Context: an optimization exercise on an open-source flow, tuned for small area. The choices shown serve that exercise and are no tape-out recipe. RTL that was checked went through simulation tests only; none was proved equivalent to the original. The series may have gaps, and a smaller design here may also do less where the tests do not look. For run 8, only the layout was checked, not whether the RTL still works. Power and IR drop assume default switching activity.

==> design/flow/design.v <==
`timescale 1ns / 1ps
module timer_1ms(
	input wire clk,
	input wire rst,
	output reg clk_1ms,
	output wire tick);
	reg[1:0] cnt;
	assign tick = (cnt >= 1) & ~clk_1ms;
	always @(posedge clk)
		if (rst) begin
			cnt <= 0;
			clk_1ms <= 0;
		end
		else if (cnt >= 1) begin
			cnt <= 0;
			clk_1ms <= ~clk_1ms;
		end
		else begin
			cnt <= cnt+1;
		end
endmodule
`timescale 1ns / 1ps
module pbdebounce(
	input wire clk,
	input wire rst,
	input wire button,
	output reg pbreg);
	reg[7:0] pbshift;
	wire clk_1ms, tick_1ms;
	timer_1ms m0(clk, rst, clk_1ms, tick_1ms);
	wire[7:0] pbshift_next = {pbshift[6:0], button};
	always @(posedge clk) begin
		if (rst) begin
			pbshift <= 8'h00;
			pbreg <= 1'b0;
		end
		else if (tick_1ms) begin
			pbshift <= pbshift_next;
			if (pbshift_next == 8'h00)
				pbreg <= 1'b0;
			if (pbshift_next == 8'hFF)
				pbreg <= 1'b1;
		end
	end
endmodule
`timescale 1ns / 1ps
module timer_1ps(
	input wire clk,
	input wire rst,
	output reg clk_1ps,
	output wire tick);
	reg[1:0] cnt;
	assign tick = (cnt >= 2) & ~clk_1ps;
	always @(posedge clk)
		if (rst) begin
			cnt <= 0;
			clk_1ps <= 0;
		end
		else if (cnt >= 2) begin
			cnt <= 0;
			clk_1ps <= ~clk_1ps;
		end
		else begin
			cnt <= cnt+1;
		end
endmodule
`timescale 1ns / 1ps
module sw_gen_psec(
	input wire clk,
	input wire reset,
	input wire en,
	output wire carry,
	output reg[3:0] psec_low, psec_high);
	assign carry = en & (psec_low == 9) & (psec_high == 9);
	always @(posedge clk) begin
		if (reset) begin
			psec_low <= 0;
			psec_high <= 0;
		end
		else if (en)
			if (psec_low == 9) begin
				psec_low <= 0;
				if (psec_high == 9)
					psec_high <= 0;
				else
					psec_high <= psec_high + 1;
				end
			else
				psec_low <= psec_low + 1;
	end
endmodule
`timescale 1ns / 1ps
module sw_gen_sec(
	input wire clk,
	input wire reset,
	input wire en,
	output wire carry,
	output reg[3:0] sec_low, sec_high);
	assign carry = en & (sec_low == 9) & (sec_high == 5);
	always @(posedge clk) begin
		if (reset) begin
			sec_low <= 0;
			sec_high <= 0;
		end
		else if (en)
			if (sec_low == 9) begin
				sec_low <= 0;
				if (sec_high == 5)
					sec_high <= 0;
				else
					sec_high <= sec_high + 1;
				end
			else
				sec_low <= sec_low + 1;
	end
endmodule
`timescale 1ns / 1ps
module sw_gen_min(
	input wire clk,
	input wire reset,
	input wire en,
	output reg[3:0] min_low, min_high);
	always @(posedge clk) begin
		if (reset) begin
			min_low <= 0;
			min_high <= 0;
		end
		else if (en)
			if (min_low == 9) begin
				min_low <= 0;
				if (min_high == 9)
					min_high <= 0;
				else
					min_high <= min_high + 1;
				end
			else
				min_low <= min_low + 1;
	end
endmodule
`timescale 1ns / 1ps
module register24(
	input wire clk,
	input wire rst,
	input wire we,
	input wire[23:0] data_in,
	output reg[23:0] data_out);
	always @(posedge clk)
		if (rst)
			data_out <= 24'b0;
		else if (we)
			data_out <= data_in;
endmodule
`timescale 1ns / 1ps
module decoder_4_16(
	input wire[3:0] address,
	input wire wclk,
	output reg[15:0] Yi);
	always @* begin
		if (wclk == 1'b1)
			case (address[3:0])
				4'b0000: Yi = 16'h0001;
				4'b0001: Yi = 16'h0002;
				4'b0010: Yi = 16'h0004;
				4'b0011: Yi = 16'h0008;
				4'b0100: Yi = 16'h0010;
				4'b0101: Yi = 16'h0020;
				4'b0110: Yi = 16'h0040;
				4'b0111: Yi = 16'h0080;
				4'b1000: Yi = 16'h0100;
				4'b1001: Yi = 16'h0200;
				4'b1010: Yi = 16'h0400;
				4'b1011: Yi = 16'h0800;
				4'b1100: Yi = 16'h1000;
				4'b1101: Yi = 16'h2000;
				4'b1110: Yi = 16'h4000;
				4'b1111: Yi = 16'h8000;
			endcase
		else
			Yi = 16'h0000;
	end
endmodule
`timescale 1ns / 1ps
module mux_16_1(
	input wire clk,
	input wire rst,
	input wire rclk,
	input wire[3:0] address,
	input wire[23:0] regQ0, regQ1, regQ2, regQ3, regQ4,
		regQ5, regQ6, regQ7, regQ8, regQ9, regQ10,
		regQ11, regQ12, regQ13, regQ14, regQ15,
	output reg[23:0] data_out);
	always @(posedge clk) begin
		if (rst)
			data_out <= 24'b0;
		else if (rclk)
		case (address[3:0])
			4'b0000: data_out <= regQ0;
			4'b0001: data_out <= regQ1;
			4'b0010: data_out <= regQ2;
			4'b0011: data_out <= regQ3;
			4'b0100: data_out <= regQ4;
			4'b0101: data_out <= regQ5;
			4'b0110: data_out <= regQ6;
			4'b0111: data_out <= regQ7;
			4'b1000: data_out <= regQ8;
			4'b1001: data_out <= regQ9;
			4'b1010: data_out <= regQ10;
			4'b1011: data_out <= regQ11;
			4'b1100: data_out <= regQ12;
			4'b1101: data_out <= regQ13;
			4'b1110: data_out <= regQ14;
			4'b1111: data_out <= regQ15;
		endcase
	end
endmodule
`timescale 1ns / 1ps
module regfile(
	input wire clk, rst,
	input wire wclk, rclk,
	input wire[3:0] address,
	input wire[23:0] data_in,
	output wire[23:0] data_out);
	wire[15:0] Yi;
	wire[23:0] regQ0, regQ1, regQ2, regQ3, regQ4,
		regQ5, regQ6, regQ7, regQ8, regQ9, regQ10,
		regQ11, regQ12, regQ13, regQ14, regQ15;
	decoder_4_16 m0(address, wclk, Yi);
	mux_16_1 m1(clk, rst, rclk, address, regQ0, regQ1, regQ2, regQ3, regQ4,
		regQ5, regQ6, regQ7, regQ8, regQ9, regQ10,
		regQ11, regQ12, regQ13, regQ14, regQ15, data_out);
	register24 r0(clk, rst, Yi[0], data_in, regQ0),
		r1(clk, rst, Yi[1], data_in, regQ1),
		r2(clk, rst, Yi[2], data_in, regQ2),
		r3(clk, rst, Yi[3], data_in, regQ3),
		r4(clk, rst, Yi[4], data_in, regQ4),
		r5(clk, rst, Yi[5], data_in, regQ5),
		r6(clk, rst, Yi[6], data_in, regQ6),
		r7(clk, rst, Yi[7], data_in, regQ7),
		r8(clk, rst, Yi[8], data_in, regQ8),
		r9(clk, rst, Yi[9], data_in, regQ9),
		r10(clk, rst, Yi[10], data_in, regQ10),
		r11(clk, rst, Yi[11], data_in, regQ11),
		r12(clk, rst, Yi[12], data_in, regQ12),
		r13(clk, rst, Yi[13], data_in, regQ13),
		r14(clk, rst, Yi[14], data_in, regQ14),
		r15(clk, rst, Yi[15], data_in, regQ15);
endmodule
`timescale 1ns / 1ps
module display_16(
	input wire clk,
	input wire rst,
	input wire[15:0] digit,
	output reg[3:0] node,
	output reg[7:0] segment);
	reg[3:0] code;
	reg[3:0] count;
	always @(posedge clk) begin
		if (rst) begin
			node <= 4'b1111;
			code <= 4'b0;
			segment <= 8'b11111111;
			count <= 4'b0;
		end
		else begin
		case (count[3:2])
			2'b00: begin
				node <= 4'b1110;
				code <= digit[3:0];
			end
			2'b01: begin
				node <= 4'b1101;
				code <= digit[7:4];
			end
			2'b10: begin
				node <= 4'b1011;
				code <= digit[11:8];
			end
			2'b11: begin
				node <= 4'b0111;
				code <= digit[15:12];
			end
		endcase
		case (code)
			4'b0000: segment <= 8'b11000000;
			4'b0001: segment <= 8'b11111001;
			4'b0010: segment <= 8'b10100100;
			4'b0011: segment <= 8'b10110000;
			4'b0100: segment <= 8'b10011001;
			4'b0101: segment <= 8'b10010010;
			4'b0110: segment <= 8'b10000010;
			4'b0111: segment <= 8'b11111000;
			4'b1000: segment <= 8'b10000000;
			4'b1001: segment <= 8'b10010000;
			4'b1010: segment <= 8'b10001000;
			4'b1011: segment <= 8'b10000011;
			4'b1100: segment <= 8'b11000110;
			4'b1101: segment <= 8'b01111111;
			4'b1110: segment <= 8'b10000110;
			4'b1111: segment <= 8'b10001101;
			default: segment <= 8'b00000000;
		endcase
		count <= count + 1;
		end
	end
endmodule
`timescale 1ns / 1ps
module stop_watch(
	input wire clk,
	input wire rst,
	input wire start_stop, pause_resume,
	input wire record_recall, recall_mode,
	input wire[3:0] reg_address,
	output wire reg_exceed,
	output reg started, paused,
	output wire write, rmode,
	output wire[23:0] result);
	reg[3:0] rec_pos, dis_pos;
	reg start_d, pause_d, record_d;
	wire start_rise  = start_stop & ~start_d;
	wire pause_rise  = pause_resume & ~pause_d;
	wire record_rise = record_recall & ~record_d;
	wire record_fall = ~record_recall & record_d;
	reg reset;
	always @(posedge clk) begin
		if (rst) begin
			start_d <= 0;
			pause_d <= 0;
			record_d <= 0;
			started <= 0;
			paused <= 0;
			rec_pos <= 0;
			dis_pos <= 0;
			reset <= 0;
		end
		else begin
			start_d <= start_stop;
			pause_d <= pause_resume;
			record_d <= record_recall;
			if (start_rise) started <= ~started;
			if (pause_rise) paused <= ~paused;
			if (record_fall) begin
				if (started) begin
					rec_pos <= rec_pos + 1;
					dis_pos <= dis_pos + 1;
				end
				else
					if (dis_pos == rec_pos)
						dis_pos <= 0;
					else
						dis_pos <= dis_pos + 1;
			end
			if (reset) reset <= 0;
			else if (~started & start_stop) reset <= 1;
		end
	end
	wire clk_psec, tick_psec, clock_psec;
	timer_1ps psec_clock(clk, rst, clk_psec, tick_psec);
	assign clock_psec = started & (~paused) & tick_psec;
	wire clk_sec, clk_min;
	wire[3:0] sec_low, sec_high, min_low, min_high, psec_low, psec_high;
	sw_gen_psec PSEC(clk, rst | reset, clock_psec, clk_sec, psec_low, psec_high);
	sw_gen_sec SEC(clk, rst | reset, clk_sec, clk_min, sec_low, sec_high);
	sw_gen_min MIN(clk, rst | reset, clk_min, min_low, min_high);
	wire[23:0] timer_result;
	assign timer_result[23:20] = min_high[3:0] ;
	assign timer_result[19:16] = min_low[3:0] ;
	assign timer_result[15:12] = sec_high[3:0] ;
	assign timer_result[11:8]  = sec_low[3:0] ;
	assign timer_result[7:4]   = psec_high[3:0];
	assign timer_result[3:0]   = psec_low[3:0];
	wire[3:0] address;
	assign reg_exceed = recall_mode & (reg_address > rec_pos);
	assign address = (started) ? rec_pos : ((recall_mode) ? reg_address : dis_pos);
	wire[23:0] reg_out;
	assign write = (started & record_recall) | start_stop;
	regfile registers(clk, rst, started & record_rise, ~started, address, timer_result, reg_out);
	assign result = (started) ? timer_result : reg_out;
	assign rmode = recall_mode;
endmodule
`timescale 1ns / 1ps
module calc(
	input wire clk, 
	input wire rst,
	input wire start_in, pause_in,
	input wire record_in, recall_mode_in,
	input wire display_mode,  
	input wire[3:0] reg_address,
	output wire[3:0] anode,
	output wire[7:0] segment,
	output wire started_LED,
	output wire paused_LED,
	output wire write_LED,
	output wire mode_LED);
	reg[15:0] display_num;
	display_16 seven_seg(clk, rst, display_num, anode[3:0], segment[7:0]);
	wire start_stop, pause_resume, record_recall, recall_mode;
	pbdebounce p0(clk, rst, start_in, start_stop);
	pbdebounce p1(clk, rst, pause_in, pause_resume);
	pbdebounce p2(clk, rst, record_in, record_recall);
	pbdebounce p3(clk, rst, recall_mode_in, recall_mode);
	wire[23:0] result;
	wire reg_exceed;
	stop_watch sw(clk, rst,
		start_stop, pause_resume,
		record_recall, recall_mode,
		reg_address,
		reg_exceed,
		started_LED, paused_LED,
		write_LED, mode_LED,
		result);
	always @* begin
		if (reg_exceed)
			display_num = 16'hEFFD;  
		else
			case(display_mode)
				1'b0: display_num = result[23:8];
				1'b1: display_num = result[15:0];
			endcase
	end
endmodule
==> design/flow/run.sh <==
#!/bin/bash
# synth_recipe.tcl (not shown) runs the flow's synth.tcl, then flattens the netlist and writes it again
# the make line also repeats each setting of config.mk as NAME=value (left out here)
make -C /OpenROAD-flow-scripts/flow DESIGN_CONFIG=/design/flow/config.mk WORK_HOME=/design/flow/orfs CLKGATE_MAP_FILE= SYNTH_SCRIPT=/design/flow/synth_recipe.tcl finish
==> design/flow/config.mk <==
export PLATFORM = sky130hd
export DESIGN_NAME = calc
export DESIGN_NICKNAME = calc
export VERILOG_FILES = /design/flow/design.v
export SDC_FILE = /design/flow/constraint.sdc
export NUM_CORES = 4
export LEC_CHECK = 0
export CAP_MARGIN = 20
export CORE_MARGIN = 2
export CORE_UTILIZATION = 40
export SLEW_MARGIN = 20
==> design/flow/constraint.sdc <==
create_clock -name core_clock -period 10.0 [get_ports {clk}]
set_input_delay 2.0000 -clock core_clock [delete_from_list [all_inputs] [get_ports {clk}]]
set_output_delay 2.0000 -clock core_clock [all_outputs]
set_load 0.01 [all_outputs]
==> run_results.csv, run 1 <==
group,metric,value,unit
power_and_ir_drop,p_int,3.265,mW
layout,finalNetCount,2768,
layout,drive_gt1_share,8.552,%
place,io_buffers,26,
route,drc,0,
sta,finClkSkew,0.03410,ns
clock_tree,ctsHoldBuffers,0,
layout,clkbuf_count,85,
clock_tree,ctsResizeCount,0,
floorplanning,die_w,240.7,µm
clock_tree,path_clk_slew,0.06,ns
layout,buf_share,3.083,%
setup_path,r2r-start,"sw.started",
layout,synthToLayoutAreaGrowth,10.81,%
layout,seqCellArea,10270,µm²
place,placed_area,23020,µm²
layout,stdcell_area,24840,µm²
sta,fin_setup_tns,0,ns
power_and_ir_drop,p_total,4.264,mW
floorplanning,die_h,240.7,µm
sta,timing.fmax,202.6,MHz
power_and_ir_drop,power_leader,"registers",
setup_path,cp_num_cells,9,
route,dr_wl_met2,32790,µm
route,detail_route.wl_per_cell,21.02,µm
setup_path,cp_top_family,"compound AO/OA/AOI/OAI gates",
yosys,netlist_area,22420,µm²
sta,setup_viol,0,
layout,n_all_buffers,87,
layout,layout_common_cells,"906 x nand2_1, 510 x dfxtp_1, 435 x a21oi_1",
floorplanning,io_pins,27,
yosys,yosys.area.top_type_share,45.82,%
floorplanning,tap_cells,748,
setup_path,r2r_cells,8,
floorplanning,coreArea,55200,µm²
power_and_ir_drop,swShare,23.43,%
yosys,syn_area_per_cell,7.843,µm²
yosys,synth_common_cells,"908 x nand2_1, 513 x dfxtp_1, 435 x a21oi_1",
yosys,yosysMostFrequentCell,"nand2_1",
layout,clock_area_share,7.092,%
clock_tree,root_buffer,"clkbuf_16",
hold_path,hold_path.class,"reg2reg",
yosys,synth_edf_count,0,
sta,timing.final.max_slew_violations,0,
place,placed_cells,3426,
grt,grt_use_met3,4.438,%
setup_path,worst-path-buf-inv,2,
yosys,syn_inst,2858,
power_and_ir_drop,seq-power,2.11,mW
grt,grt_pass1_vias,18663,
floorplanning,start_util,40.61,%
power_and_ir_drop,leakagePower,7.824,nW
hold_path,hp-start,"p1.m0.cnt[0]",
yosys,ys_ff_latch,513,
yosys,synth-main-ff-cell,"dfxtp_1",
clock_tree,htreeDepth,2,
setup_path,setup.worst_path.end,"sw.registers.m1.data_out[1]",
setup_path,cp_max_fo,61,
sta,setup_ws,5.064,ns
setup_path,critical_path.slowest_cell,"a2111oi_0",
place,hpwl,45820,µm
setup_path,worst_path_largest_cell_delay,0.78,ns
yosys,synth_area_leaders,"dfxtp_1 46%, nand2_1 15%, a21oi_1 9.7%, clkbuf_1 3.2%, a22oi_1 2.1%",
power_and_ir_drop,p_comb_share,4.0,%
layout,multi_input_cells,2054,
yosys,synth_top_family_by_area,"simple AND/OR/NAND/NOR gates",
yosys,synth_top_area_cell,"dfxtp_1",
clock_tree,postCtsSetupBuffers,0,
yosys,synth-simple-area-share,21.79,%
yosys,yosys_warnings,12,
run,cap_violations,0,
clock_tree,cts_tree,"built",
setup_path,crit_type,"in2reg",
route,avgViaCountPerCell,5.752,
layout,inverters,27,
power_and_ir_drop,vdd_ir_drop_max,0.1173,mV
yosys,synth-compound-area-share,20.92,%
power_and_ir_drop,seqPwrFrac,49.4,%
sta,hold_slack,0.4168,ns
yosys,synth-async-reset-ratio,0,%
layout,final_cells,3532,
power_and_ir_drop,power.density,171.7,nW/µm²
sta,slew_headroom,22.38,%
layout,multiInputGateArea,11000,µm²
layout,n_fill_cell,5372,
setup_path,end_kind,"flop",
setup_path,cp.arrival,5.41,ns
yosys,synth_cell_type_count,71,
layout,multi_input_area_share,44.28,%
power_and_ir_drop,comb-power,169,µW
sta,tightest_slew,1.164,ns
clock_tree,numCtsBuffers,55,
floorplanning,dieArea,57950,µm²
yosys,synthAdderAreaFrac,1.061,%
grt,grt_start_max_net_pins,245,
power_and_ir_drop,p_sw,999.3,µW
route,wl_met1,31870,µm
grt,busiest_layer,"met2",
place,routabilityCongestion,0.9030,
power_and_ir_drop,clkPwrFrac,46.7,%
sta,grt_setup_unrepaired,"no",
outcome,outcome,"timing/DRC/antenna clean",
grt,grt.total_usage,25.20,%
setup_path,cp_cell_sequence,"clkdlybuf4s50_1 -> mux2i_2 -> a21oi_4 -> buf_4 -> nor4_1 -> a22oi_1 -> o211ai_1 -> a2111oi_0 -> o21ai_0",
sta,hold_viol,0,
route,drt_iter0_drc,2367,
floorplanning,placementRows,86,
route,routed.top_layer,"met5",
route,first_pass_iters,6,
layout,seq_area_share,41.36,%
hold_path,holdPathEnd,"p1.m0.cnt[0]",
grt,grt_pass1_wl,112600,µm
grt,gr-usage-met2,38.92,%
grt,grt_overflow,0,
setup_path,startpoint_type,"input pin",
clock_tree,clock_path_buffers,3,
setup_path,worstPathRequired,10.47,ns
layout,diodes,1,
Run 1, met1 routing:
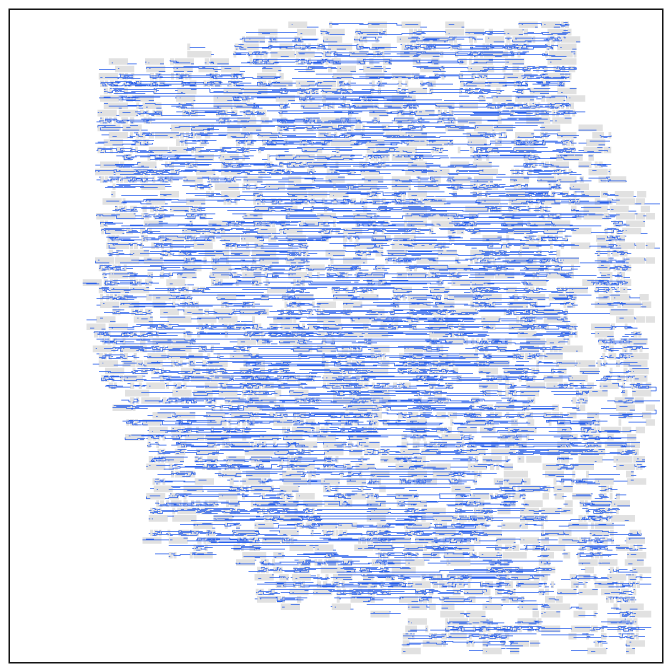
wire length on this layer: 31.9 mm
main direction: horizontal
longest straight run: 104 µm

Run 1, the clock network:
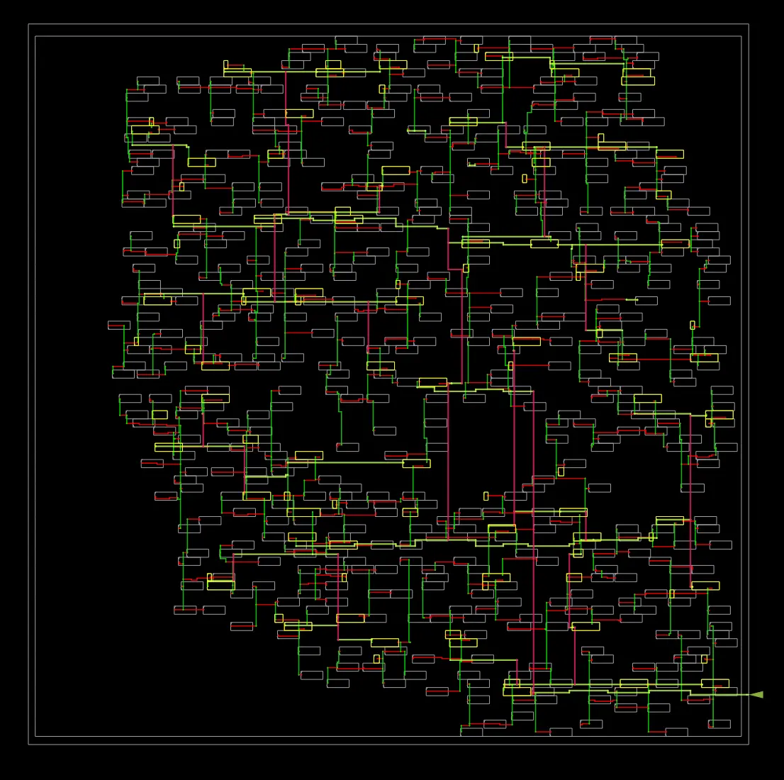
clock latency (worst-skew pair): 0.64 ns
P_clk: 1.99 mW
Sink Count: 513
num sequential: 513

Run 1, cells coloured by class:
Scale bar: 50 µm.
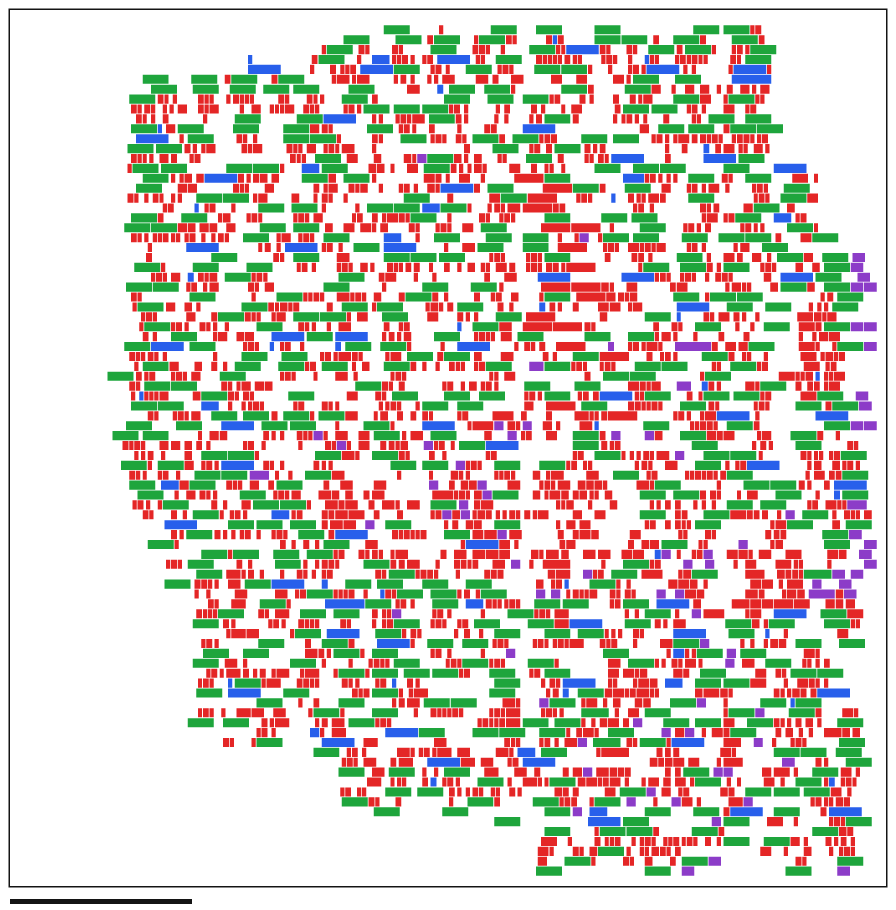
| colour | class | cells | share of their area |
|---|---|---|---|
| green | sequential cells | 513 | 43% |
| red | combinational and other logic | 2,081 | 46% |
| blue | clock drivers and dummy loads | 102 | 7.4% |
| purple | remaining buffers and delay cells | 87 | 3.2% |

==> run 2: a larger rewrite; changed files in full <==
==> design/flow/design.v <==
`timescale 1ns / 1ps
module calc(
	input wire clk,
	input wire rst,
	input wire start_in, pause_in,
	input wire record_in, recall_mode_in,
	input wire display_mode,
	input wire[3:0] reg_address,
	output wire[3:0] anode,
	output wire[7:0] segment,
	output wire started_LED,
	output wire paused_LED,
	output wire write_LED,
	output wire mode_LED);
	reg[3:0] count;
	reg done;	 
	always @(posedge clk) begin
		if (rst) count <= 4'd0;
		else count <= count + 4'd1;
		done <= ~rst & (done | (count == 4'd15));
	end
	wire first = ~done & (count == 4'd0);	 
	wire tick4 = (count[1:0] == 2'd1);
	reg[2:0] j6;
	always @(posedge clk)
		if (rst) j6 <= 3'b000;
		else j6 <= {j6[1:0], ~j6[2]};
	wire tick6 = j6[1] & ~j6[2];
	wire[3:0] btn = {recall_mode_in, record_in, pause_in, start_in};
	reg[3:0] pb;
	reg[2:0] dc0, dc1, dc2, dc3;
	wire[11:0] dc = {dc3, dc2, dc1, dc0};
	reg[11:0] dc_n;
	reg[3:0] pb_n;
	integer b;
	always @* begin
		dc_n = dc;
		pb_n = pb;
		for (b = 0; b < 4; b = b + 1)
			if (tick4) begin
				if (btn[b] == pb[b])
					dc_n[3*b +: 3] = 3'd0;
				else if (dc[3*b +: 3] == 3'd7) begin
					dc_n[3*b +: 3] = 3'd0;
					pb_n[b] = btn[b];
				end
				else
					dc_n[3*b +: 3] = dc[3*b +: 3] + 3'd1;
			end
	end
	always @(posedge clk)
		if (rst) begin
			pb <= 4'd0;
			{dc3, dc2, dc1, dc0} <= 12'd0;
		end
		else begin
			pb <= pb_n;
			{dc3, dc2, dc1, dc0} <= dc_n;
		end
	wire start_stop = pb[0], pause_resume = pb[1];
	wire record_recall = pb[2], recall_mode = pb[3];
	reg start_d, pause_d, record_d;
	reg started, paused;
	reg[3:0] rec_pos, dis_pos;
	wire start_rise  = start_stop & ~start_d;
	wire pause_rise  = pause_resume & ~pause_d;
	wire record_rise = record_recall & ~record_d;
	wire record_fall = ~record_recall & record_d;
	always @(posedge clk) begin
		start_d <= start_stop;
		pause_d <= pause_resume;
		if (rst) begin
			record_d <= 1'b0;
			started <= 1'b0;
			paused <= 1'b0;
			rec_pos <= 4'd0;
			dis_pos <= 4'd0;
		end
		else begin
			record_d <= record_recall;
			if (start_rise) started <= ~started;
			if (pause_rise) paused <= ~paused;
			if (record_fall) begin
				if (started) begin
					rec_pos <= rec_pos + 4'd1;
					dis_pos <= dis_pos + 4'd1;
				end
				else if (dis_pos == rec_pos)
					dis_pos <= 4'd0;
				else
					dis_pos <= dis_pos + 4'd1;
			end
		end
	end
	reg[6:0] hs;	 
	reg[5:0] sc;	 
	reg[6:0] mn;	 
	wire inc = started & ~paused & tick6;
	always @(posedge clk)
		if (~started) begin
			hs <= 7'd0;
			sc <= 6'd0;
			mn <= 7'd0;
		end
		else if (inc) begin
			if (hs == 7'd99) begin
				hs <= 7'd0;
				if (sc == 6'd59) begin
					sc <= 6'd0;
					if (mn == 7'd99) mn <= 7'd0;
					else mn <= mn + 7'd1;
				end
				else sc <= sc + 6'd1;
			end
			else hs <= hs + 7'd1;
		end
	wire[19:0] timer = {mn, sc, hs};
	wire we = started & record_rise;
	reg pend;
	reg[3:0] pa;
	reg[19:0] pdata;
	reg[319:0] ring;
	wire ins = pend & (pa == ~count);
	always @(posedge clk) begin
		if (rst) pend <= 1'b0;
		else if (we) pend <= 1'b1;
		else if (ins) pend <= 1'b0;
		if (we) begin
			pa <= rec_pos;
			pdata <= timer;
		end
	end
	wire[19:0] ring_in = ins ? pdata : (done ? ring[319:300] : 20'd0);
	always @(posedge clk)
		ring <= {ring[299:0], ring_in};
	wire[3:0] raddr = recall_mode ? reg_address : dis_pos;
	wire[4:0] rsum = {1'b0, raddr} + {1'b0, count};
	wire cleared = done | rsum[4];
	wire bypass = pend & (pa == raddr);
	wire[15:0] rsel = (cleared & ~bypass) ? (16'd1 << rsum[3:0]) : 16'd0;
	reg[19:0] rd;
	integer k;
	always @* begin
		rd = bypass ? pdata : 20'd0;
		for (k = 0; k < 16; k = k + 1)
			rd = rd | (ring[20*k +: 20] & {20{rsel[k]}});
	end
	reg[19:0] reg_out;
	always @(posedge clk)
		if (rst) reg_out <= 20'd0;
		else if (~started) reg_out <= rd;
	wire[19:0] result = started ? timer : reg_out;
	wire reg_exceed = recall_mode & (reg_address > rec_pos);
	wire[1:0] dj = count[3:2];
	reg[6:0] pair;
	always @*
		case ({display_mode, dj[1]})
			2'b00: pair = {1'b0, result[12:7]};	 
			2'b01: pair = result[19:13];		 
			2'b10: pair = result[6:0];		 
			default: pair = {1'b0, result[12:7]};	 
		endcase
	wire[3:0] tens = pair / 7'd10;
	wire[3:0] ones = pair % 7'd10;
	reg[3:0] errd;
	always @*
		case (dj)
			2'd0: errd = 4'hD;
			2'd1: errd = 4'hF;
			2'd2: errd = 4'hF;
			default: errd = 4'hE;
		endcase
	wire[3:0] code_n = reg_exceed ? errd : (dj[0] ? tens : ones);
	reg[3:0] code, code2;
	always @(posedge clk) begin
		if (rst) code <= 4'd0;
		else code <= code_n;
		code2 <= code;
	end
	reg[7:0] seg7;
	always @*
		case (code2)
			4'b0000: seg7 = 8'b11000000;
			4'b0001: seg7 = 8'b11111001;
			4'b0010: seg7 = 8'b10100100;
			4'b0011: seg7 = 8'b10110000;
			4'b0100: seg7 = 8'b10011001;
			4'b0101: seg7 = 8'b10010010;
			4'b0110: seg7 = 8'b10000010;
			4'b0111: seg7 = 8'b11111000;
			4'b1000: seg7 = 8'b10000000;
			4'b1001: seg7 = 8'b10010000;
			4'b1010: seg7 = 8'b10001000;
			4'b1011: seg7 = 8'b10000011;
			4'b1100: seg7 = 8'b11000110;
			4'b1101: seg7 = 8'b01111111;
			4'b1110: seg7 = 8'b10000110;
			default: seg7 = 8'b10001101;
		endcase
	assign segment = first ? 8'hFF : seg7;
	wire[3:0] cprev = count - 4'd1;
	assign anode = first ? 4'b1111 : ~(4'b0001 << cprev[3:2]);
	assign started_LED = started;
	assign paused_LED = paused;
	assign write_LED = (started & record_recall) | start_stop;
	assign mode_LED = recall_mode;
endmodule
==> design/flow/config.mk <==
export PLATFORM = sky130hd
export DESIGN_NAME = calc
export DESIGN_NICKNAME = calc
export VERILOG_FILES = /design/flow/design.v
export SDC_FILE = /design/flow/constraint.sdc
export NUM_CORES = 4
export LEC_CHECK = 0
export CAP_MARGIN = 20
export CORE_MARGIN = 2
export CORE_UTILIZATION = 60
export CTS_BUF_LIST = sky130_fd_sc_hd__clkbuf_8
export CTS_CLUSTER_DIAMETER = 100
export CTS_CLUSTER_SIZE = 18
export SLEW_MARGIN = 20
Run 2, the clock network:
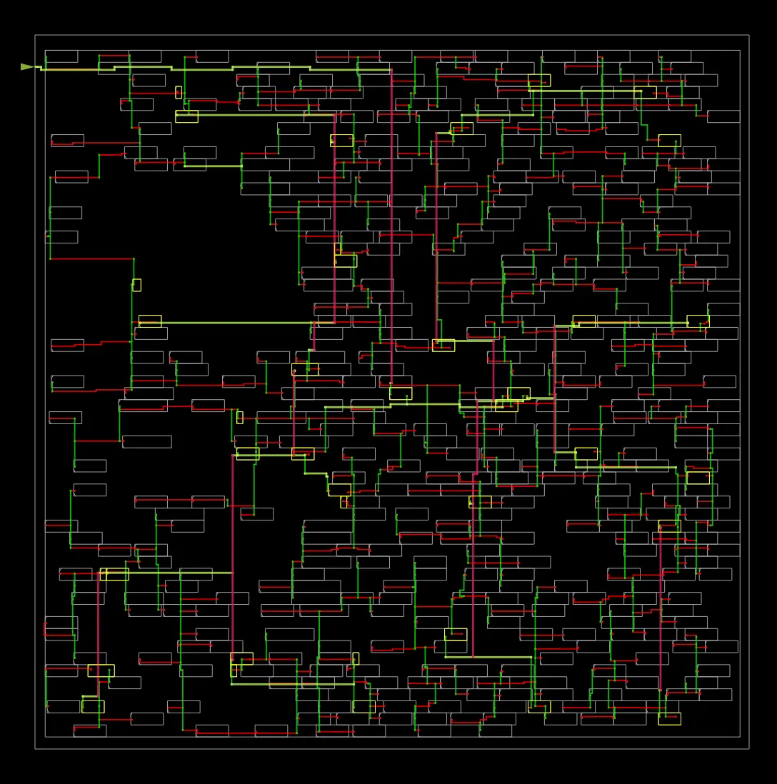
num sequential: 434
P_clk: 794 µW

Run 2, signal wires on met3:
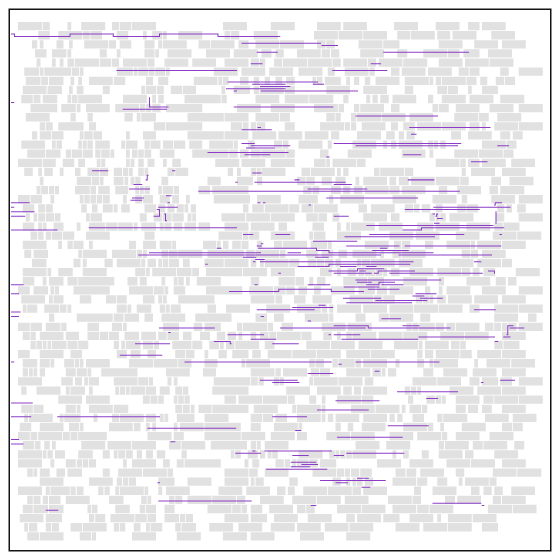
wire length on this layer: 2,300 µm
nets with wire on the layer: 110
longest straight run: 77.7 µm
main direction: horizontal
share of all routed wire: 6.2%

==> run_results.csv, run 2 <==
group,metric,value,unit
setup_path,startpoint_type,"input pin",
yosys,yosys_warnings,1,
clock_tree,postCtsSetupBuffers,0,
power_and_ir_drop,power_leader,"registers",
sta,slew_headroom,30.33,%
setup_path,end_kind,"flop",
layout,multi_input_cells,803,
layout,layout_common_cells,"409 x dfxtp_1, 91 x nand2_1, 81 x nand3_1",
floorplanning,die_h,161.2,µm
clock_tree,numCtsBuffers,28,
setup_path,worst-path-buf-inv,5,
setup_path,r2r_cells,19,
grt,grt_start_max_net_pins,62,
sta,tightest_slew,1.043,ns
power_and_ir_drop,p_comb_share,3.7,%
sta,hold_viol,0,
yosys,yosysMostFrequentCell,"dfxtp_1",
clock_tree,ctsResizeCount,0,
layout,multiInputGateArea,5562,µm²
layout,seq_area_share,55.94,%
grt,busiest_layer,"met2",
grt,grt_overflow,0,
floorplanning,tap_cells,324,
setup_path,crit_type,"in2reg",
setup_path,cp_top_family,"compound AO/OA/AOI/OAI gates",
yosys,synthAdderAreaFrac,3.257,%
floorplanning,placementRows,57,
yosys,synth_area_leaders,"dfxtp_1 55%, edfxtp_1 4.9%, a22oi_1 3.9%, ha_1 3.1%, nand3_1 2.7%",
floorplanning,coreArea,24320,µm²
layout,synthToLayoutAreaGrowth,7.678,%
sta,finClkSkew,0.06447,ns
layout,multi_input_area_share,34.83,%
hold_path,hp-start,"ring[248]",
route,drc,0,
power_and_ir_drop,p_total,2.647,mW
route,first_pass_iters,5,
sta,setup_ws,3.094,ns
hold_path,hold_path.class,"reg2reg",
setup_path,r2r-start,"started",
place,placed_cells,1656,
route,detail_route.wl_per_cell,22.01,µm
layout,diodes,0,
place,routabilityCongestion,0.8537,
floorplanning,die_w,161.2,µm
run,cap_violations,0,
setup_path,cp_max_fo,13,
setup_path,worstPathRequired,10.53,ns
layout,finalNetCount,1412,
sta,setup_viol,0,
clock_tree,root_buffer,"clkbuf_8",
route,wl_met1,16910,µm
layout,clock_area_share,2.813,%
route,drt_iter0_drc,1071,
power_and_ir_drop,power.density,165.7,nW/µm²
yosys,ys_ff_latch,434,
place,placed_area,15510,µm²
power_and_ir_drop,p_int,2.050,mW
clock_tree,path_clk_slew,0.12,ns
grt,gr-usage-met2,47.07,%
outcome,outcome,"timing/DRC/antenna clean",
layout,clkbuf_count,28,
yosys,synth-async-reset-ratio,0,%
yosys,synth_common_cells,"410 x dfxtp_1, 91 x nand2_1, 81 x nand3_1",
power_and_ir_drop,seq-power,1.75,mW
yosys,synth_edf_count,24,
setup_path,cp_num_cells,21,
yosys,synth-simple-area-share,12.86,%
place,hpwl,23510,µm
floorplanning,io_pins,27,
clock_tree,cts_tree,"built",
yosys,synth_top_area_cell,"dfxtp_1",
grt,grt_pass1_vias,10170,
yosys,synth_top_family_by_area,"compound AO/OA/AOI/OAI gates",
yosys,syn_area_per_cell,11.03,µm²
yosys,netlist_area,14830,µm²
clock_tree,clock_path_buffers,3,
grt,grt.total_usage,28.66,%
Run 2, cells coloured by class:
Scale bar: 50 µm.
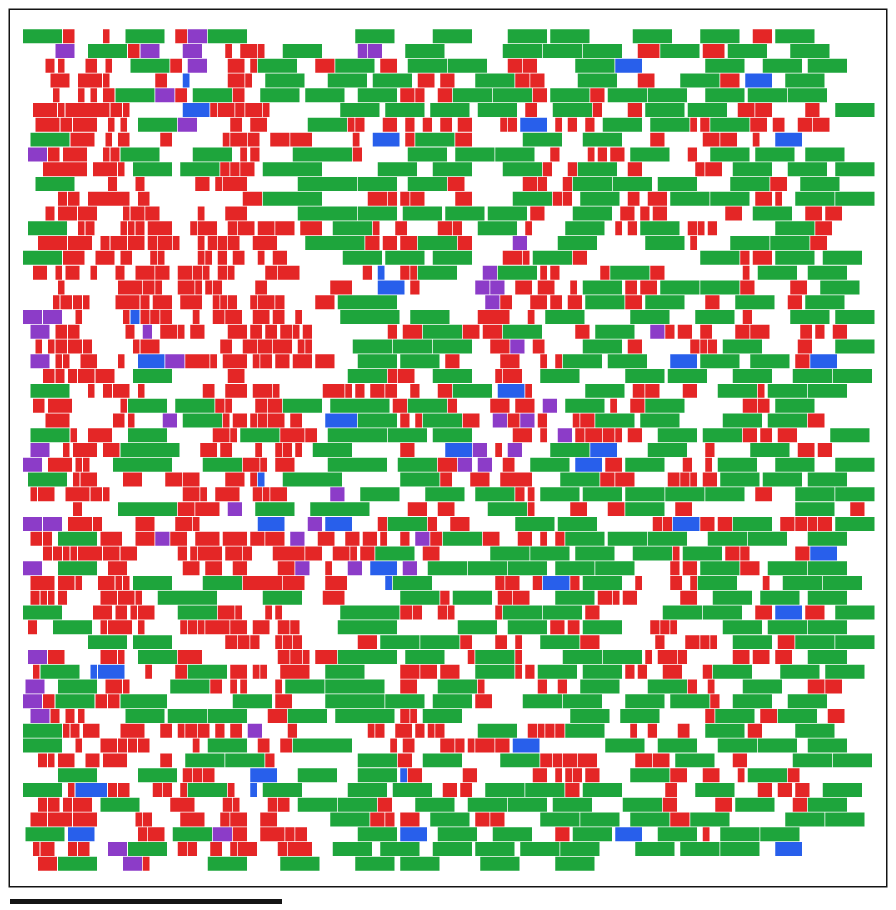
| colour | class | cells | share of their area |
|---|---|---|---|
| red | combinational and other logic | 845 | 37% |
| blue | clock drivers and dummy loads | 38 | 2.9% |
| purple | remaining buffers and delay cells | 54 | 3.0% |
| green | sequential cells | 434 | 57% |

--- run 3 (diff from run 2) ---
--- a/design/flow/design.v
+++ b/design/flow/design.v
@@ -138,12 +138,6 @@
 	wire cleared = done | rsum[4];
 	wire bypass = pend & (pa == raddr);
-	wire[15:0] rsel = (cleared & ~bypass) ? (16'd1 << rsum[3:0]) : 16'd0;
-	reg[19:0] rd;
-	integer k;
-	always @* begin
-		rd = bypass ? pdata : 20'd0;
-		for (k = 0; k < 16; k = k + 1)
-			rd = rd | (ring[20*k +: 20] & {20{rsel[k]}});
-	end
+	wire[19:0] ring_rd = ring[20*rsum[3:0] +: 20];
+	wire[19:0] rd = bypass ? pdata : (cleared ? ring_rd : 20'd0);
 	reg[19:0] reg_out;
 	always @(posedge clk)
==> design/flow/config.mk (replaced) <==
export PLATFORM = sky130hd
export DESIGN_NAME = calc
export DESIGN_NICKNAME = calc
export VERILOG_FILES = /design/flow/design.v
export SDC_FILE = /design/flow/constraint.sdc
export NUM_CORES = 4
export LEC_CHECK = 0
export CAP_MARGIN = 20
export CORE_MARGIN = 2
export CORE_UTILIZATION = 40
export SLEW_MARGIN = 20
Run 3, the clock network:
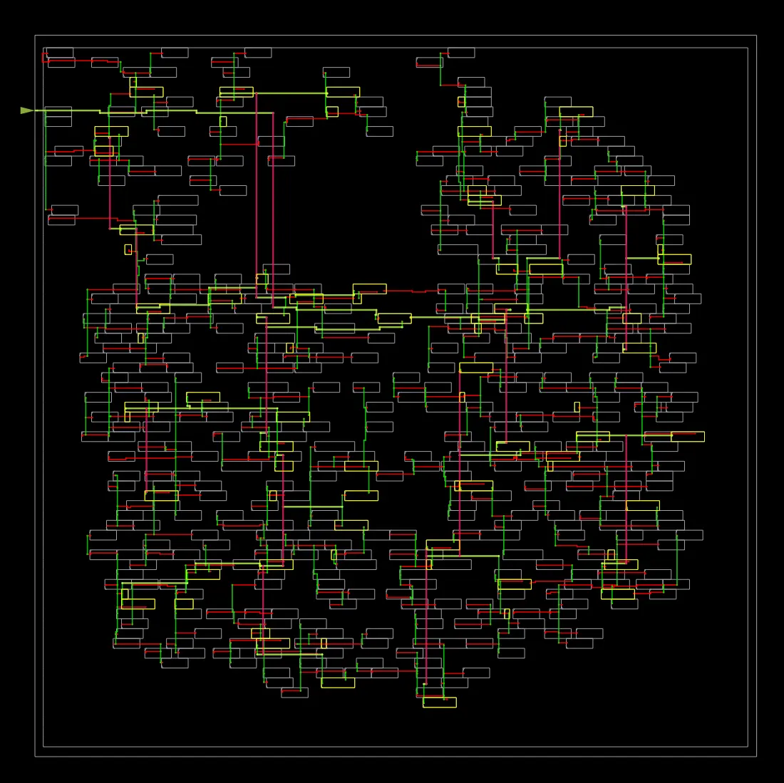
Final Skew: 0.006971 ns
Sink Count: 434
P_clk: 1.52 mW
CLK BUF: 63
CTS Buf Count: 44

Run 3, cells coloured by class:
Scale bar: 50 µm.
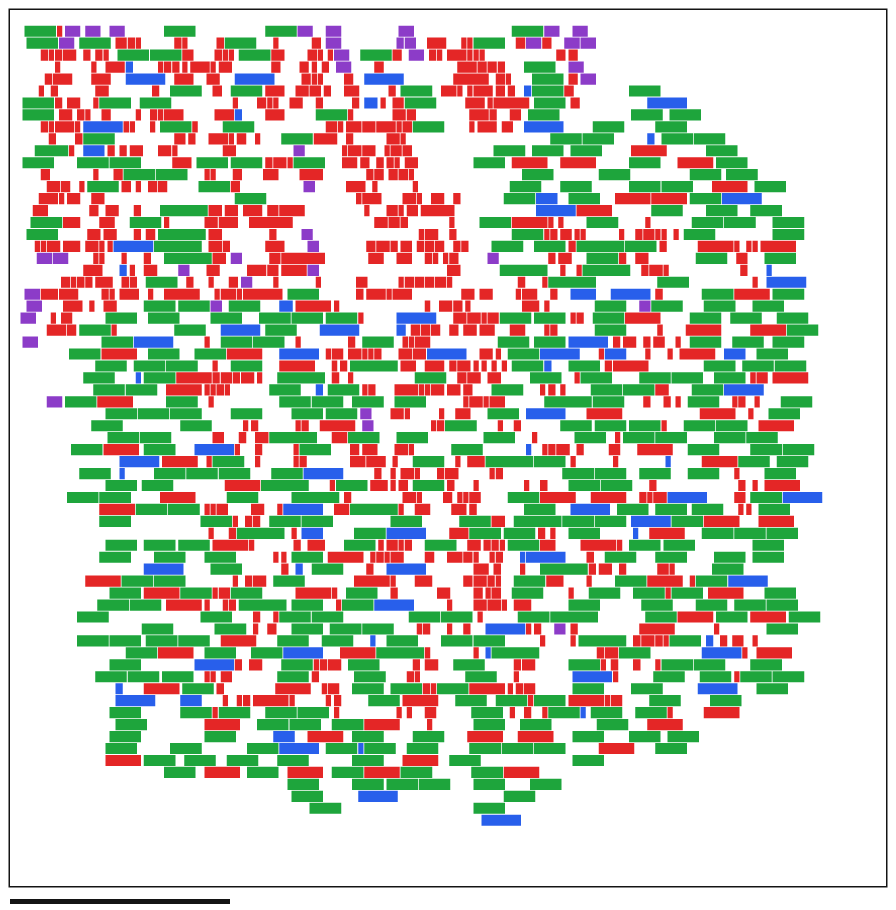
| colour | class | cells | share of their area |
|---|---|---|---|
| green | sequential cells | 434 | 53% |
| purple | remaining buffers and delay cells | 41 | 2.2% |
| red | combinational and other logic | 779 | 36% |
| blue | clock drivers and dummy loads | 77 | 8.1% |

==> run_results.csv, run 3 <==
group,metric,value,unit
setup_path,critical_path.slowest_cell,"a222oi_1",
clock_tree,htreeDepth,2,
setup_path,cp_top_family,"compound AO/OA/AOI/OAI gates",
power_and_ir_drop,p_total,3.431,mW
yosys,synth-main-ff-cell,"dfxtp_1",
grt,grt_pass1_wl,50090,µm
power_and_ir_drop,seq-power,1.76,mW
sta,hold_slack,0.3437,ns
clock_tree,root_buffer,"clkbuf_16",
grt,grt_start_max_net_pins,58,
setup_path,r2r_cells,17,
yosys,synthAdderAreaFrac,3.231,%
clock_tree,ctsHoldBuffers,0,
hold_path,hp-start,"ring[228]",
yosys,netlist_area,15260,µm²
place,placed_cells,1765,
place,io_buffers,26,
setup_path,cp.arrival,6.97,ns
power_and_ir_drop,p_comb_share,4.4,%
yosys,synth_top_family_by_area,"multiplexers",
floorplanning,die_w,199.3,µm
layout,seq_area_share,51.29,%
sta,timing.final.max_slew_violations,0,
clock_tree,postCtsSetupBuffers,0,
setup_path,end_kind,"flop",
grt,grt_use_met3,2.177,%
layout,n_all_buffers,41,
setup_path,worst-path-buf-inv,4,
yosys,synth_area_leaders,"dfxtp_1 54%, mux4_2 12%, edfxtp_1 4.7%, nand2_1 3.8%, ha_1 3.0%",
place,placed_area,16060,µm²
power_and_ir_drop,comb-power,150,µW
sta,timing.fmax,153.6,MHz
power_and_ir_drop,leakagePower,6.431,nW
power_and_ir_drop,vdd_ir_drop_max,0.1004,mV
layout,layout_common_cells,"409 x dfxtp_1, 154 x nand2_1, 91 x nor2_1",
grt,grt_overflow,0,
sta,fin_setup_tns,0,ns
route,drc,0,
yosys,synth_cell_type_count,70,
power_and_ir_drop,swShare,21.29,%
place,routabilityCongestion,0.8262,
clock_tree,cts_tree,"built",
layout,finalNetCount,1349,
sta,setup_viol,0,
clock_tree,ctsResizeCount,0,
yosys,synth-async-reset-ratio,0,%
layout,multiInputGateArea,6020,µm²
sta,slew_headroom,24.42,%
route,dr_wl_met2,13890,µm
setup_path,worst_path_largest_cell_delay,0.94,ns
yosys,ys_ff_latch,434,
layout,synthToLayoutAreaGrowth,14.11,%
setup_path,cp_num_cells,19,
run,cap_violations,0,
layout,final_common_cell,"dfxtp_1",
setup_path,r2r-start,"started",
grt,gr-usage-met2,25.53,%
yosys,yosysMostFrequentCell,"dfxtp_1",
power_and_ir_drop,p_sw,730.5,µW
clock_tree,path_clk_slew,0.06,ns
sta,setup_ws,3.488,ns
setup_path,startpoint_type,"input pin",
grt,busiest_layer,"met2",
route,avgViaCountPerCell,5.099,
yosys,synth-compound-area-share,5.994,%
route,wl_met3,1191,µm
setup_path,cp_cell_sequence,"clkdlybuf4s50_1 -> inv_1 -> ha_1 -> nor2b_1 -> a222oi_1 -> o21ai_2 -> o221ai_1 -> inv_1 -> ha_1 -> o31ai_1 -> o31a_1 -> nor2_2 -> xnor2_1 -> ha_1 -> inv_1 -> o211ai_1 -> nand4_1 -> a211o_1 -> a31oi_1",
layout,n_fill_cell,3402,
yosys,synth-simple-area-share,13.06,%
setup_path,worstPathRequired,10.46,ns
yosys,syn_area_per_cell,11.88,µm²
power_and_ir_drop,power_leader,"registers",
setup_path,setup.worst_path.end,"code[1]",
power_and_ir_drop,clkPwrFrac,44.3,%
yosys,synth_common_cells,"410 x dfxtp_1, 155 x nand2_1, 91 x nor2_1",
floorplanning,io_pins,27,
setup_path,cp_max_fo,13,
layout,buf_share,2.113,%
clock_tree,clock_latency,0.53,ns
floorplanning,start_util,40.61,%
yosys,syn_inst,1284,
layout,inverters,27,
yosys,yosys.area.top_type_share,53.79,%
sta,tightest_slew,1.130,ns
layout,seqCellArea,8930,µm²
layout,multi_input_area_share,34.57,%
place,hpwl,18140,µm
floorplanning,coreArea,37580,µm²
hold_path,holdPathEnd,"ring[248]",
layout,clock_area_share,7.775,%
outcome,outcome,"timing/DRC/antenna clean",
route,first_pass_iters,5,
floorplanning,dieArea,39720,µm²
power_and_ir_drop,p_int,2.701,mW
route,wl_met1,14820,µm
layout,multi_input_cells,752,
Run 3, routed metal per tile:
Scale bar: 50 µm. 40 x 40 tiles, from black (low) to pale yellow (high), scaled to the fullest tile. Values are wire area over tile area, all layers added.
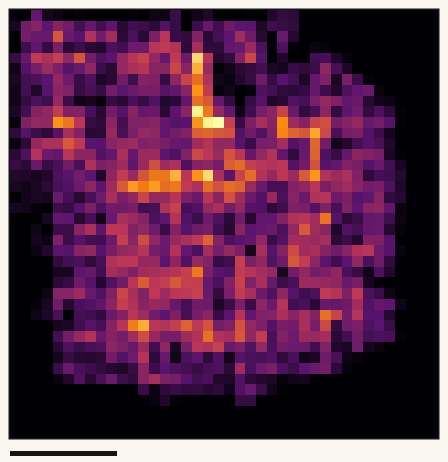
densest ninth of the die: centre
fullest tile: 0.57
tiles over half the peak: 7.2%
mean over tiles: 0.12
nearly empty tiles: 29%
emptiest ninth of the die: lower right
Total Routing Usage GR: 15.83%
Avg WL per Cell: 16.58 µm

--- run 4 (diff from run 3) ---
--- a/design/flow/design.v
+++ b/design/flow/design.v
@@ -138,6 +138,12 @@
 	wire cleared = done | rsum[4];
 	wire bypass = pend & (pa == raddr);
-	wire[19:0] ring_rd = ring[20*rsum[3:0] +: 20];
-	wire[19:0] rd = bypass ? pdata : (cleared ? ring_rd : 20'd0);
+	wire[15:0] rsel = (cleared & ~bypass) ? (16'd1 << rsum[3:0]) : 16'd0;
+	reg[19:0] rd;
+	integer k;
+	always @* begin
+		rd = bypass ? pdata : 20'd0;
+		for (k = 0; k < 16; k = k + 1)
+			rd = rd | (ring[20*k +: 20] & {20{rsel[k]}});
+	end
 	reg[19:0] reg_out;
 	always @(posedge clk)
==> design/flow/flow/run.sh (new file) <==
#!/bin/bash
# Standard ORFS layout, except that synthesis maps the logic with an
# area-oriented ABC script (flow/area.abc) and without the adder cell
# mapping. Registers, flattening and renaming are as in the standard flow's synthesis.
set -euo pipefail
HERE=$(pwd)
export MY_ABC_SCRIPT=$HERE/flow/area.abc
{ echo "source $HERE/flow/abc_hook.tcl"; cat synth_recipe.tcl; } > my_synth.tcl
bash standard.sh SYNTH_SCRIPT=$HERE/my_synth.tcl ADDER_MAP_FILE= finish > standard.log 2>&1
==> design/flow/flow/abc_hook.tcl (new file) <==
# Make every abc call use the script named by MY_ABC_SCRIPT.
proc abc {args} {
  set i [lsearch $args -script]
  if {$i >= 0} { lset args [expr {$i + 1}] $::env(MY_ABC_SCRIPT) }
  yosys abc {*}$args
}
==> design/flow/flow/area.abc (new file) <==
strash
&get -n
&dch -f
&nf -R 1000 -p -F 8
&put
==> design/flow/standard.sh (new file) <==
#!/bin/bash
# synth_recipe.tcl (not shown) runs the flow's synth.tcl, then flattens the netlist and writes it again
# the make line also repeats each setting of config.mk as NAME=value (left out here)
make -C /OpenROAD-flow-scripts/flow DESIGN_CONFIG=/design/flow/config.mk WORK_HOME=/design/flow/orfs CLKGATE_MAP_FILE= SYNTH_SCRIPT=/design/flow/synth_recipe.tcl "${@:-finish}"
--- a/design/flow/config.mk
+++ b/design/flow/config.mk
@@ -8,4 +8,7 @@
 export CAP_MARGIN = 20
 export CORE_MARGIN = 2
-export CORE_UTILIZATION = 40
+export CORE_UTILIZATION = 60
+export CTS_BUF_LIST = sky130_fd_sc_hd__clkbuf_8
+export CTS_CLUSTER_DIAMETER = 100
+export CTS_CLUSTER_SIZE = 15
 export SLEW_MARGIN = 20
removed: design/flow/run.sh
Run 4, met1 routing:
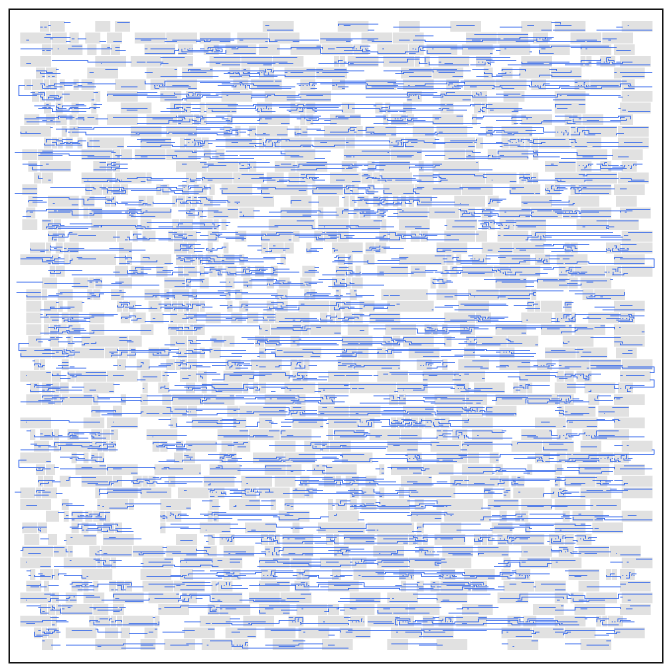
main direction: horizontal
nets with wire on the layer: 1,153
share of all routed wire: 45%
wire length on this layer: 14,300 µm
longest straight run: 63.0 µm
total routed wirelength: 31,510 µm
via count: 9,012
M1 GR Usage: 40.04%

Run 4, signal wires on met3:
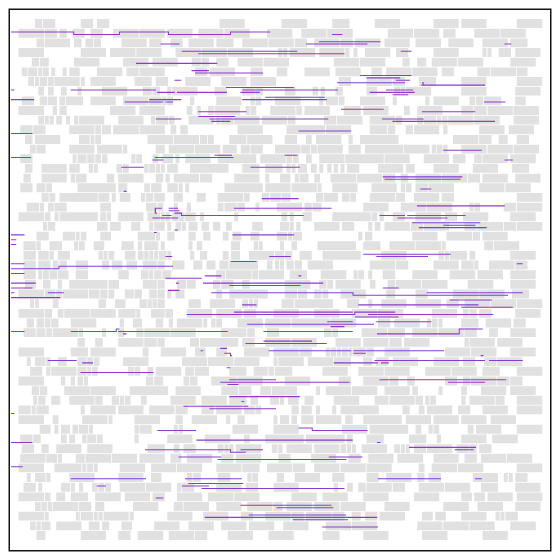
share of all routed wire: 7.9%
main direction: horizontal
nets with wire on the layer: 94
longest straight run: 48.3 µm

==> run_results.csv, run 4 <==
group,metric,value,unit
yosys,synthAdderAreaFrac,0.2283,%
power_and_ir_drop,p_clk,850,µW
grt,busiest_layer,"met2",
sta,setup_ws,3.873,ns
layout,inverters,11,
yosys,yosys_warnings,1,
setup_path,r2r-start,"started",
sta,setup_viol,0,
layout,layout_common_cells,"409 x dfxtp_1, 93 x nand2_1, 93 x a222oi_1",
sta,timing.final.max_slew_violations,0,
power_and_ir_drop,power_leader,"registers",
setup_path,cp_max_fo,8,
layout,multiInputGateArea,4248,µm²
setup_path,setup.worst_path.end,"code[2]",
power_and_ir_drop,seqPwrFrac,65.5,%
place,placed_cells,1428,
floorplanning,placementRows,54,
outcome,outcome,"timing/DRC/antenna clean",
clock_tree,path_clk_slew,0.10,ns
yosys,yosysMostFrequentCell,"dfxtp_1",
run,cap_violations,0,
clock_tree,numCtsBuffers,34,
sta,fin_setup_tns,0,ns
setup_path,worst-path-buf-inv,2,
hold_path,hold_path.class,"reg2reg",
power_and_ir_drop,comb-power,77.6,µW
clock_tree,root_buffer,"clkbuf_8",
setup_path,r2r_cells,21,
hold_path,hp-start,"ring[156]",
layout,clock_area_share,3.634,%
grt,grt_use_met3,4.050,%
layout,drive_gt1_share,6.030,%
layout,design.seq.count,434,
layout,synthToLayoutAreaGrowth,10.20,%
setup_path,cp_num_cells,22,
sta,grt_setup_unrepaired,"no",
sta,timing.fmax,163.2,MHz
power_and_ir_drop,clkPwrFrac,31.6,%
setup_path,critical_path.slowest_cell,"mux4_2",
route,routed.top_layer,"met4",
yosys,netlist_area,13150,µm²
sta,tightest_slew,0.9055,ns
layout,multi_input_area_share,29.31,%
layout,buf_share,2.745,%
yosys,synth_edf_count,24,
layout,multi_input_cells,658,
place,placed_area,13970,µm²
yosys,yosys.area.top_type_share,62.40,%
yosys,ys_ff_latch,434,
sta,slew_headroom,39.49,%
power_and_ir_drop,p_total,2.688,mW
power_and_ir_drop,p_comb_share,2.9,%
power_and_ir_drop,vdd_ir_drop_max,0.1093,mV
yosys,synth-async-reset-ratio,0,%
power_and_ir_drop,seq-power,1.76,mW
floorplanning,io_pins,27,
route,drt_iter0_drc,1037,
setup_path,crit_type,"in2reg",
setup_path,end_kind,"flop",
power_and_ir_drop,leakagePower,5.140,nW
setup_path,cp_top_family,"simple AND/OR/NAND/NOR gates",
layout,stdcell_area,14490,µm²
place,hpwl,18890,µm
grt,grt_pass1_wl,49220,µm
power_and_ir_drop,p_sw,578.6,µW
layout,seqCellArea,8930,µm²
floorplanning,coreArea,21690,µm²
grt,grt_start_max_net_pins,61,
clock_tree,htreeDepth,2,
route,wl_met3,2481,µm
floorplanning,die_h,152.1,µm
setup_path,cp.arrival,6.53,ns
grt,grt.total_usage,27.11,%
floorplanning,die_w,152.1,µm
clock_tree,ctsHoldBuffers,0,
grt,grt_overflow,0,
power_and_ir_drop,swShare,21.52,%
floorplanning,dieArea,23120,µm²
route,drc,0,
layout,clkbuf_count,35,
yosys,synth-simple-area-share,13.29,%
clock_tree,clock_latency,0.55,ns
clock_tree,clock_path_buffers,3,
layout,n_fill_cell,1699,
clock_tree,ctsResizeCount,0,
yosys,synth-main-ff-cell,"dfxtp_1",
setup_path,worstPathRequired,10.41,ns
yosys,synth_top_area_cell,"dfxtp_1",
power_and_ir_drop,p_int,2.109,mW
clock_tree,cts_tree,"built",
clock_tree,postCtsSetupBuffers,0,
setup_path,cp_cell_sequence,"clkdlybuf4s50_1 -> nand2_1 -> mux4_2 -> o21ai_0 -> nand2_1 -> nand2_1 -> xor2_1 -> nand2b_1 -> clkinv_1 -> o21ai_0 -> xor2_1 -> nand2_1 -> a21oi_1 -> xor2_1 -> nand2b_1 -> nand2_1 -> nand2_1 -> nand2_1 -> xor2_1 -> nor2_1 -> a211oi_1 -> nor2_1",
sta,finClkSkew,0.02395,ns
layout,final_common_cell,"dfxtp_1",
yosys,syn_inst,1103,
layout,n_all_buffers,45,
hold_path,holdPathEnd,"ring[176]",
sta,hold_viol,0,
route,avgViaCountPerCell,6.114,
setup_path,startpoint_type,"input pin",
power_and_ir_drop,power.density,185.5,nW/µm²
yosys,synth_top_family_by_area,"compound AO/OA/AOI/OAI gates",
sta,hold_slack,0.3381,ns
Run 4, routed metal per tile:
Scale bar: 50 µm. 30 x 30 tiles, from black (low) to pale yellow (high), scaled to the fullest tile. Values are wire area over tile area, all layers added.
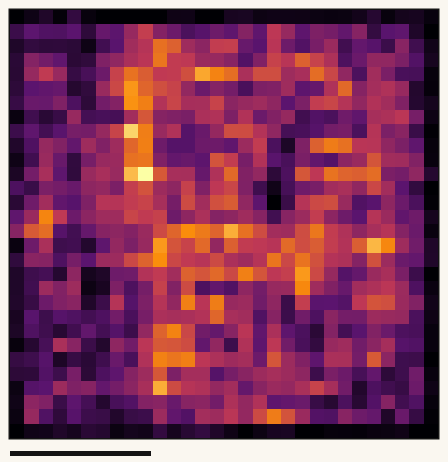
fullest tile: 0.67
densest ninth of the die: centre
emptiest ninth of the die: lower left
mean over tiles: 0.22

--- run 5 (diff from run 4) ---
--- a/design/flow/flow/run.sh
+++ b/design/flow/flow/run.sh
@@ -6,4 +6,7 @@
 HERE=$(pwd)
 export MY_ABC_SCRIPT=$HERE/flow/area.abc
+# smallest buffers on the ports; clock tree without dummy loads
+export BUFFER_PORTS_ARGS="-buffer_cell sky130_fd_sc_hd__buf_1"
+export CTS_ARGS="-sink_clustering_enable -repair_clock_nets -sink_clustering_size 15 -sink_clustering_max_diameter 100 -buf_list sky130_fd_sc_hd__clkbuf_8 -dont_use_dummy_load"
 { echo "source $HERE/flow/abc_hook.tcl"; cat synth_recipe.tcl; } > my_synth.tcl
 bash standard.sh SYNTH_SCRIPT=$HERE/my_synth.tcl ADDER_MAP_FILE= finish > standard.log 2>&1
--- a/design/flow/config.mk
+++ b/design/flow/config.mk
@@ -6,9 +6,9 @@
 export NUM_CORES = 4
 export LEC_CHECK = 0
-export CAP_MARGIN = 20
+export CAP_MARGIN = 0
 export CORE_MARGIN = 2
-export CORE_UTILIZATION = 60
+export CORE_UTILIZATION = 70
 export CTS_BUF_LIST = sky130_fd_sc_hd__clkbuf_8
 export CTS_CLUSTER_DIAMETER = 100
 export CTS_CLUSTER_SIZE = 15
-export SLEW_MARGIN = 20
+export SLEW_MARGIN = 0
Run 5, cells coloured by class:
Scale bar: 50 µm.
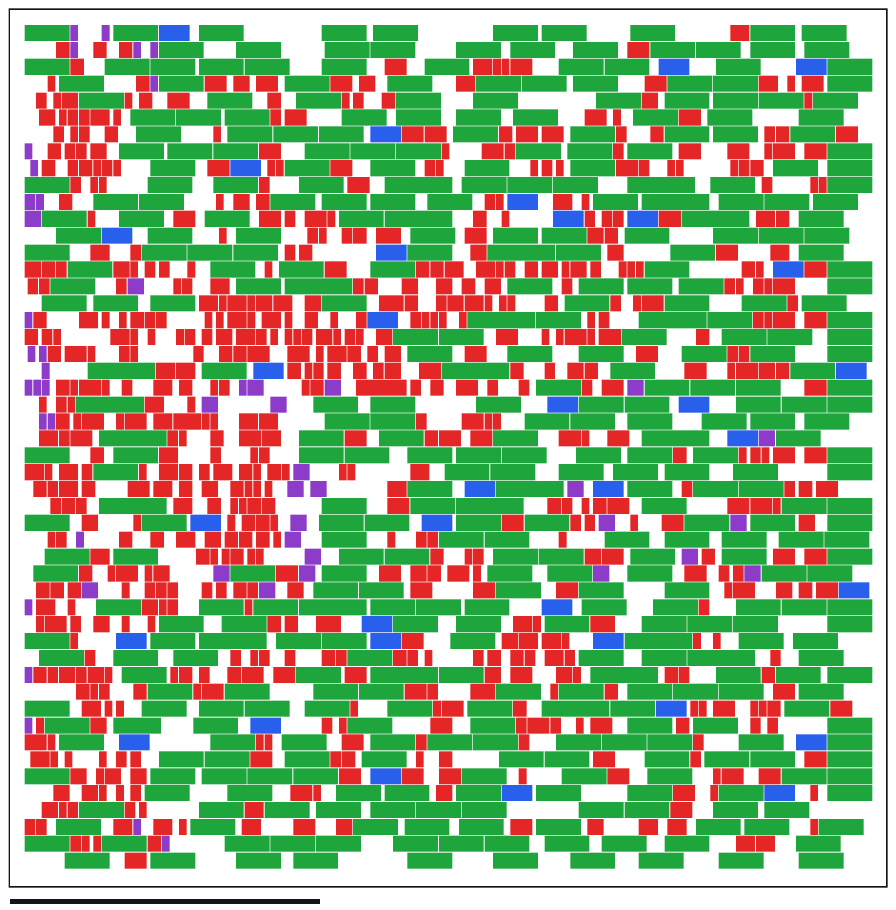
| colour | class | cells | share of their area |
|---|---|---|---|
| blue | clock drivers | 34 | 3.4% |
| red | combinational and other logic | 669 | 31% |
| green | sequential cells | 434 | 64% |
| purple | remaining buffers and delay cells | 50 | 2.0% |
core region area: 18,580 µm²
Seq/total area: 62.77%

Run 5, the clock network:
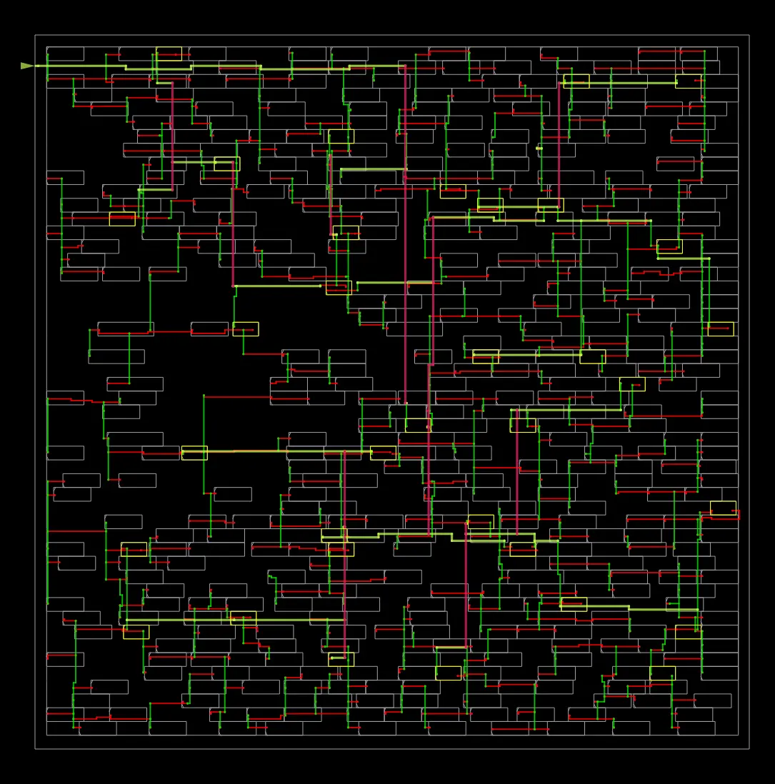
Final Skew: 0.03489 ns
P_clk: 811 µW

==> run_results.csv, run 5 <==
group,metric,value,unit
setup_path,cp_top_family,"simple AND/OR/NAND/NOR gates",
yosys,netlist_area,13150,µm²
outcome,outcome,"timing/DRC/antenna clean",
layout,n_fill_cell,1249,
clock_tree,ctsHoldBuffers,0,
clock_tree,postCtsSetupBuffers,0,
power_and_ir_drop,p_sw,553.4,µW
power_and_ir_drop,seq-power,1.76,mW
clock_tree,htreeDepth,2,
yosys,synth-main-ff-cell,"dfxtp_1",
layout,final_cells,1422,
layout,drive_gt1_share,6.066,%
place,io_buffers,26,
setup_path,cp_cell_sequence,"buf_1 -> nand2_1 -> mux4_2 -> o21ai_0 -> nand2_1 -> nand2_1 -> xor2_1 -> nand2b_1 -> clkinv_1 -> o21ai_0 -> xor2_1 -> nand2_1 -> a21oi_1 -> xor2_1 -> nand2b_1 -> nand2_1 -> nand2_1 -> nand2_1 -> xor2_1 -> nor2_1 -> a211oi_1 -> nor2_1",
power_and_ir_drop,comb-power,64.6,µW
setup_path,worst-path-buf-inv,2,
power_and_ir_drop,power.density,185.3,nW/µm²
route,avgViaCountPerCell,6.505,
hold_path,holdPathEnd,"ring[156]",
route,wl_met1,13370,µm
floorplanning,start_util,70.79,%
yosys,synth-compound-area-share,13.60,%
route,first_pass_iters,9,
layout,buf_share,1.961,%
floorplanning,tap_cells,234,
place,placed_cells,1387,
grt,grt.total_usage,31.44,%
layout,final_common_cell,"dfxtp_1",
layout,multi_input_area_share,29.61,%
setup_path,end_kind,"flop",
place,routabilityCongestion,0.8918,
yosys,syn_inst,1103,
layout,stdcell_area,14230,µm²
yosys,synth-simple-area-share,13.29,%
sta,setup_ws,4.259,ns
floorplanning,dieArea,19900,µm²
power_and_ir_drop,p_total,2.636,mW
power_and_ir_drop,power_leader,"registers",
sta,timing.fmax,174.2,MHz
yosys,synth-async-reset-ratio,0,%
yosys,synth_top_area_cell,"dfxtp_1",
yosys,yosys.area.top_type_share,62.40,%
setup_path,startpoint_type,"input pin",
yosys,synth_area_leaders,"dfxtp_1 62%, a222oi_1 7.1%, edfxtp_1 5.5%, nand2_1 2.7%, nor2_1 2.6%",
layout,diodes,1,
clock_tree,cts_num_sinks,434,
setup_path,r2r_cells,21,
setup_path,cp_num_cells,22,
power_and_ir_drop,p_comb_share,2.5,%
floorplanning,die_h,141.1,µm
setup_path,cp.arrival,6.13,ns
grt,use_met1,45.37,%
yosys,synth_cell_type_count,44,
place,placed_area,13760,µm²
clock_tree,cts_tree,"built",
hold_path,hp-start,"ring[136]",
layout,seqCellArea,8930,µm²
setup_path,worst_path_largest_cell_delay,0.54,ns
yosys,yosys_warnings,1,
layout,multi_input_cells,658,
setup_path,crit_top_cell,"nand2_1",
sta,hold_slack,0.3344,ns
layout,clkbuf_count,34,
grt,gr-usage-met2,46.96,%
clock_tree,clock_path_buffers,3,
power_and_ir_drop,vdd_ir_drop_max,0.1248,mV
yosys,yosysMostFrequentCell,"dfxtp_1",
sta,timing.final.max_slew_violations,0,
sta,fin_crit_sh,57.41,%
clock_tree,clock_latency,0.55,ns
sta,fin_setup_tns,0,ns
route,wl_met3,3483,µm
route,vias,9250,
route,routed.top_layer,"met4",
layout,synthToLayoutAreaGrowth,8.162,%
yosys,synth_edf_count,24,
power_and_ir_drop,leakagePower,5.039,nW
clock_tree,numCtsBuffers,34,
clock_tree,ctsResizeCount,0,
power_and_ir_drop,p_int,2.083,mW
setup_path,crit_type,"in2reg",
layout,multiInputGateArea,4213,µm²
route,drc,0,
sta,tightest_slew,1.158,ns
power_and_ir_drop,swShare,20.99,%
clock_tree,root_buffer,"clkbuf_8",
floorplanning,die_w,141.1,µm
yosys,synth_top_family_by_area,"compound AO/OA/AOI/OAI gates",
sta,grt_setup_unrepaired,"no",
setup_path,setup.worst_path.end,"code[2]",
place,hpwl,18850,µm
yosys,synth_common_cells,"410 x dfxtp_1, 93 x a222oi_1, 93 x nand2_1",
yosys,ys_ff_latch,434,
grt,grt_start_max_net_pins,61,
sta,slew_headroom,22.51,%
grt,busiest_layer,"met2",
setup_path,worstPathRequired,10.39,ns
grt,grt_pass1_wl,48030,µm
sta,hold_viol,0,
route,dr_wl_met2,13610,µm
layout,finalNetCount,1200,
run,cap_violations,0,
layout,inverters,11,
Run 5, routed metal per tile:
Scale bar: 50 µm. 28 x 28 tiles, from black (low) to pale yellow (high), scaled to the fullest tile. Values are wire area over tile area, all layers added.
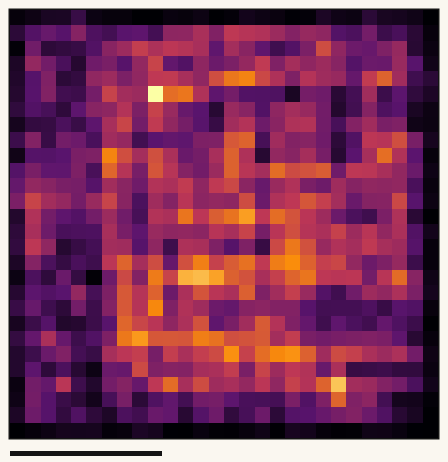
mean over tiles: 0.27
fullest tile: 0.83
densest ninth of the die: centre
tiles over half the peak: 16%
nearly empty tiles: 4.5%
total routed wirelength: 31,330 µm
Avg WL per Cell: 22.03 µm

--- run 6 (diff from run 5) ---
==> design/flow/flow/area.abc (replaced) <==
strash
 &get -n
 &dch -f
 &nf -R 1000 -p -F 16 -A 8 -C 32
 &put
Run 6, the clock network:
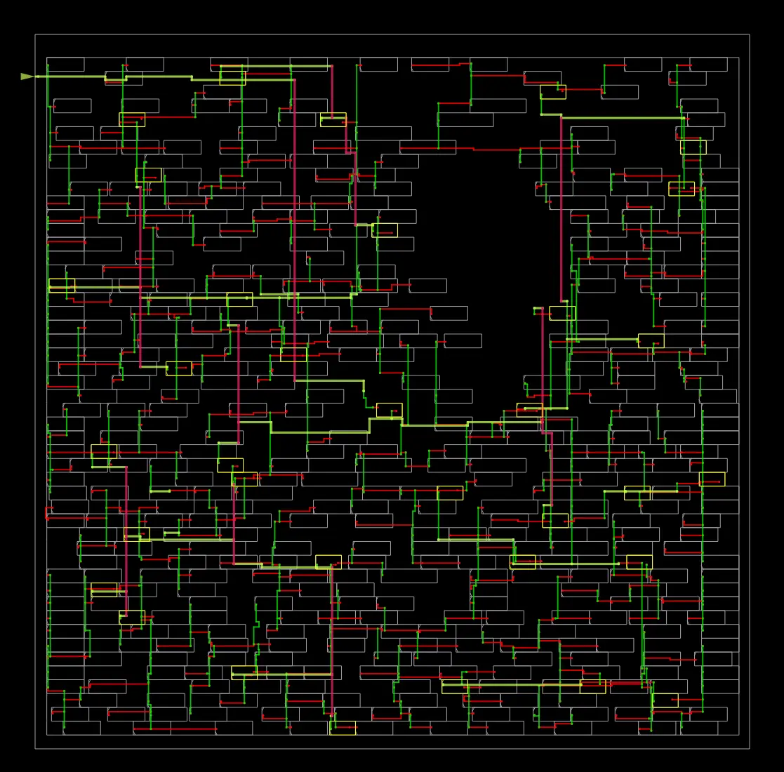
CTS Buf Count: 34
Final Skew: 0.05951 ns
clock latency (worst-skew pair): 0.56 ns
P_clk: 810 µW
CLK BUF: 34

Run 6, routed metal per tile:
Scale bar: 50 µm. 28 x 28 tiles, from black (low) to pale yellow (high), scaled to the fullest tile. Values are wire area over tile area, all layers added.
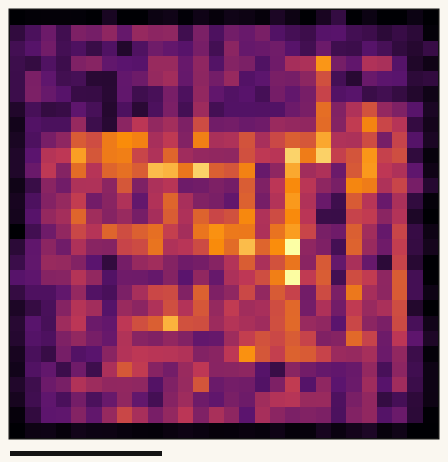
emptiest ninth of the die: upper left
mean over tiles: 0.27
fullest tile: 0.79
nearly empty tiles: 5.0%
densest ninth of the die: centre
tiles over half the peak: 21%
total routed wirelength: 31,770 µm
Avg WL per Cell: 22.89 µm
via count: 9,184
Total Routing Usage GR: 32.27%

==> run_results.csv, run 6 <==
group,metric,value,unit
outcome,outcome,"timing/DRC/antenna clean",
layout,buf_share,1.968,%
setup_path,worstPathRequired,10.38,ns
setup_path,cp_num_cells,22,
yosys,synth_common_cells,"410 x dfxtp_1, 95 x nor2_1, 93 x a222oi_1",
grt,gr-usage-met2,52.94,%
setup_path,startpoint_type,"input pin",
grt,grt_start_max_net_pins,42,
place,placed_area,13650,µm²
floorplanning,coreArea,18150,µm²
yosys,yosys.area.top_type_share,62.90,%
sta,hold_viol,0,
sta,setup_ws,3.750,ns
power_and_ir_drop,swShare,21.01,%
layout,clock_area_share,3.316,%
grt,use_met1,42.63,%
run,cap_violations,0,
layout,final_cells,1388,
place,io_buffers,26,
power_and_ir_drop,p_comb_share,2.6,%
layout,diodes,0,
layout,postLayoutCoreUtil,77.77,%
place,routabilityCongestion,0.8725,
grt,busiest_layer,"met2",
yosys,synth-async-reset-ratio,0,%
layout,final_common_cell,"dfxtp_1",
route,drt_iter0_drc,1294,
route,wl_met1,13000,µm
clock_tree,ctsHoldBuffers,0,
setup_path,setup.worst_path.end,"code[2]",
floorplanning,start_util,71.91,%
yosys,syn_area_per_cell,12.14,µm²
sta,min_period,6.250,ns
place,place_ws,3.322,ns
sta,fin_setup_tns,0,ns
setup_path,r2r_cells,21,
route,routed.top_layer,"met4",
setup_path,r2r-start,"count[3]",
power_and_ir_drop,clkPwrFrac,30.7,%
layout,stdcell_area,14110,µm²
yosys,ys_ff_latch,434,
layout,largestClassByArea,"registers",
layout,drive_gt1_share,6.040,%
sta,timing.fmax,160.0,MHz
sta,hold_slack,0.3309,ns
setup_path,cp_max_fo,10,
layout,n_all_buffers,50,
layout,n_fill_cell,1184,
clock_tree,clock_path_buffers,3,
power_and_ir_drop,seqPwrFrac,66.7,%
yosys,yosys_warnings,1,
sta,grt_setup_unrepaired,"no",
yosys,synth-main-ff-cell,"dfxtp_1",
clock_tree,path_clk_slew,0.09,ns
clock_tree,cts_tree,"built",
layout,finalNetCount,1172,
yosys,syn_nets,1086,
clock_tree,cts_num_sinks,434,
hold_path,holdPathEnd,"ring[278]",
grt,grt_overflow,0,
sta,setup_viol,0,
layout,inverters,13,
yosys,yosysSeqAreaShare,68.42,%
power_and_ir_drop,seq-power,1.76,mW
setup_path,critical_path.slowest_cell,"nor2b_1",
power_and_ir_drop,comb-power,67.4,µW
sta,slew_headroom,20.75,%
power_and_ir_drop,leakagePower,4.943,nW
floorplanning,placementRows,49,
clock_tree,root_buffer,"clkbuf_8",
power_and_ir_drop,power_leader,"registers",
layout,layout_common_cells,"410 x dfxtp_1, 93 x a222oi_1, 85 x nor2_1",
yosys,yosysMostFrequentCell,"dfxtp_1",
route,first_pass_iters,7,
layout,seqCellArea,8929,µm²
yosys,synthAdderAreaFrac,0.2301,%
clock_tree,ctsResizeCount,0,
layout,seq_area_share,63.26,%
yosys,synth_area_leaders,"dfxtp_1 63%, a222oi_1 7.1%, edfxtp_1 5.5%, nor2_1 2.7%, nand2_1 2.3%",
setup_path,cp.arrival,6.63,ns
power_and_ir_drop,vdd_ir_drop_max,0.1607,mV
setup_path,cp-startpoint,"display_mode",
layout,largest_reg_flops,320,
yosys,synth_edf_count,24,
sta,timing.final.max_slew_violations,0,
sta,fin_crit_sh,62.50,%
power_and_ir_drop,p_sw,554.1,µW
hold_path,hold_path_depth,0,
route,dr_wl_met2,14790,µm
yosys,netlist_area,13050,µm²
power_and_ir_drop,p_total,2.638,mW
hold_path,hp-start,"ring[258]",
layout,synthToLayoutAreaGrowth,8.149,%
setup_path,worst_path_largest_cell_delay,0.58,ns
place,placed_cells,1354,
layout,multi_input_cells,628,
grt,antenna_found_initial,0,
hold_path,hold_path.class,"reg2reg",
yosys,syn_inst,1075,
floorplanning,tap_cells,229,
layout,multi_input_area_share,29.08,%
sta,tightest_slew,1.181,ns
layout,design.seq.count,434,
route,wl_met3,2871,µm
setup_path,cp_top_family,"simple AND/OR/NAND/NOR gates",
floorplanning,io_pins,27,
route,avgViaCountPerCell,6.617,
layout,regMostFlops,"ring",
clock_tree,htreeDepth,2,
yosys,synth_top_family_by_area,"compound AO/OA/AOI/OAI gates",
setup_path,r2r-end,"code[2]",
place,hpwl,19660,µm
setup_path,crit_top_cell,"nand2_1",
floorplanning,die_h,140.5,µm
setup_path,worst-path-buf-inv,2,
yosys,synth-compound-area-share,15.71,%
yosys,synth_cell_type_count,42,
setup_path,cp_cell_sequence,"buf_1 -> nor2b_1 -> mux4_2 -> o21ai_0 -> nand2_1 -> nand2_1 -> xor2_1 -> nand2b_1 -> clkinv_1 -> o21ai_0 -> xor2_1 -> nand2_1 -> a21oi_1 -> xnor2_1 -> nand2_1 -> nand2_1 -> o21ai_0 -> nand2_1 -> xnor2_1 -> nor2_1 -> a211oi_1 -> nor2_1",
yosys,synth_mux_area_share,1.659,%
grt,grt_pass1_vias,9035,
route,postRouteAntennaNets,0,
route,drc,0,
yosys,synth_top_area_cell,"dfxtp_1",
floorplanning,dieArea,19750,µm²
setup_path,rrSetupSlack,4.92,ns
yosys,synth_xor_area_share,2.349,%
floorplanning,die_w,140.5,µm
grt,grt_pass1_wl,49070,µm
layout,multiInputGateArea,4104,µm²
setup_path,end_kind,"flop",
clock_tree,postCtsSetupBuffers,0,
yosys,synth-simple-area-share,11.26,%
power_and_ir_drop,p_int,2.084,mW
power_and_ir_drop,power.density,186.9,nW/µm²
setup_path,crit_type,"in2reg",
Run 6, signal wires on met3:
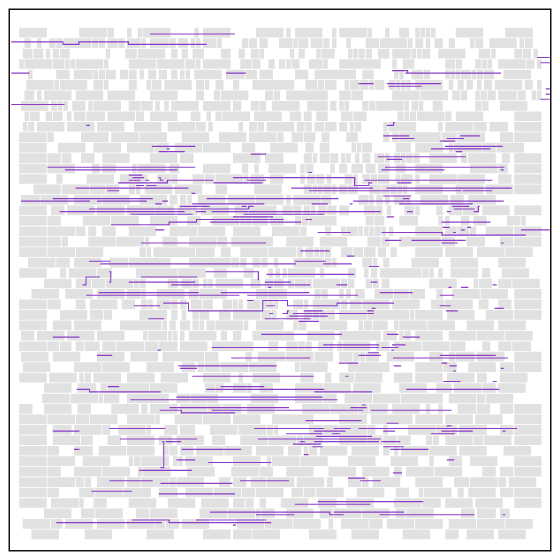
longest straight run: 53.6 µm
share of all routed wire: 9.0%
nets with wire on the layer: 118
met3 usage: 5.436%

--- run 7 (diff from run 6) ---
--- a/design/flow/flow/run.sh
+++ b/design/flow/flow/run.sh
@@ -8,5 +8,5 @@
 # smallest buffers on the ports; clock tree without dummy loads
 export BUFFER_PORTS_ARGS="-buffer_cell sky130_fd_sc_hd__buf_1"
-export CTS_ARGS="-sink_clustering_enable -repair_clock_nets -sink_clustering_size 15 -sink_clustering_max_diameter 100 -buf_list sky130_fd_sc_hd__clkbuf_8 -dont_use_dummy_load"
+export CTS_ARGS='-sink_clustering_enable -repair_clock_nets -sink_clustering_size 15 -sink_clustering_max_diameter 100 -buf_list {sky130_fd_sc_hd__clkbuf_4 sky130_fd_sc_hd__clkbuf_8} -dont_use_dummy_load'
 { echo "source $HERE/flow/abc_hook.tcl"; cat synth_recipe.tcl; } > my_synth.tcl
 bash standard.sh SYNTH_SCRIPT=$HERE/my_synth.tcl ADDER_MAP_FILE= finish > standard.log 2>&1
--- a/design/flow/config.mk
+++ b/design/flow/config.mk
@@ -12,3 +12,4 @@
 export CTS_CLUSTER_DIAMETER = 100
 export CTS_CLUSTER_SIZE = 15
+export GPL_TIMING_DRIVEN = 0
 export SLEW_MARGIN = 0
Run 7, signal wires on met3:
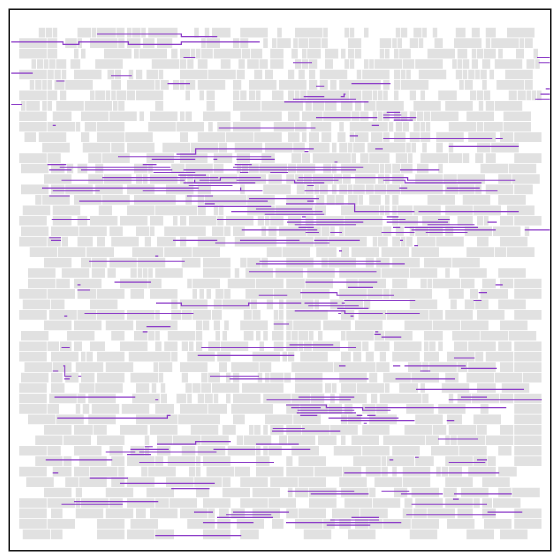
longest straight run: 49.9 µm
main direction: horizontal

Run 7, the clock network:
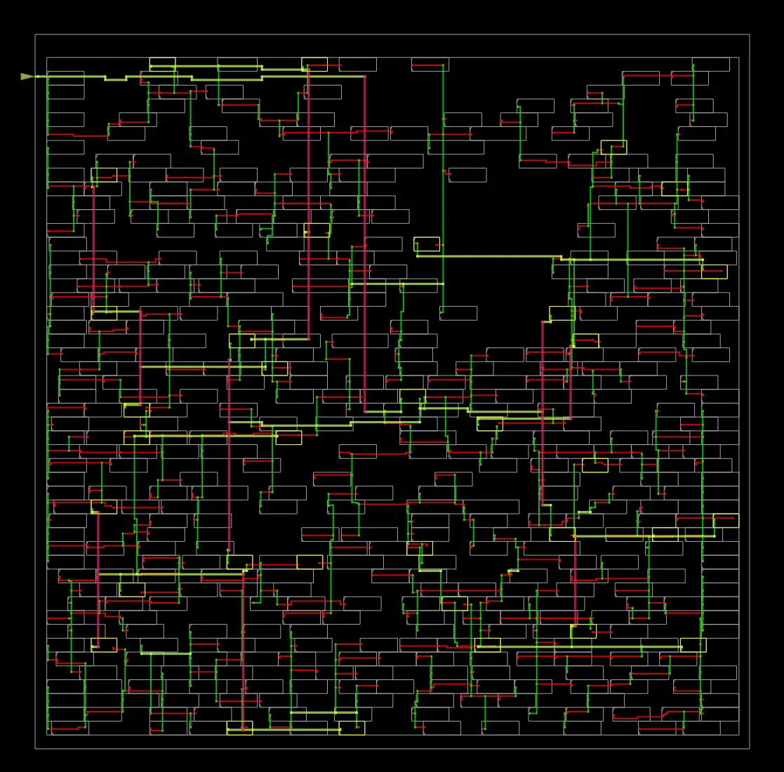
Final Skew: 0.02420 ns
clock latency (worst-skew pair): 0.54 ns
P_clk: 802 µW

==> run_results.csv, run 7 <==
group,metric,value,unit
outcome,outcome,"timing/DRC/antenna clean",
place,place_ws,2.540,ns
route,wl_met3,2890,µm
grt,busiest_layer,"met2",
yosys,synth_top_family_by_area,"compound AO/OA/AOI/OAI gates",
layout,multiInputGateArea,4129,µm²
power_and_ir_drop,seq-power,1.76,mW
layout,diodes,0,
clock_tree,cts_tree,"built",
sta,min_period,7.175,ns
power_and_ir_drop,swShare,20.83,%
yosys,synthAdderAreaFrac,0.2301,%
place,routabilityCongestion,0.8095,
route,drt_iter0_drc,1210,
clock_tree,clock_path_buffers,3,
sta,grt_setup_unrepaired,"no",
yosys,yosysMostFrequentCell,"dfxtp_1",
layout,finalNetCount,1167,
floorplanning,io_pins,27,
power_and_ir_drop,p_int,2.084,mW
setup_path,cp.arrival,7.56,ns
yosys,netlist_area,13050,µm²
floorplanning,dieArea,19750,µm²
layout,largest_reg_flops,320,
route,avgViaCountPerCell,6.631,
power_and_ir_drop,power.density,183.6,nW/µm²
setup_path,r2r_cells,21,
setup_path,cp_top_family,"simple AND/OR/NAND/NOR gates",
hold_path,hp-start,"ring[173]",
layout,final_common_cell,"dfxtp_1",
layout,multi_input_area_share,28.80,%
power_and_ir_drop,power_leader,"registers",
route,dr_wl_met2,14430,µm
layout,n_all_buffers,45,
clock_tree,path_clk_slew,0.09,ns
sta,setup_ws,2.825,ns
yosys,synth_cell_type_count,42,
layout,synthToLayoutAreaGrowth,9.847,%
layout,regMostFlops,"ring",
setup_path,worst-path-buf-inv,2,
setup_path,crit_top_cell,"nand2_1",
yosys,yosysSeqAreaShare,68.42,%
setup_path,crit_type,"in2reg",
run,cap_violations,0,
sta,hold_viol,0,
place,hpwl,19850,µm
setup_path,startpoint_type,"input pin",
grt,grt_overflow,0,
layout,seq_area_share,62.29,%
setup_path,worstPathRequired,10.39,ns
setup_path,cp_max_fo,10,
yosys,synth_mux_area_share,1.659,%
setup_path,rrSetupSlack,3.76,ns
grt,antenna_found_initial,0,
setup_path,critical_path.slowest_cell,"nor2b_1",
setup_path,cp-startpoint,"display_mode",
hold_path,hold_path.class,"reg2reg",
yosys,synth-simple-area-share,11.26,%
yosys,ys_ff_latch,434,
route,vias,9171,
floorplanning,coreArea,18150,µm²
setup_path,cp_num_cells,23,
floorplanning,start_util,71.91,%
power_and_ir_drop,p_total,2.632,mW
floorplanning,die_w,140.5,µm
setup_path,setup.worst_path.end,"code[2]",
yosys,synth_common_cells,"410 x dfxtp_1, 95 x nor2_1, 93 x a222oi_1",
place,io_buffers,26,
hold_path,holdPathEnd,"ring[193]",
setup_path,r2r-end,"code[2]",
layout,multi_input_cells,628,
setup_path,end_kind,"flop",
layout,layout_common_cells,"409 x dfxtp_1, 93 x a222oi_1, 79 x nand2_1",
clock_tree,cts_num_sinks,434,
grt,use_met1,41.61,%
yosys,yosys_warnings,1,
yosys,synth-main-ff-cell,"dfxtp_1",
hold_path,hold_path_depth,0,
route,routed.top_layer,"met4",
clock_tree,postCtsSetupBuffers,0,
route,detail_route.wl_per_cell,22.49,µm
route,wirelength,31100,µm
grt,grt_pass1_wl,48060,µm
layout,buf_share,3.291,%
yosys,syn_inst,1075,
layout,postLayoutCoreUtil,78.99,%
layout,clock_area_share,3.264,%
power_and_ir_drop,seqPwrFrac,66.9,%
layout,design.seq.count,434,
yosys,synth_top_area_cell,"dfxtp_1",
grt,grt_use_met3,6.530,%
layout,clkbuf_count,34,
route,drc,0,
layout,stdcell_area,14340,µm²
yosys,syn_area_per_cell,12.14,µm²
grt,grt_start_max_net_pins,54,
route,postRouteAntennaNets,0,
floorplanning,placementRows,49,
yosys,syn_nets,1086,
floorplanning,die_h,140.5,µm
grt,grt.total_usage,31.22,%
setup_path,cp_cell_sequence,"buf_1 -> nor2b_1 -> nor2b_1 -> a21oi_1 -> o21ai_0 -> nand2_1 -> nand2_1 -> xor2_1 -> nand2b_1 -> clkinv_1 -> o21ai_0 -> xor2_1 -> nand2_1 -> a21oi_1 -> nor2b_1 -> xnor2_1 -> nand2_1 -> o21ai_0 -> nand2_1 -> xnor2_1 -> nor2_1 -> a211oi_1 -> nor2_1",
clock_tree,root_buffer,"clkbuf_8",
sta,slew_headroom,17.68,%
layout,final_cells,1383,
yosys,synth-compound-area-share,15.71,%
power_and_ir_drop,p_sw,548.2,µW
yosys,synth_xor_area_share,2.349,%
power_and_ir_drop,leakagePower,4.989,nW
setup_path,r2r-start,"started",
clock_tree,ctsResizeCount,0,
yosys,synth_area_leaders,"dfxtp_1 63%, a222oi_1 7.1%, edfxtp_1 5.5%, nor2_1 2.7%, nand2_1 2.3%",
place,placed_area,13870,µm²
layout,drive_gt1_share,6.586,%
route,first_pass_iters,7,
clock_tree,htreeDepth,2,
power_and_ir_drop,comb-power,70.2,µW
sta,setup_viol,0,
power_and_ir_drop,p_comb_share,2.7,%
sta,fin_crit_sh,71.75,%
grt,grt_pass1_vias,8847,
layout,seqCellArea,8930,µm²
sta,fin_setup_tns,0,ns
sta,timing.final.max_slew_violations,0,
Run 7, cells coloured by class:
Scale bar: 50 µm.
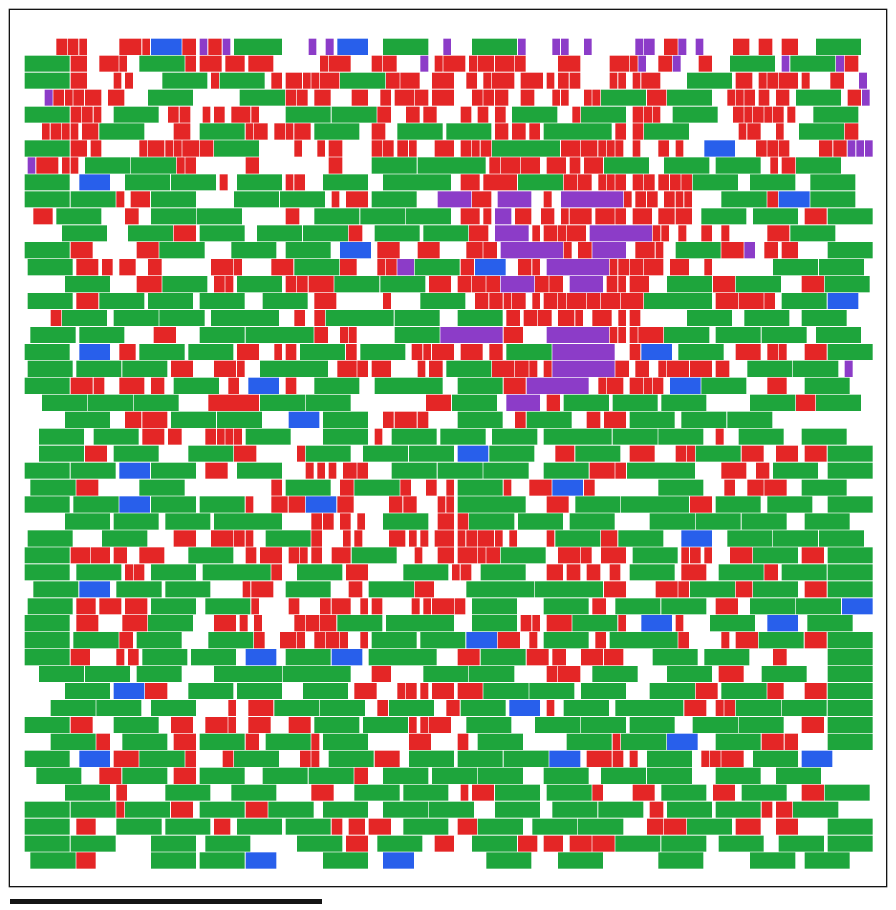
| colour | class | cells | share of their area |
|---|---|---|---|
| red | combinational and other logic | 641 | 30% |
| blue | clock drivers | 34 | 3.3% |
| green | sequential cells | 434 | 64% |
| purple | remaining buffers and delay cells | 45 | 3.4% |

--- run 8 (diff from run 7) ---
--- a/design/flow/design.v
+++ b/design/flow/design.v
@@ -98,5 +98,5 @@
 	wire inc = started & ~paused & tick6;
 	always @(posedge clk)
-		if (~started) begin
+		if (~started & start_rise) begin
 			hs <= 7'd0;
 			sc <= 6'd0;
@@ -119,5 +119,5 @@
 	reg pend;
 	reg[3:0] pa;
-	reg[19:0] pdata;
+	reg[1:0] pk;	 
 	reg[319:0] ring;
 	wire ins = pend & (pa == ~count);
@@ -128,7 +128,15 @@
 		if (we) begin
 			pa <= rec_pos;
-			pdata <= timer;
-		end
-	end
+			pk <= {1'b0, inc};
+		end
+		else if (inc) pk <= pk + 2'd1;
+	end
+	wire hs_b = hs < {5'd0, pk};
+	wire[6:0] hs_d = hs - {5'd0, pk};
+	wire sc_b = hs_b & (sc == 6'd0);
+	wire[6:0] pd_hs = hs_b ? hs_d + 7'd100 : hs_d;
+	wire[5:0] pd_sc = hs_b ? ((sc == 6'd0) ? 6'd59 : sc - 6'd1) : sc;
+	wire[6:0] pd_mn = sc_b ? ((mn == 7'd0) ? 7'd99 : mn - 7'd1) : mn;
+	wire[19:0] pdata = {pd_mn, pd_sc, pd_hs};
 	wire[19:0] ring_in = ins ? pdata : (done ? ring[319:300] : 20'd0);
 	always @(posedge clk)
--- a/design/flow/flow/run.sh
+++ b/design/flow/flow/run.sh
@@ -8,5 +8,5 @@
 # smallest buffers on the ports; clock tree without dummy loads
 export BUFFER_PORTS_ARGS="-buffer_cell sky130_fd_sc_hd__buf_1"
-export CTS_ARGS='-sink_clustering_enable -repair_clock_nets -sink_clustering_size 15 -sink_clustering_max_diameter 100 -buf_list {sky130_fd_sc_hd__clkbuf_4 sky130_fd_sc_hd__clkbuf_8} -dont_use_dummy_load'
+export CTS_ARGS="-sink_clustering_enable -repair_clock_nets -sink_clustering_size 15 -sink_clustering_max_diameter 100 -buf_list sky130_fd_sc_hd__clkbuf_8 -dont_use_dummy_load"
 { echo "source $HERE/flow/abc_hook.tcl"; cat synth_recipe.tcl; } > my_synth.tcl
 bash standard.sh SYNTH_SCRIPT=$HERE/my_synth.tcl ADDER_MAP_FILE= finish > standard.log 2>&1
--- a/design/flow/config.mk
+++ b/design/flow/config.mk
@@ -12,4 +12,3 @@
 export CTS_CLUSTER_DIAMETER = 100
 export CTS_CLUSTER_SIZE = 15
-export GPL_TIMING_DRIVEN = 0
 export SLEW_MARGIN = 0
Run 8, the clock network:
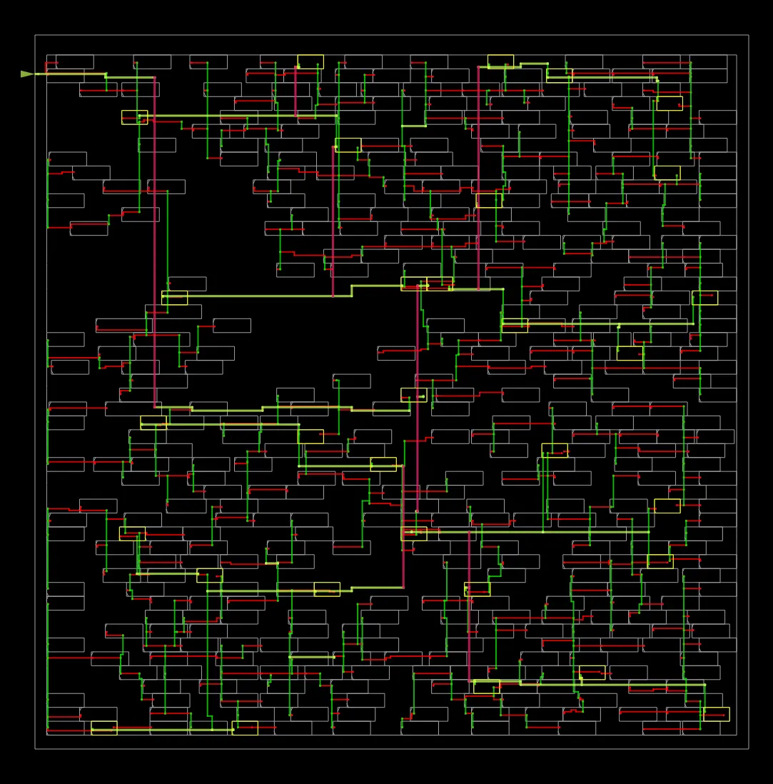
CTS Buf Count: 31
Sink Count: 416
clock latency (worst-skew pair): 0.61 ns

Run 8, met1 routing:
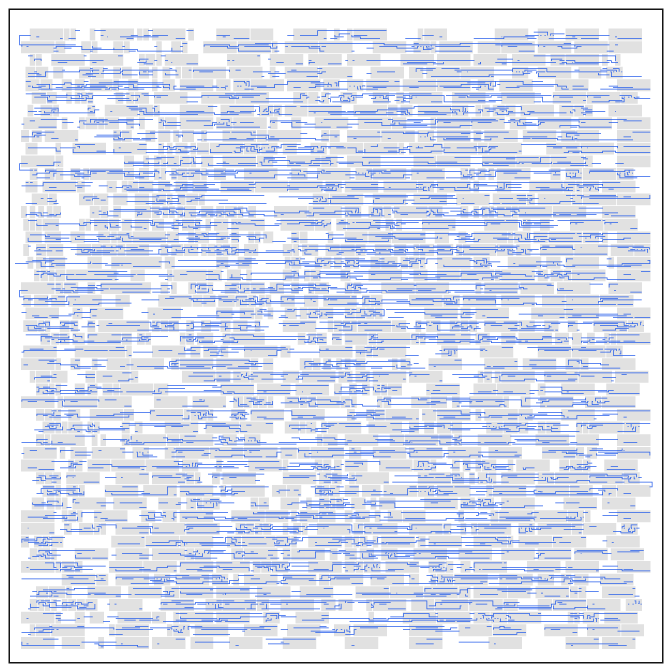
wire length on this layer: 13,400 µm
longest straight run: 78.2 µm
main direction: horizontal

==> run_results.csv, run 8 <==
group,metric,value,unit
outcome,outcome,"timing/DRC/antenna clean",
sta,fin_crit_sh,52.05,%
sta,hold_viol,0,
route,first_pass_iters,8,
layout,multiInputGateArea,4503,µm²
yosys,synth_xor_area_share,3.590,%
route,routed.top_layer,"met4",
sta,min_period,5.205,ns
setup_path,critical_path.slowest_cell,"nor2_1",
layout,design.seq.count,416,
grt,use_met1,45.14,%
clock_tree,ctsHoldBuffers,0,
layout,seqCellArea,8379,µm²
sta,setup_ws,4.795,ns
power_and_ir_drop,power.density,180.9,nW/µm²
sta,fin_setup_tns,0,ns
yosys,yosys_warnings,1,
layout,largest_reg_flops,320,
sta,tightest_slew,1.066,ns
sta,setup_viol,0,
yosys,yosysSeqAreaShare,64.80,%
sta,slew_headroom,28.39,%
power_and_ir_drop,comb-power,80.4,µW
layout,largestClassByArea,"registers",
setup_path,cp_num_cells,15,
yosys,syn_area_per_cell,11.36,µm²
layout,buf_share,1.844,%
clock_tree,ctsResizeCount,0,
place,routabilityCongestion,0.9042,
yosys,synth_common_cells,"411 x dfxtp_1, 91 x nand2_1, 87 x nor2_1",
yosys,synth-async-reset-ratio,0,%
floorplanning,placementRows,49,
floorplanning,tap_cells,229,
setup_path,rrSetupSlack,4.84,ns
floorplanning,start_util,71.73,%
clock_tree,htreeDepth,1,
power_and_ir_drop,leakagePower,5.102,nW
floorplanning,die_w,139.9,µm
setup_path,cp-startpoint,"reg_address[1]",
power_and_ir_drop,clkPwrFrac,30.0,%
power_and_ir_drop,seq-power,1.68,mW
layout,stdcell_area,13910,µm²
setup_path,r2r_cells,19,
grt,gr-usage-met2,49.91,%
clock_tree,cts_tree,"built",
power_and_ir_drop,p_total,2.517,mW
setup_path,worst_path_largest_cell_delay,0.87,ns
clock_tree,path_clk_slew,0.09,ns
power_and_ir_drop,p_comb_share,3.2,%
hold_path,hold_path_depth,0,
layout,n_fill_cell,1249,
hold_path,hold_path.class,"reg2reg",
layout,inverters,16,
grt,grt_pass1_wl,49290,µm
place,hpwl,18950,µm
setup_path,crit_type,"in2reg",
layout,multi_input_area_share,32.37,%
setup_path,r2r-start,"hs[1]",
power_and_ir_drop,swShare,21.43,%
yosys,synthAdderAreaFrac,0.2322,%
floorplanning,coreArea,18020,µm²
setup_path,cp.arrival,5.71,ns
layout,clock_area_share,3.067,%
hold_path,holdPathEnd,"ring[198]",
power_and_ir_drop,p_clk,754,µW
layout,regMostFlops,"ring",
setup_path,cp_top_family,"simple AND/OR/NAND/NOR gates",
yosys,synth_edf_count,5,
grt,grt_use_met3,4.786,%
setup_path,cp_cell_sequence,"buf_1 -> mux2i_1 -> xor2_1 -> o21ai_0 -> a21oi_1 -> maj3_1 -> a21oi_1 -> nand2_1 -> nor2_1 -> buf_4 -> a22o_1 -> a221oi_1 -> nand4_1 -> nor3_1 -> nor3_1",
grt,grt_start_max_net_pins,61,
sta,timing.final.max_slew_violations,0,
yosys,yosysMostFrequentCell,"dfxtp_1",
layout,seq_area_share,60.23,%
layout,final_common_cell,"dfxtp_1",
yosys,synth-simple-area-share,13.75,%
sta,grt_setup_unrepaired,"no",
grt,grt.total_usage,31.64,%
grt,busiest_layer,"met2",
layout,layout_common_cells,"410 x dfxtp_1, 91 x nand2_1, 84 x nor2_1",
yosys,synth_mux_area_share,1.819,%
clock_tree,postCtsSetupBuffers,0,
power_and_ir_drop,seqPwrFrac,66.8,%
layout,multi_input_cells,706,
layout,diodes,0,
clock_tree,clock_path_buffers,3,
route,wl_met1,13450,µm
layout,postLayoutCoreUtil,77.18,%
floorplanning,die_h,139.9,µm
power_and_ir_drop,power_leader,"registers",
route,postRouteAntennaNets,0,
layout,n_all_buffers,47,
sta,finClkSkew,0.03725,ns
sta,timing.fmax,192.1,MHz
route,vias,9382,
layout,clkbuf_count,31,
yosys,synth-main-ff-cell,"dfxtp_1",
route,dr_wl_met2,14330,µm
sta,hold_slack,0.3375,ns
yosys,synth_top_area_cell,"dfxtp_1",
yosys,netlist_area,12930,µm²
power_and_ir_drop,p_sw,539.3,µW
route,avgViaCountPerCell,6.493,
floorplanning,dieArea,19570,µm²
setup_path,setup.worst_path.end,"reg_out[2]",
setup_path,r2r-end,"reg_out[18]",
yosys,syn_inst,1138,
power_and_ir_drop,vdd_ir_drop_max,0.1788,mV
layout,finalNetCount,1229,
route,drc,0,
grt,grt_pass1_vias,9269,
layout,synthToLayoutAreaGrowth,7.596,%
setup_path,end_kind,"flop",
grt,grt_overflow,0,
place,placed_cells,1414,
route,drt_iter0_drc,1105,
place,placed_area,13490,µm²
hold_path,hp-start,"ring[178]",
layout,drive_gt1_share,4.770,%
setup_path,cp_max_fo,12,
layout,final_cells,1445,
setup_path,worstPathRequired,10.50,ns
place,place_ws,4.255,ns
yosys,syn_nets,1149,
setup_path,worst-path-buf-inv,2,
yosys,synth_area_leaders,"dfxtp_1 64%, a222oi_1 5.4%, xnor2_1 2.7%, nor3_1 2.7%, nand2_1 2.6%",
setup_path,startpoint_type,"input pin",
yosys,ys_ff_latch,416,
floorplanning,io_pins,27,
route,wl_met3,2657,µm
run,cap_violations,0,
place,io_buffers,26,
power_and_ir_drop,p_int,1.977,mW
yosys,synth_cell_type_count,45,
yosys,synth_top_family_by_area,"compound AO/OA/AOI/OAI gates",
clock_tree,root_buffer,"clkbuf_8",
yosys,synth-compound-area-share,15.35,%
route,detail_route.wl_per_cell,21.73,µm
route,wirelength,31400,µm
yosys,yosys.area.top_type_share,63.63,%
grt,antenna_found_initial,0,
Run 8, cells coloured by class:
Scale bar: 50 µm.
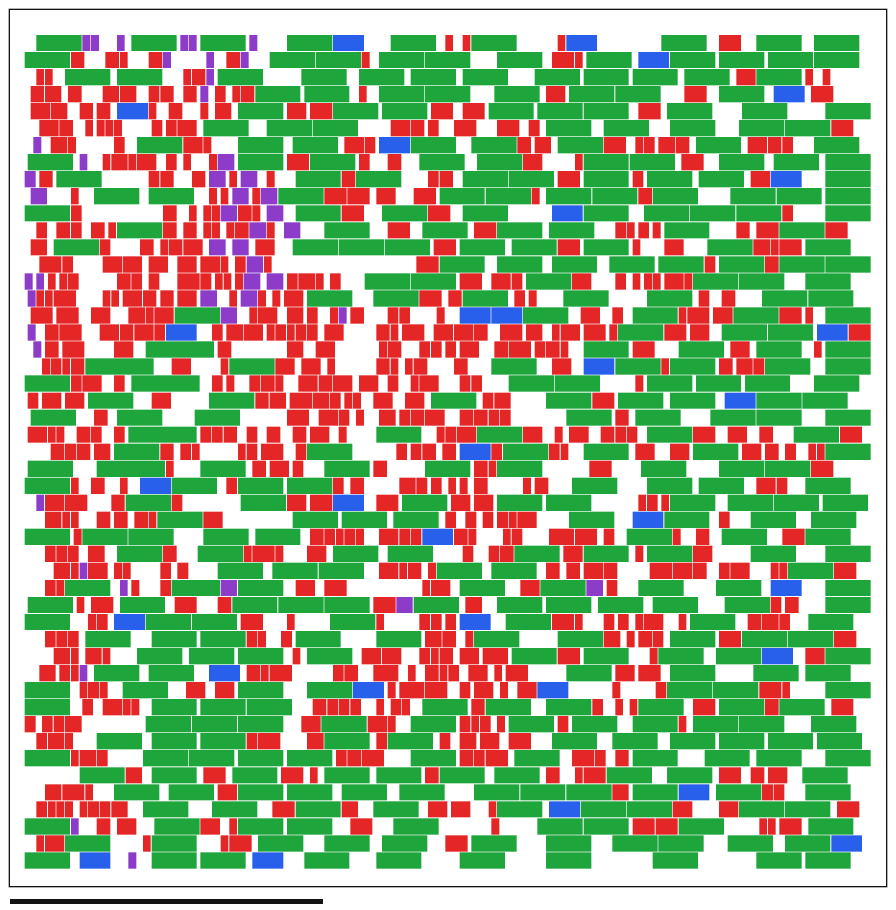
| colour | class | cells | share of their area |
|---|---|---|---|
| green | sequential cells | 416 | 61% |
| blue | clock drivers | 31 | 3.1% |
| purple | remaining buffers and delay cells | 47 | 1.9% |
| red | combinational and other logic | 722 | 33% |

--- run 9 (diff from run 8) ---
--- a/design/flow/design.v
+++ b/design/flow/design.v
@@ -22,9 +22,9 @@
 	wire first = ~done & (count == 4'd0);	 
 	wire tick4 = (count[1:0] == 2'd1);
-	reg[2:0] j6;
-	always @(posedge clk)
-		if (rst) j6 <= 3'b000;
-		else j6 <= {j6[1:0], ~j6[2]};
-	wire tick6 = j6[1] & ~j6[2];
+	reg[1:0] m3;
+	always @(posedge clk)
+		if (rst) m3 <= 2'd0;
+		else m3 <= {m3[0], ~m3[0] & ~m3[1]};
+	wire tick6 = ~count[0] & m3[1];
 	wire[3:0] btn = {recall_mode_in, record_in, pause_in, start_in};
 	reg[3:0] pb;
Run 9, the clock network:
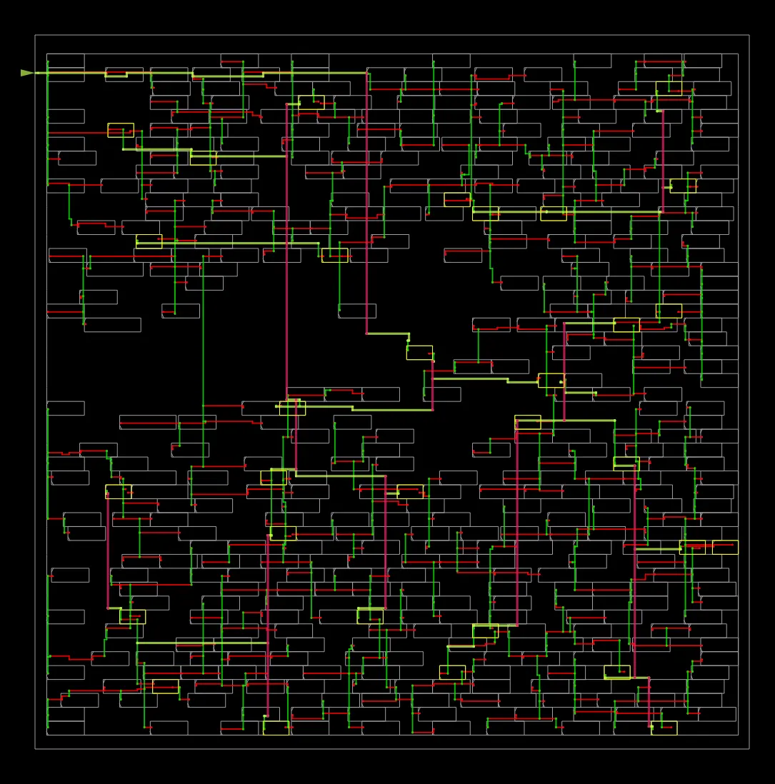
CLK BUF: 31
P_clk: 754 µW
clock latency (worst-skew pair): 0.60 ns
Final Skew: 0.03548 ns
num sequential: 415

Run 9, routed metal per tile:
Scale bar: 50 µm. 28 x 28 tiles, from black (low) to pale yellow (high), scaled to the fullest tile. Values are wire area over tile area, all layers added.
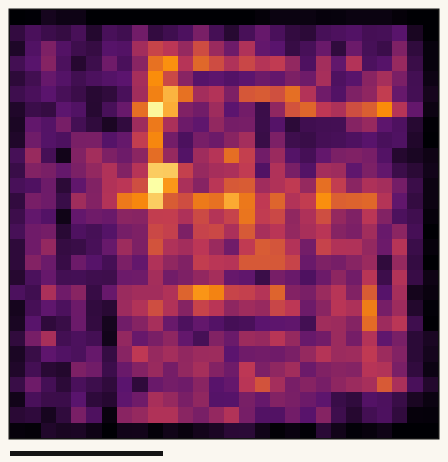
fullest tile: 0.89
tiles over half the peak: 13%
densest ninth of the die: centre
Avg WL per Cell: 22.18 µm
Total Routing Usage GR: 32.02%
via count: 9,433
total routed wirelength: 31,780 µm

==> run_results.csv, run 9 <==
group,metric,value,unit
outcome,outcome,"timing/DRC/antenna clean",
sta,fin_crit_sh,56.73,%
sta,grt_setup_unrepaired,"no",
place,place_ws,3.946,ns
grt,grt_pass1_wl,49640,µm
power_and_ir_drop,vdd_ir_drop_max,0.2377,mV
hold_path,hold_path_depth,0,
grt,grt_start_max_net_pins,72,
sta,min_period,5.673,ns
layout,largestClassByArea,"registers",
yosys,synth_common_cells,"410 x dfxtp_1, 85 x nand2_1, 84 x nor2_1",
power_and_ir_drop,power_leader,"registers",
sta,fin_setup_tns,0,ns
grt,use_met1,45.02,%
setup_path,r2r-end,"code[1]",
grt,gr-usage-met2,50.32,%
layout,seqCellArea,8359,µm²
floorplanning,die_h,139.7,µm
power_and_ir_drop,comb-power,75.1,µW
setup_path,rrSetupSlack,4.88,ns
yosys,yosys.area.top_type_share,63.70,%
setup_path,worstPathRequired,10.43,ns
clock_tree,numCtsBuffers,31,
grt,antenna_found_initial,0,
layout,final_cells,1433,
layout,n_all_buffers,47,
sta,setup_viol,0,
yosys,synth-async-reset-ratio,0,%
yosys,yosysSeqAreaShare,64.86,%
power_and_ir_drop,seq-power,1.68,mW
setup_path,cp_top_family,"compound AO/OA/AOI/OAI gates",
yosys,synthAdderAreaFrac,0.2330,%
layout,layout_common_cells,"409 x dfxtp_1, 85 x nand2_1, 79 x a222oi_1",
yosys,syn_nets,1137,
grt,grt_overflow,0,
layout,final_common_cell,"dfxtp_1",
sta,hold_slack,0.3352,ns
yosys,ys_ff_latch,415,
yosys,synth_edf_count,5,
yosys,synth_mux_area_share,1.903,%
setup_path,cp.arrival,6.11,ns
route,dr_wl_met2,14160,µm
hold_path,holdPathEnd,"ring[221]",
yosys,synth-main-ff-cell,"dfxtp_1",
route,wl_met3,3135,µm
yosys,synth_top_area_cell,"dfxtp_1",
route,drc,0,
yosys,synth_top_family_by_area,"compound AO/OA/AOI/OAI gates",
yosys,syn_inst,1126,
place,io_buffers,26,
setup_path,setup.worst_path.end,"code[1]",
route,postRouteAntennaNets,0,
layout,drive_gt1_share,5.316,%
power_and_ir_drop,leakagePower,5.092,nW
place,hpwl,19770,µm
power_and_ir_drop,clkPwrFrac,30.1,%
sta,timing.fmax,176.3,MHz
route,first_pass_iters,6,
setup_path,cp_num_cells,19,
setup_path,worst-path-buf-inv,1,
sta,tightest_slew,1.324,ns
floorplanning,die_w,139.7,µm
place,routabilityCongestion,0.9075,
floorplanning,io_pins,27,
route,wl_met1,13650,µm
power_and_ir_drop,p_int,1.970,mW
Run 9, cells coloured by class:
Scale bar: 50 µm.
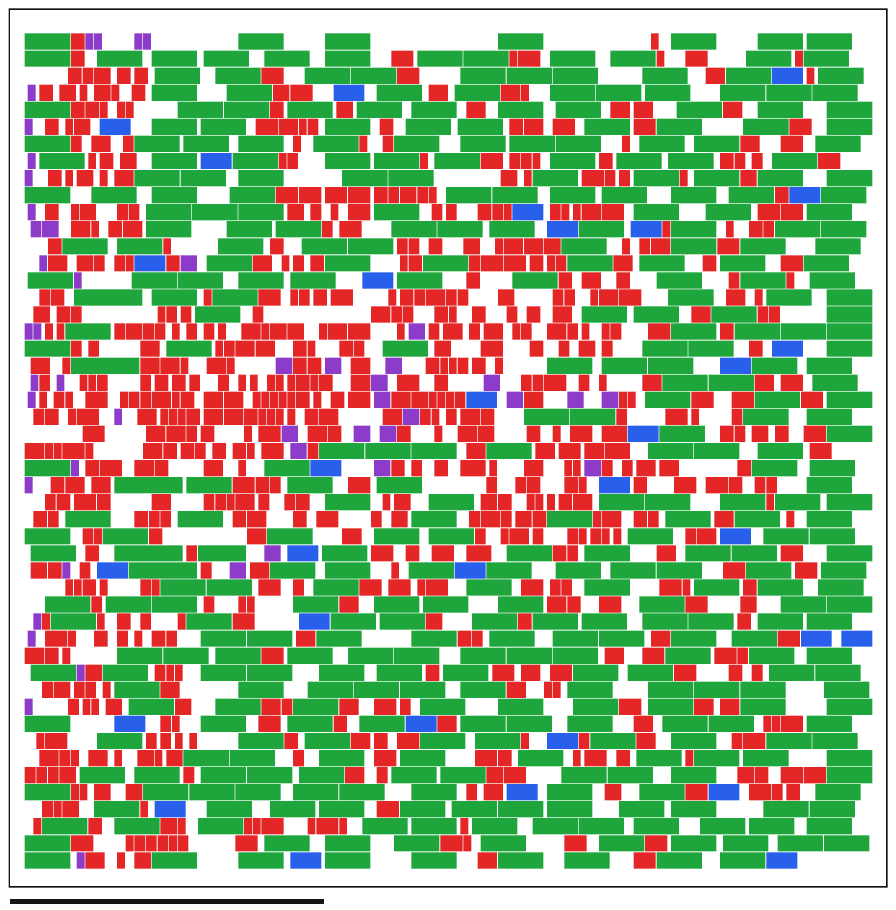
| colour | class | cells | share of their area |
|---|---|---|---|
| green | sequential cells | 415 | 61% |
| blue | clock drivers | 31 | 3.1% |
| purple | remaining buffers and delay cells | 47 | 1.9% |
| red | combinational and other logic | 711 | 34% |
final instance area: 13,890 µm²
post-layout util: 77.04%
Seq/total area: 60.19%
core region area: 18,020 µm²
FP Rows: 49

--- run 10 (diff from run 9) ---
--- a/design/flow/design.v
+++ b/design/flow/design.v
@@ -118,16 +118,12 @@
 	wire we = started & record_rise;
 	reg pend;
-	reg[3:0] pa;
 	reg[1:0] pk;	 
 	reg[319:0] ring;
-	wire ins = pend & (pa == ~count);
+	wire ins = pend & (rec_pos == ~count);
 	always @(posedge clk) begin
 		if (rst) pend <= 1'b0;
 		else if (we) pend <= 1'b1;
 		else if (ins) pend <= 1'b0;
-		if (we) begin
-			pa <= rec_pos;
-			pk <= {1'b0, inc};
-		end
+		if (we) pk <= {1'b0, inc};
 		else if (inc) pk <= pk + 2'd1;
 	end
@@ -145,5 +141,5 @@
 	wire[4:0] rsum = {1'b0, raddr} + {1'b0, count};
 	wire cleared = done | rsum[4];
-	wire bypass = pend & (pa == raddr);
+	wire bypass = pend & (rec_pos == raddr);
 	wire[15:0] rsel = (cleared & ~bypass) ? (16'd1 << rsum[3:0]) : 16'd0;
 	reg[19:0] rd;
Run 10, cells coloured by class:
Scale bar: 50 µm.
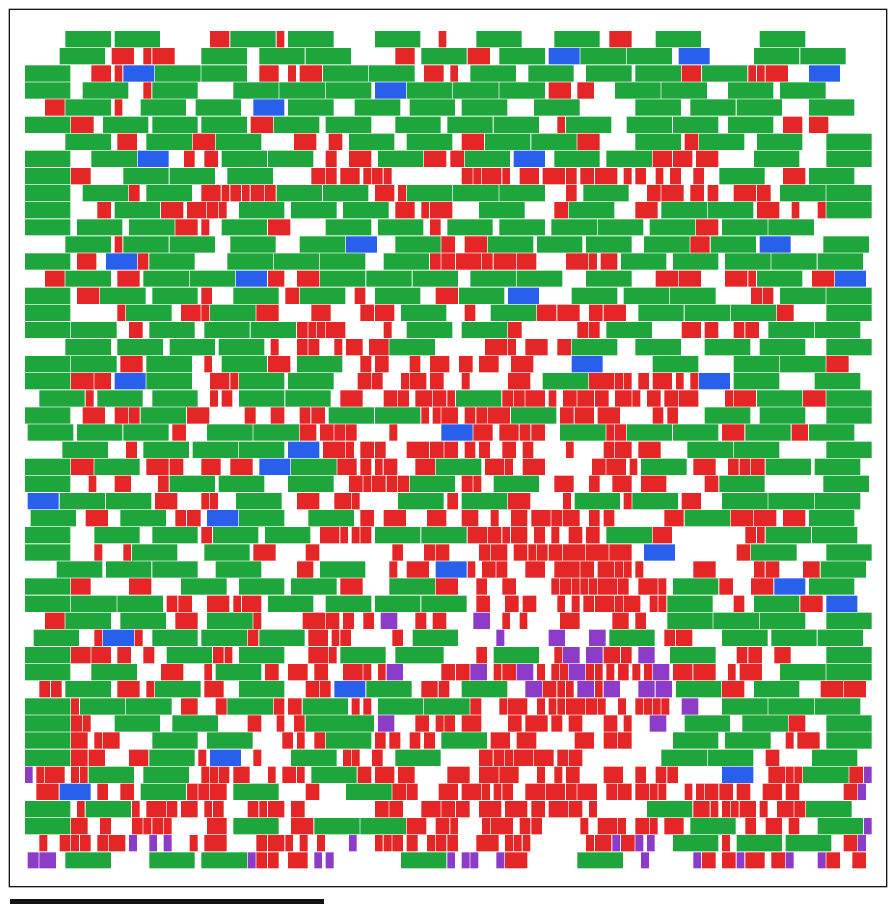
| colour | class | cells | share of their area |
|---|---|---|---|
| purple | remaining buffers and delay cells | 47 | 1.9% |
| green | sequential cells | 411 | 61% |
| blue | clock drivers | 31 | 3.2% |
| red | combinational and other logic | 721 | 34% |
core region area: 17,960 µm²
Seq/total area: 59.78%

Run 10, routed metal per tile:
Scale bar: 50 µm. 28 x 28 tiles, from black (low) to pale yellow (high), scaled to the fullest tile. Values are wire area over tile area, all layers added.
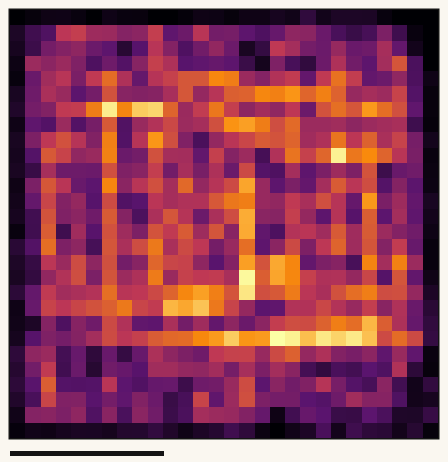
fullest tile: 0.70
densest ninth of the die: centre
tiles over half the peak: 28%
mean over tiles: 0.26
nearly empty tiles: 2.2%
Total Routing Usage GR: 31.39%
via count: 9,246
total routed wirelength: 30,780 µm

==> run_results.csv, run 10 <==
group,metric,value,unit
yosys,ys_ff_latch,411,
sta,hold_slack,0.3160,ns
grt,antenna_found_initial,0,
grt,grt_use_met3,6.607,%
yosys,yosys_warnings,1,
clock_tree,root_buffer,"clkbuf_8",
power_and_ir_drop,vdd_ir_drop_max,0.1806,mV
layout,largestClassByArea,"registers",
layout,final_common_cell,"dfxtp_1",
power_and_ir_drop,p_total,2.480,mW
layout,n_all_buffers,47,
layout,multi_input_area_share,32.81,%
floorplanning,io_pins,27,
clock_tree,cts_tree,"built",
hold_path,hold_path.class,"reg2reg",
floorplanning,start_util,71.31,%
run,cap_violations,0,
grt,grt_pass1_vias,8964,
place,io_buffers,26,
layout,diodes,0,
power_and_ir_drop,p_int,1.953,mW
clock_tree,ctsHoldBuffers,0,
layout,clock_area_share,3.096,%
yosys,syn_area_per_cell,11.32,µm²
yosys,yosysSeqAreaShare,64.31,%
sta,timing.final.max_slew_violations,0,
layout,largest_reg_flops,320,
sta,grt_setup_unrepaired,"no",
place,placed_cells,1408,
clock_tree,ctsResizeCount,0,
grt,grt_pass1_wl,48330,µm
yosys,synth-simple-area-share,14.54,%
grt,busiest_layer,"met2",
place,hpwl,18380,µm
grt,grt_overflow,0,
layout,postLayoutCoreUtil,76.73,%
hold_path,hold_path_depth,0,
setup_path,r2r-end,"code[3]",
setup_path,cp-startpoint,"display_mode",
setup_path,r2r-start,"started",
layout,layout_common_cells,"409 x dfxtp_1, 89 x nand2_1, 87 x nor2_1",
floorplanning,tap_cells,229,
place,place_ws,3.795,ns
clock_tree,postCtsSetupBuffers,0,
layout,multiInputGateArea,4522,µm²
setup_path,crit_top_cell,"nand2_1",
yosys,synth_common_cells,"410 x dfxtp_1, 89 x nand2_1, 88 x nor2_1",
power_and_ir_drop,leakagePower,5.058,nW
power_and_ir_drop,p_comb_share,3.0,%
sta,timing.fmax,174.8,MHz
layout,seqCellArea,8239,µm²
yosys,synthAdderAreaFrac,0.2344,%
layout,drive_gt1_share,4.545,%
power_and_ir_drop,comb-power,74.3,µW
floorplanning,placementRows,49,
power_and_ir_drop,clkPwrFrac,30.1,%
grt,use_met1,42.69,%
yosys,synth_area_leaders,"dfxtp_1 64%, a222oi_1 6.1%, nor3_1 2.9%, xnor2_1 2.7%, nand2_1 2.6%",
layout,clkbuf_count,31,
setup_path,setup.worst_path.end,"code[3]",
setup_path,end_kind,"flop",
floorplanning,die_w,139.3,µm
floorplanning,dieArea,19400,µm²
yosys,yosysMostFrequentCell,"dfxtp_1",
yosys,synth-compound-area-share,14.65,%
sta,fin_crit_sh,57.22,%
route,wl_met3,2754,µm
route,drt_iter0_drc,1142,
setup_path,cp_cell_sequence,"buf_1 -> nand2b_1 -> nor2b_1 -> a22oi_1 -> o21ai_0 -> nand2_1 -> nand2_1 -> xor2_1 -> nand2b_1 -> a22oi_1 -> xor2_1 -> nor2b_1 -> o21ai_0 -> xor2_1 -> nand2_1 -> nand2_1 -> and3_1 -> clkinv_1 -> a21oi_1 -> nor3b_1 -> a31oi_1 -> a21oi_1",
sta,min_period,5.722,ns
yosys,synth_xor_area_share,3.624,%
clock_tree,numCtsBuffers,31,
power_and_ir_drop,seqPwrFrac,66.9,%
route,detail_route.wl_per_cell,21.39,µm
yosys,syn_inst,1132,
sta,setup_ws,4.278,ns
sta,setup_viol,0,
layout,buf_share,1.861,%
route,dr_wl_met2,14290,µm
route,wl_met1,12900,µm
route,postRouteAntennaNets,0,
yosys,synth_top_family_by_area,"compound AO/OA/AOI/OAI gates",
clock_tree,path_clk_slew,0.09,ns
layout,synthToLayoutAreaGrowth,7.599,%
sta,slew_headroom,28.20,%
setup_path,cp_max_fo,9,
power_and_ir_drop,p_sw,527.1,µW
yosys,synth_top_area_cell,"dfxtp_1",
route,avgViaCountPerCell,6.425,
outcome,outcome,"timing/DRC/antenna clean",
layout,stdcell_area,13780,µm²
Run 10, the clock network:
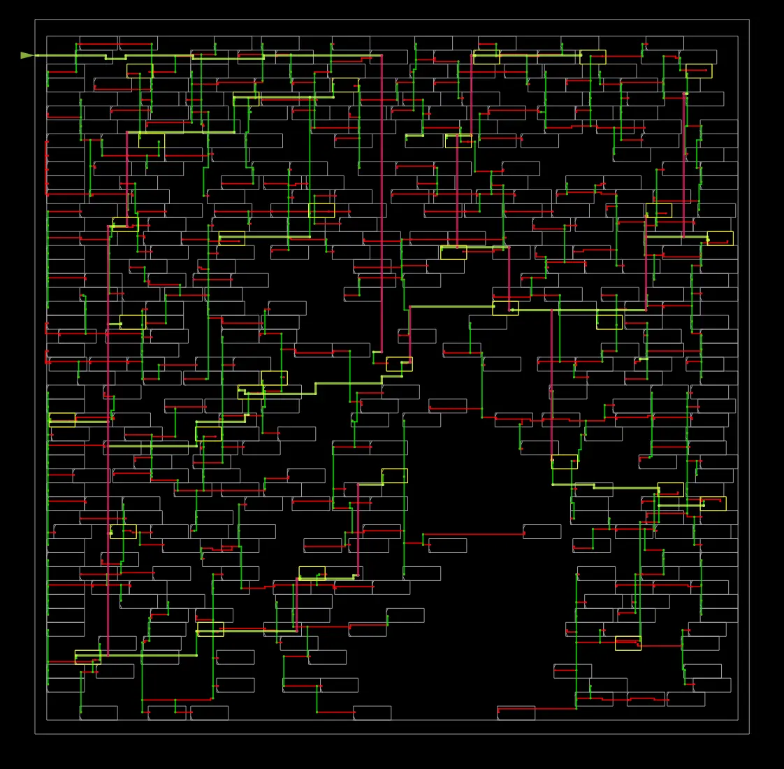
Sink Count: 411
clock latency (worst-skew pair): 0.62 ns
num sequential: 411
P_clk: 747 µW
Final Skew: 0.06347 ns


==> notes/layouts.md <==
Pictures saved along the way, in no particular order.

Routed metal per tile.
(a)
Scale bar: 50 µm. 28 x 28 tiles, from black (low) to pale yellow (high), scaled to the fullest tile. Values are wire area over tile area, all layers added.
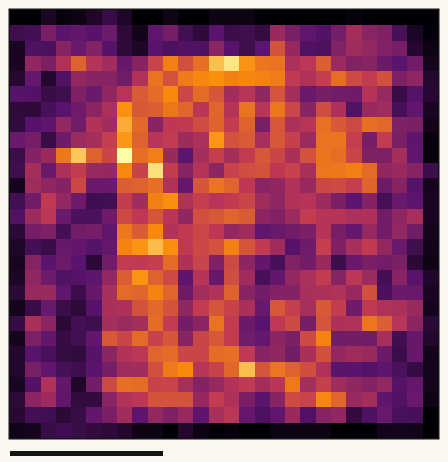
(b)
Scale bar: 50 µm. 32 x 32 tiles, from black (low) to pale yellow (high), scaled to the fullest tile. Values are wire area over tile area, all layers added.
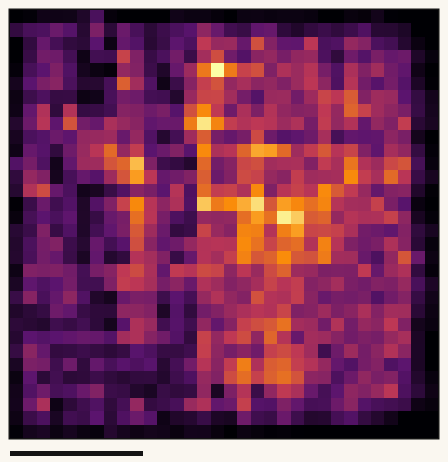
(c)
Scale bar: 50 µm. 24 x 24 tiles, from black (low) to pale yellow (high), scaled to the fullest tile. Values are wire area over tile area, all layers added.
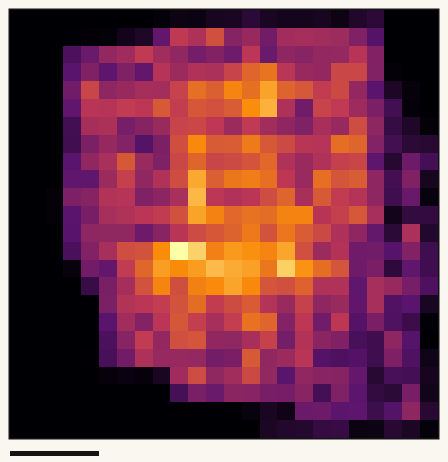
(d)
Scale bar: 50 µm. 28 x 28 tiles, from black (low) to pale yellow (high), scaled to the fullest tile. Values are wire area over tile area, all layers added.
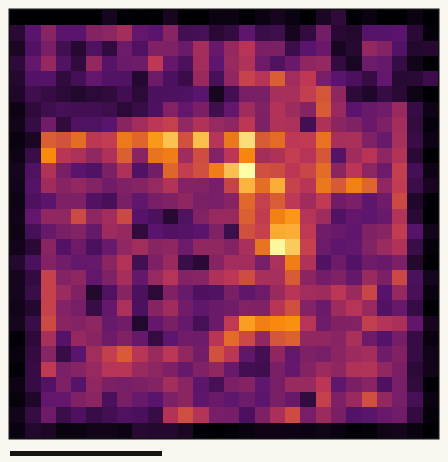
Of these, largest die: (c)
(d) comes from run 7.
(a) comes from run 8.
(b) comes from run 2.
(c) comes from run 1.

Key to (a):
tiles over half the peak: 29%
mean over tiles: 0.27
fullest tile: 0.71
nearly empty tiles: 3.6%


==> layout pictures side by side <==
Met1 routing.
picture 1
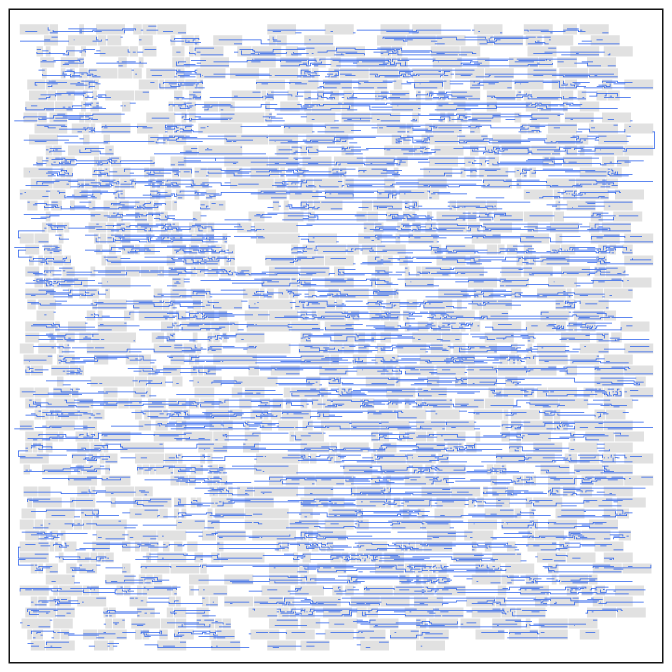
picture 2
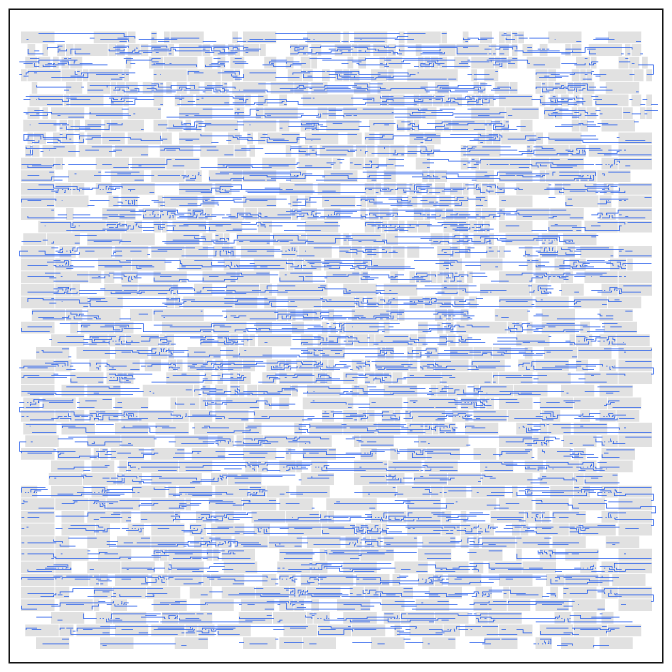
picture 3
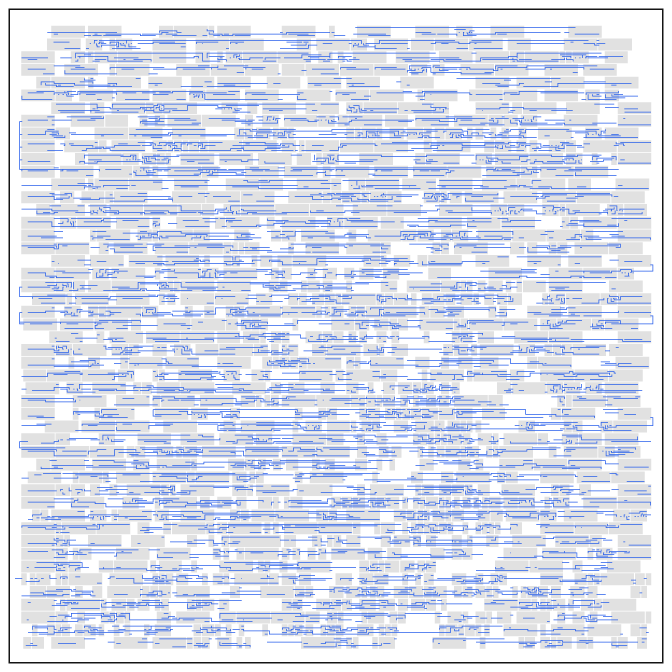
picture 4
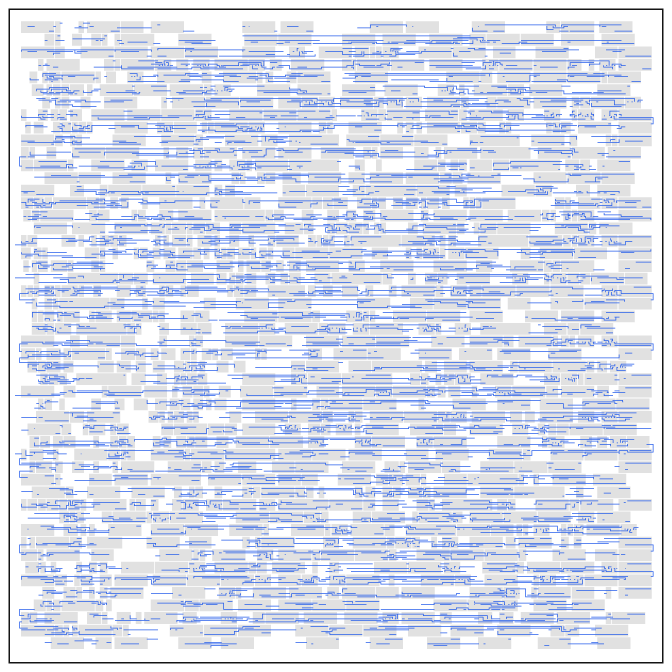
picture 5
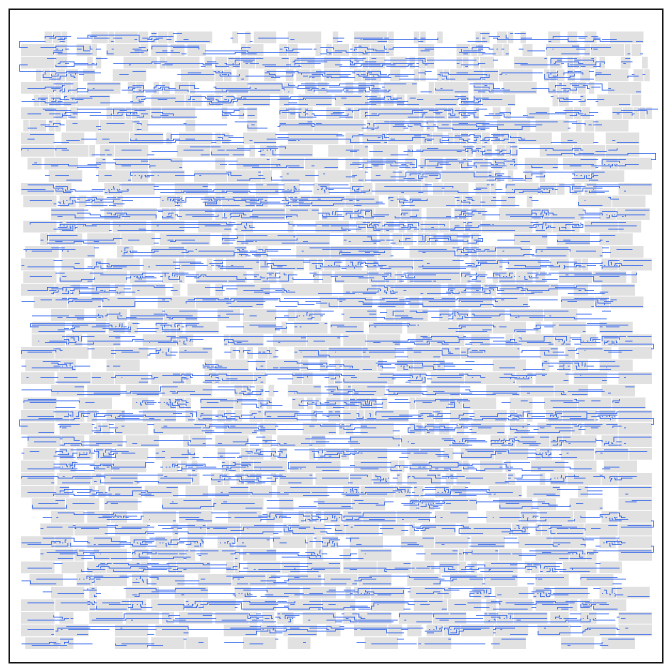
picture 3 -> run 10
picture 1 -> run 2
picture 4 -> run 5
picture 5 -> run 7
picture 2 -> run 6

Re-timed with assumed drivers on the ports (clkbuf_16 on the clock, buf_2 on other inputs), run 10 has 4.270 ns of setup slack against 4.278 ns with ideal ports, and 3.638 ns once port delays also move by the mid clock arrival of 0.632 ns.
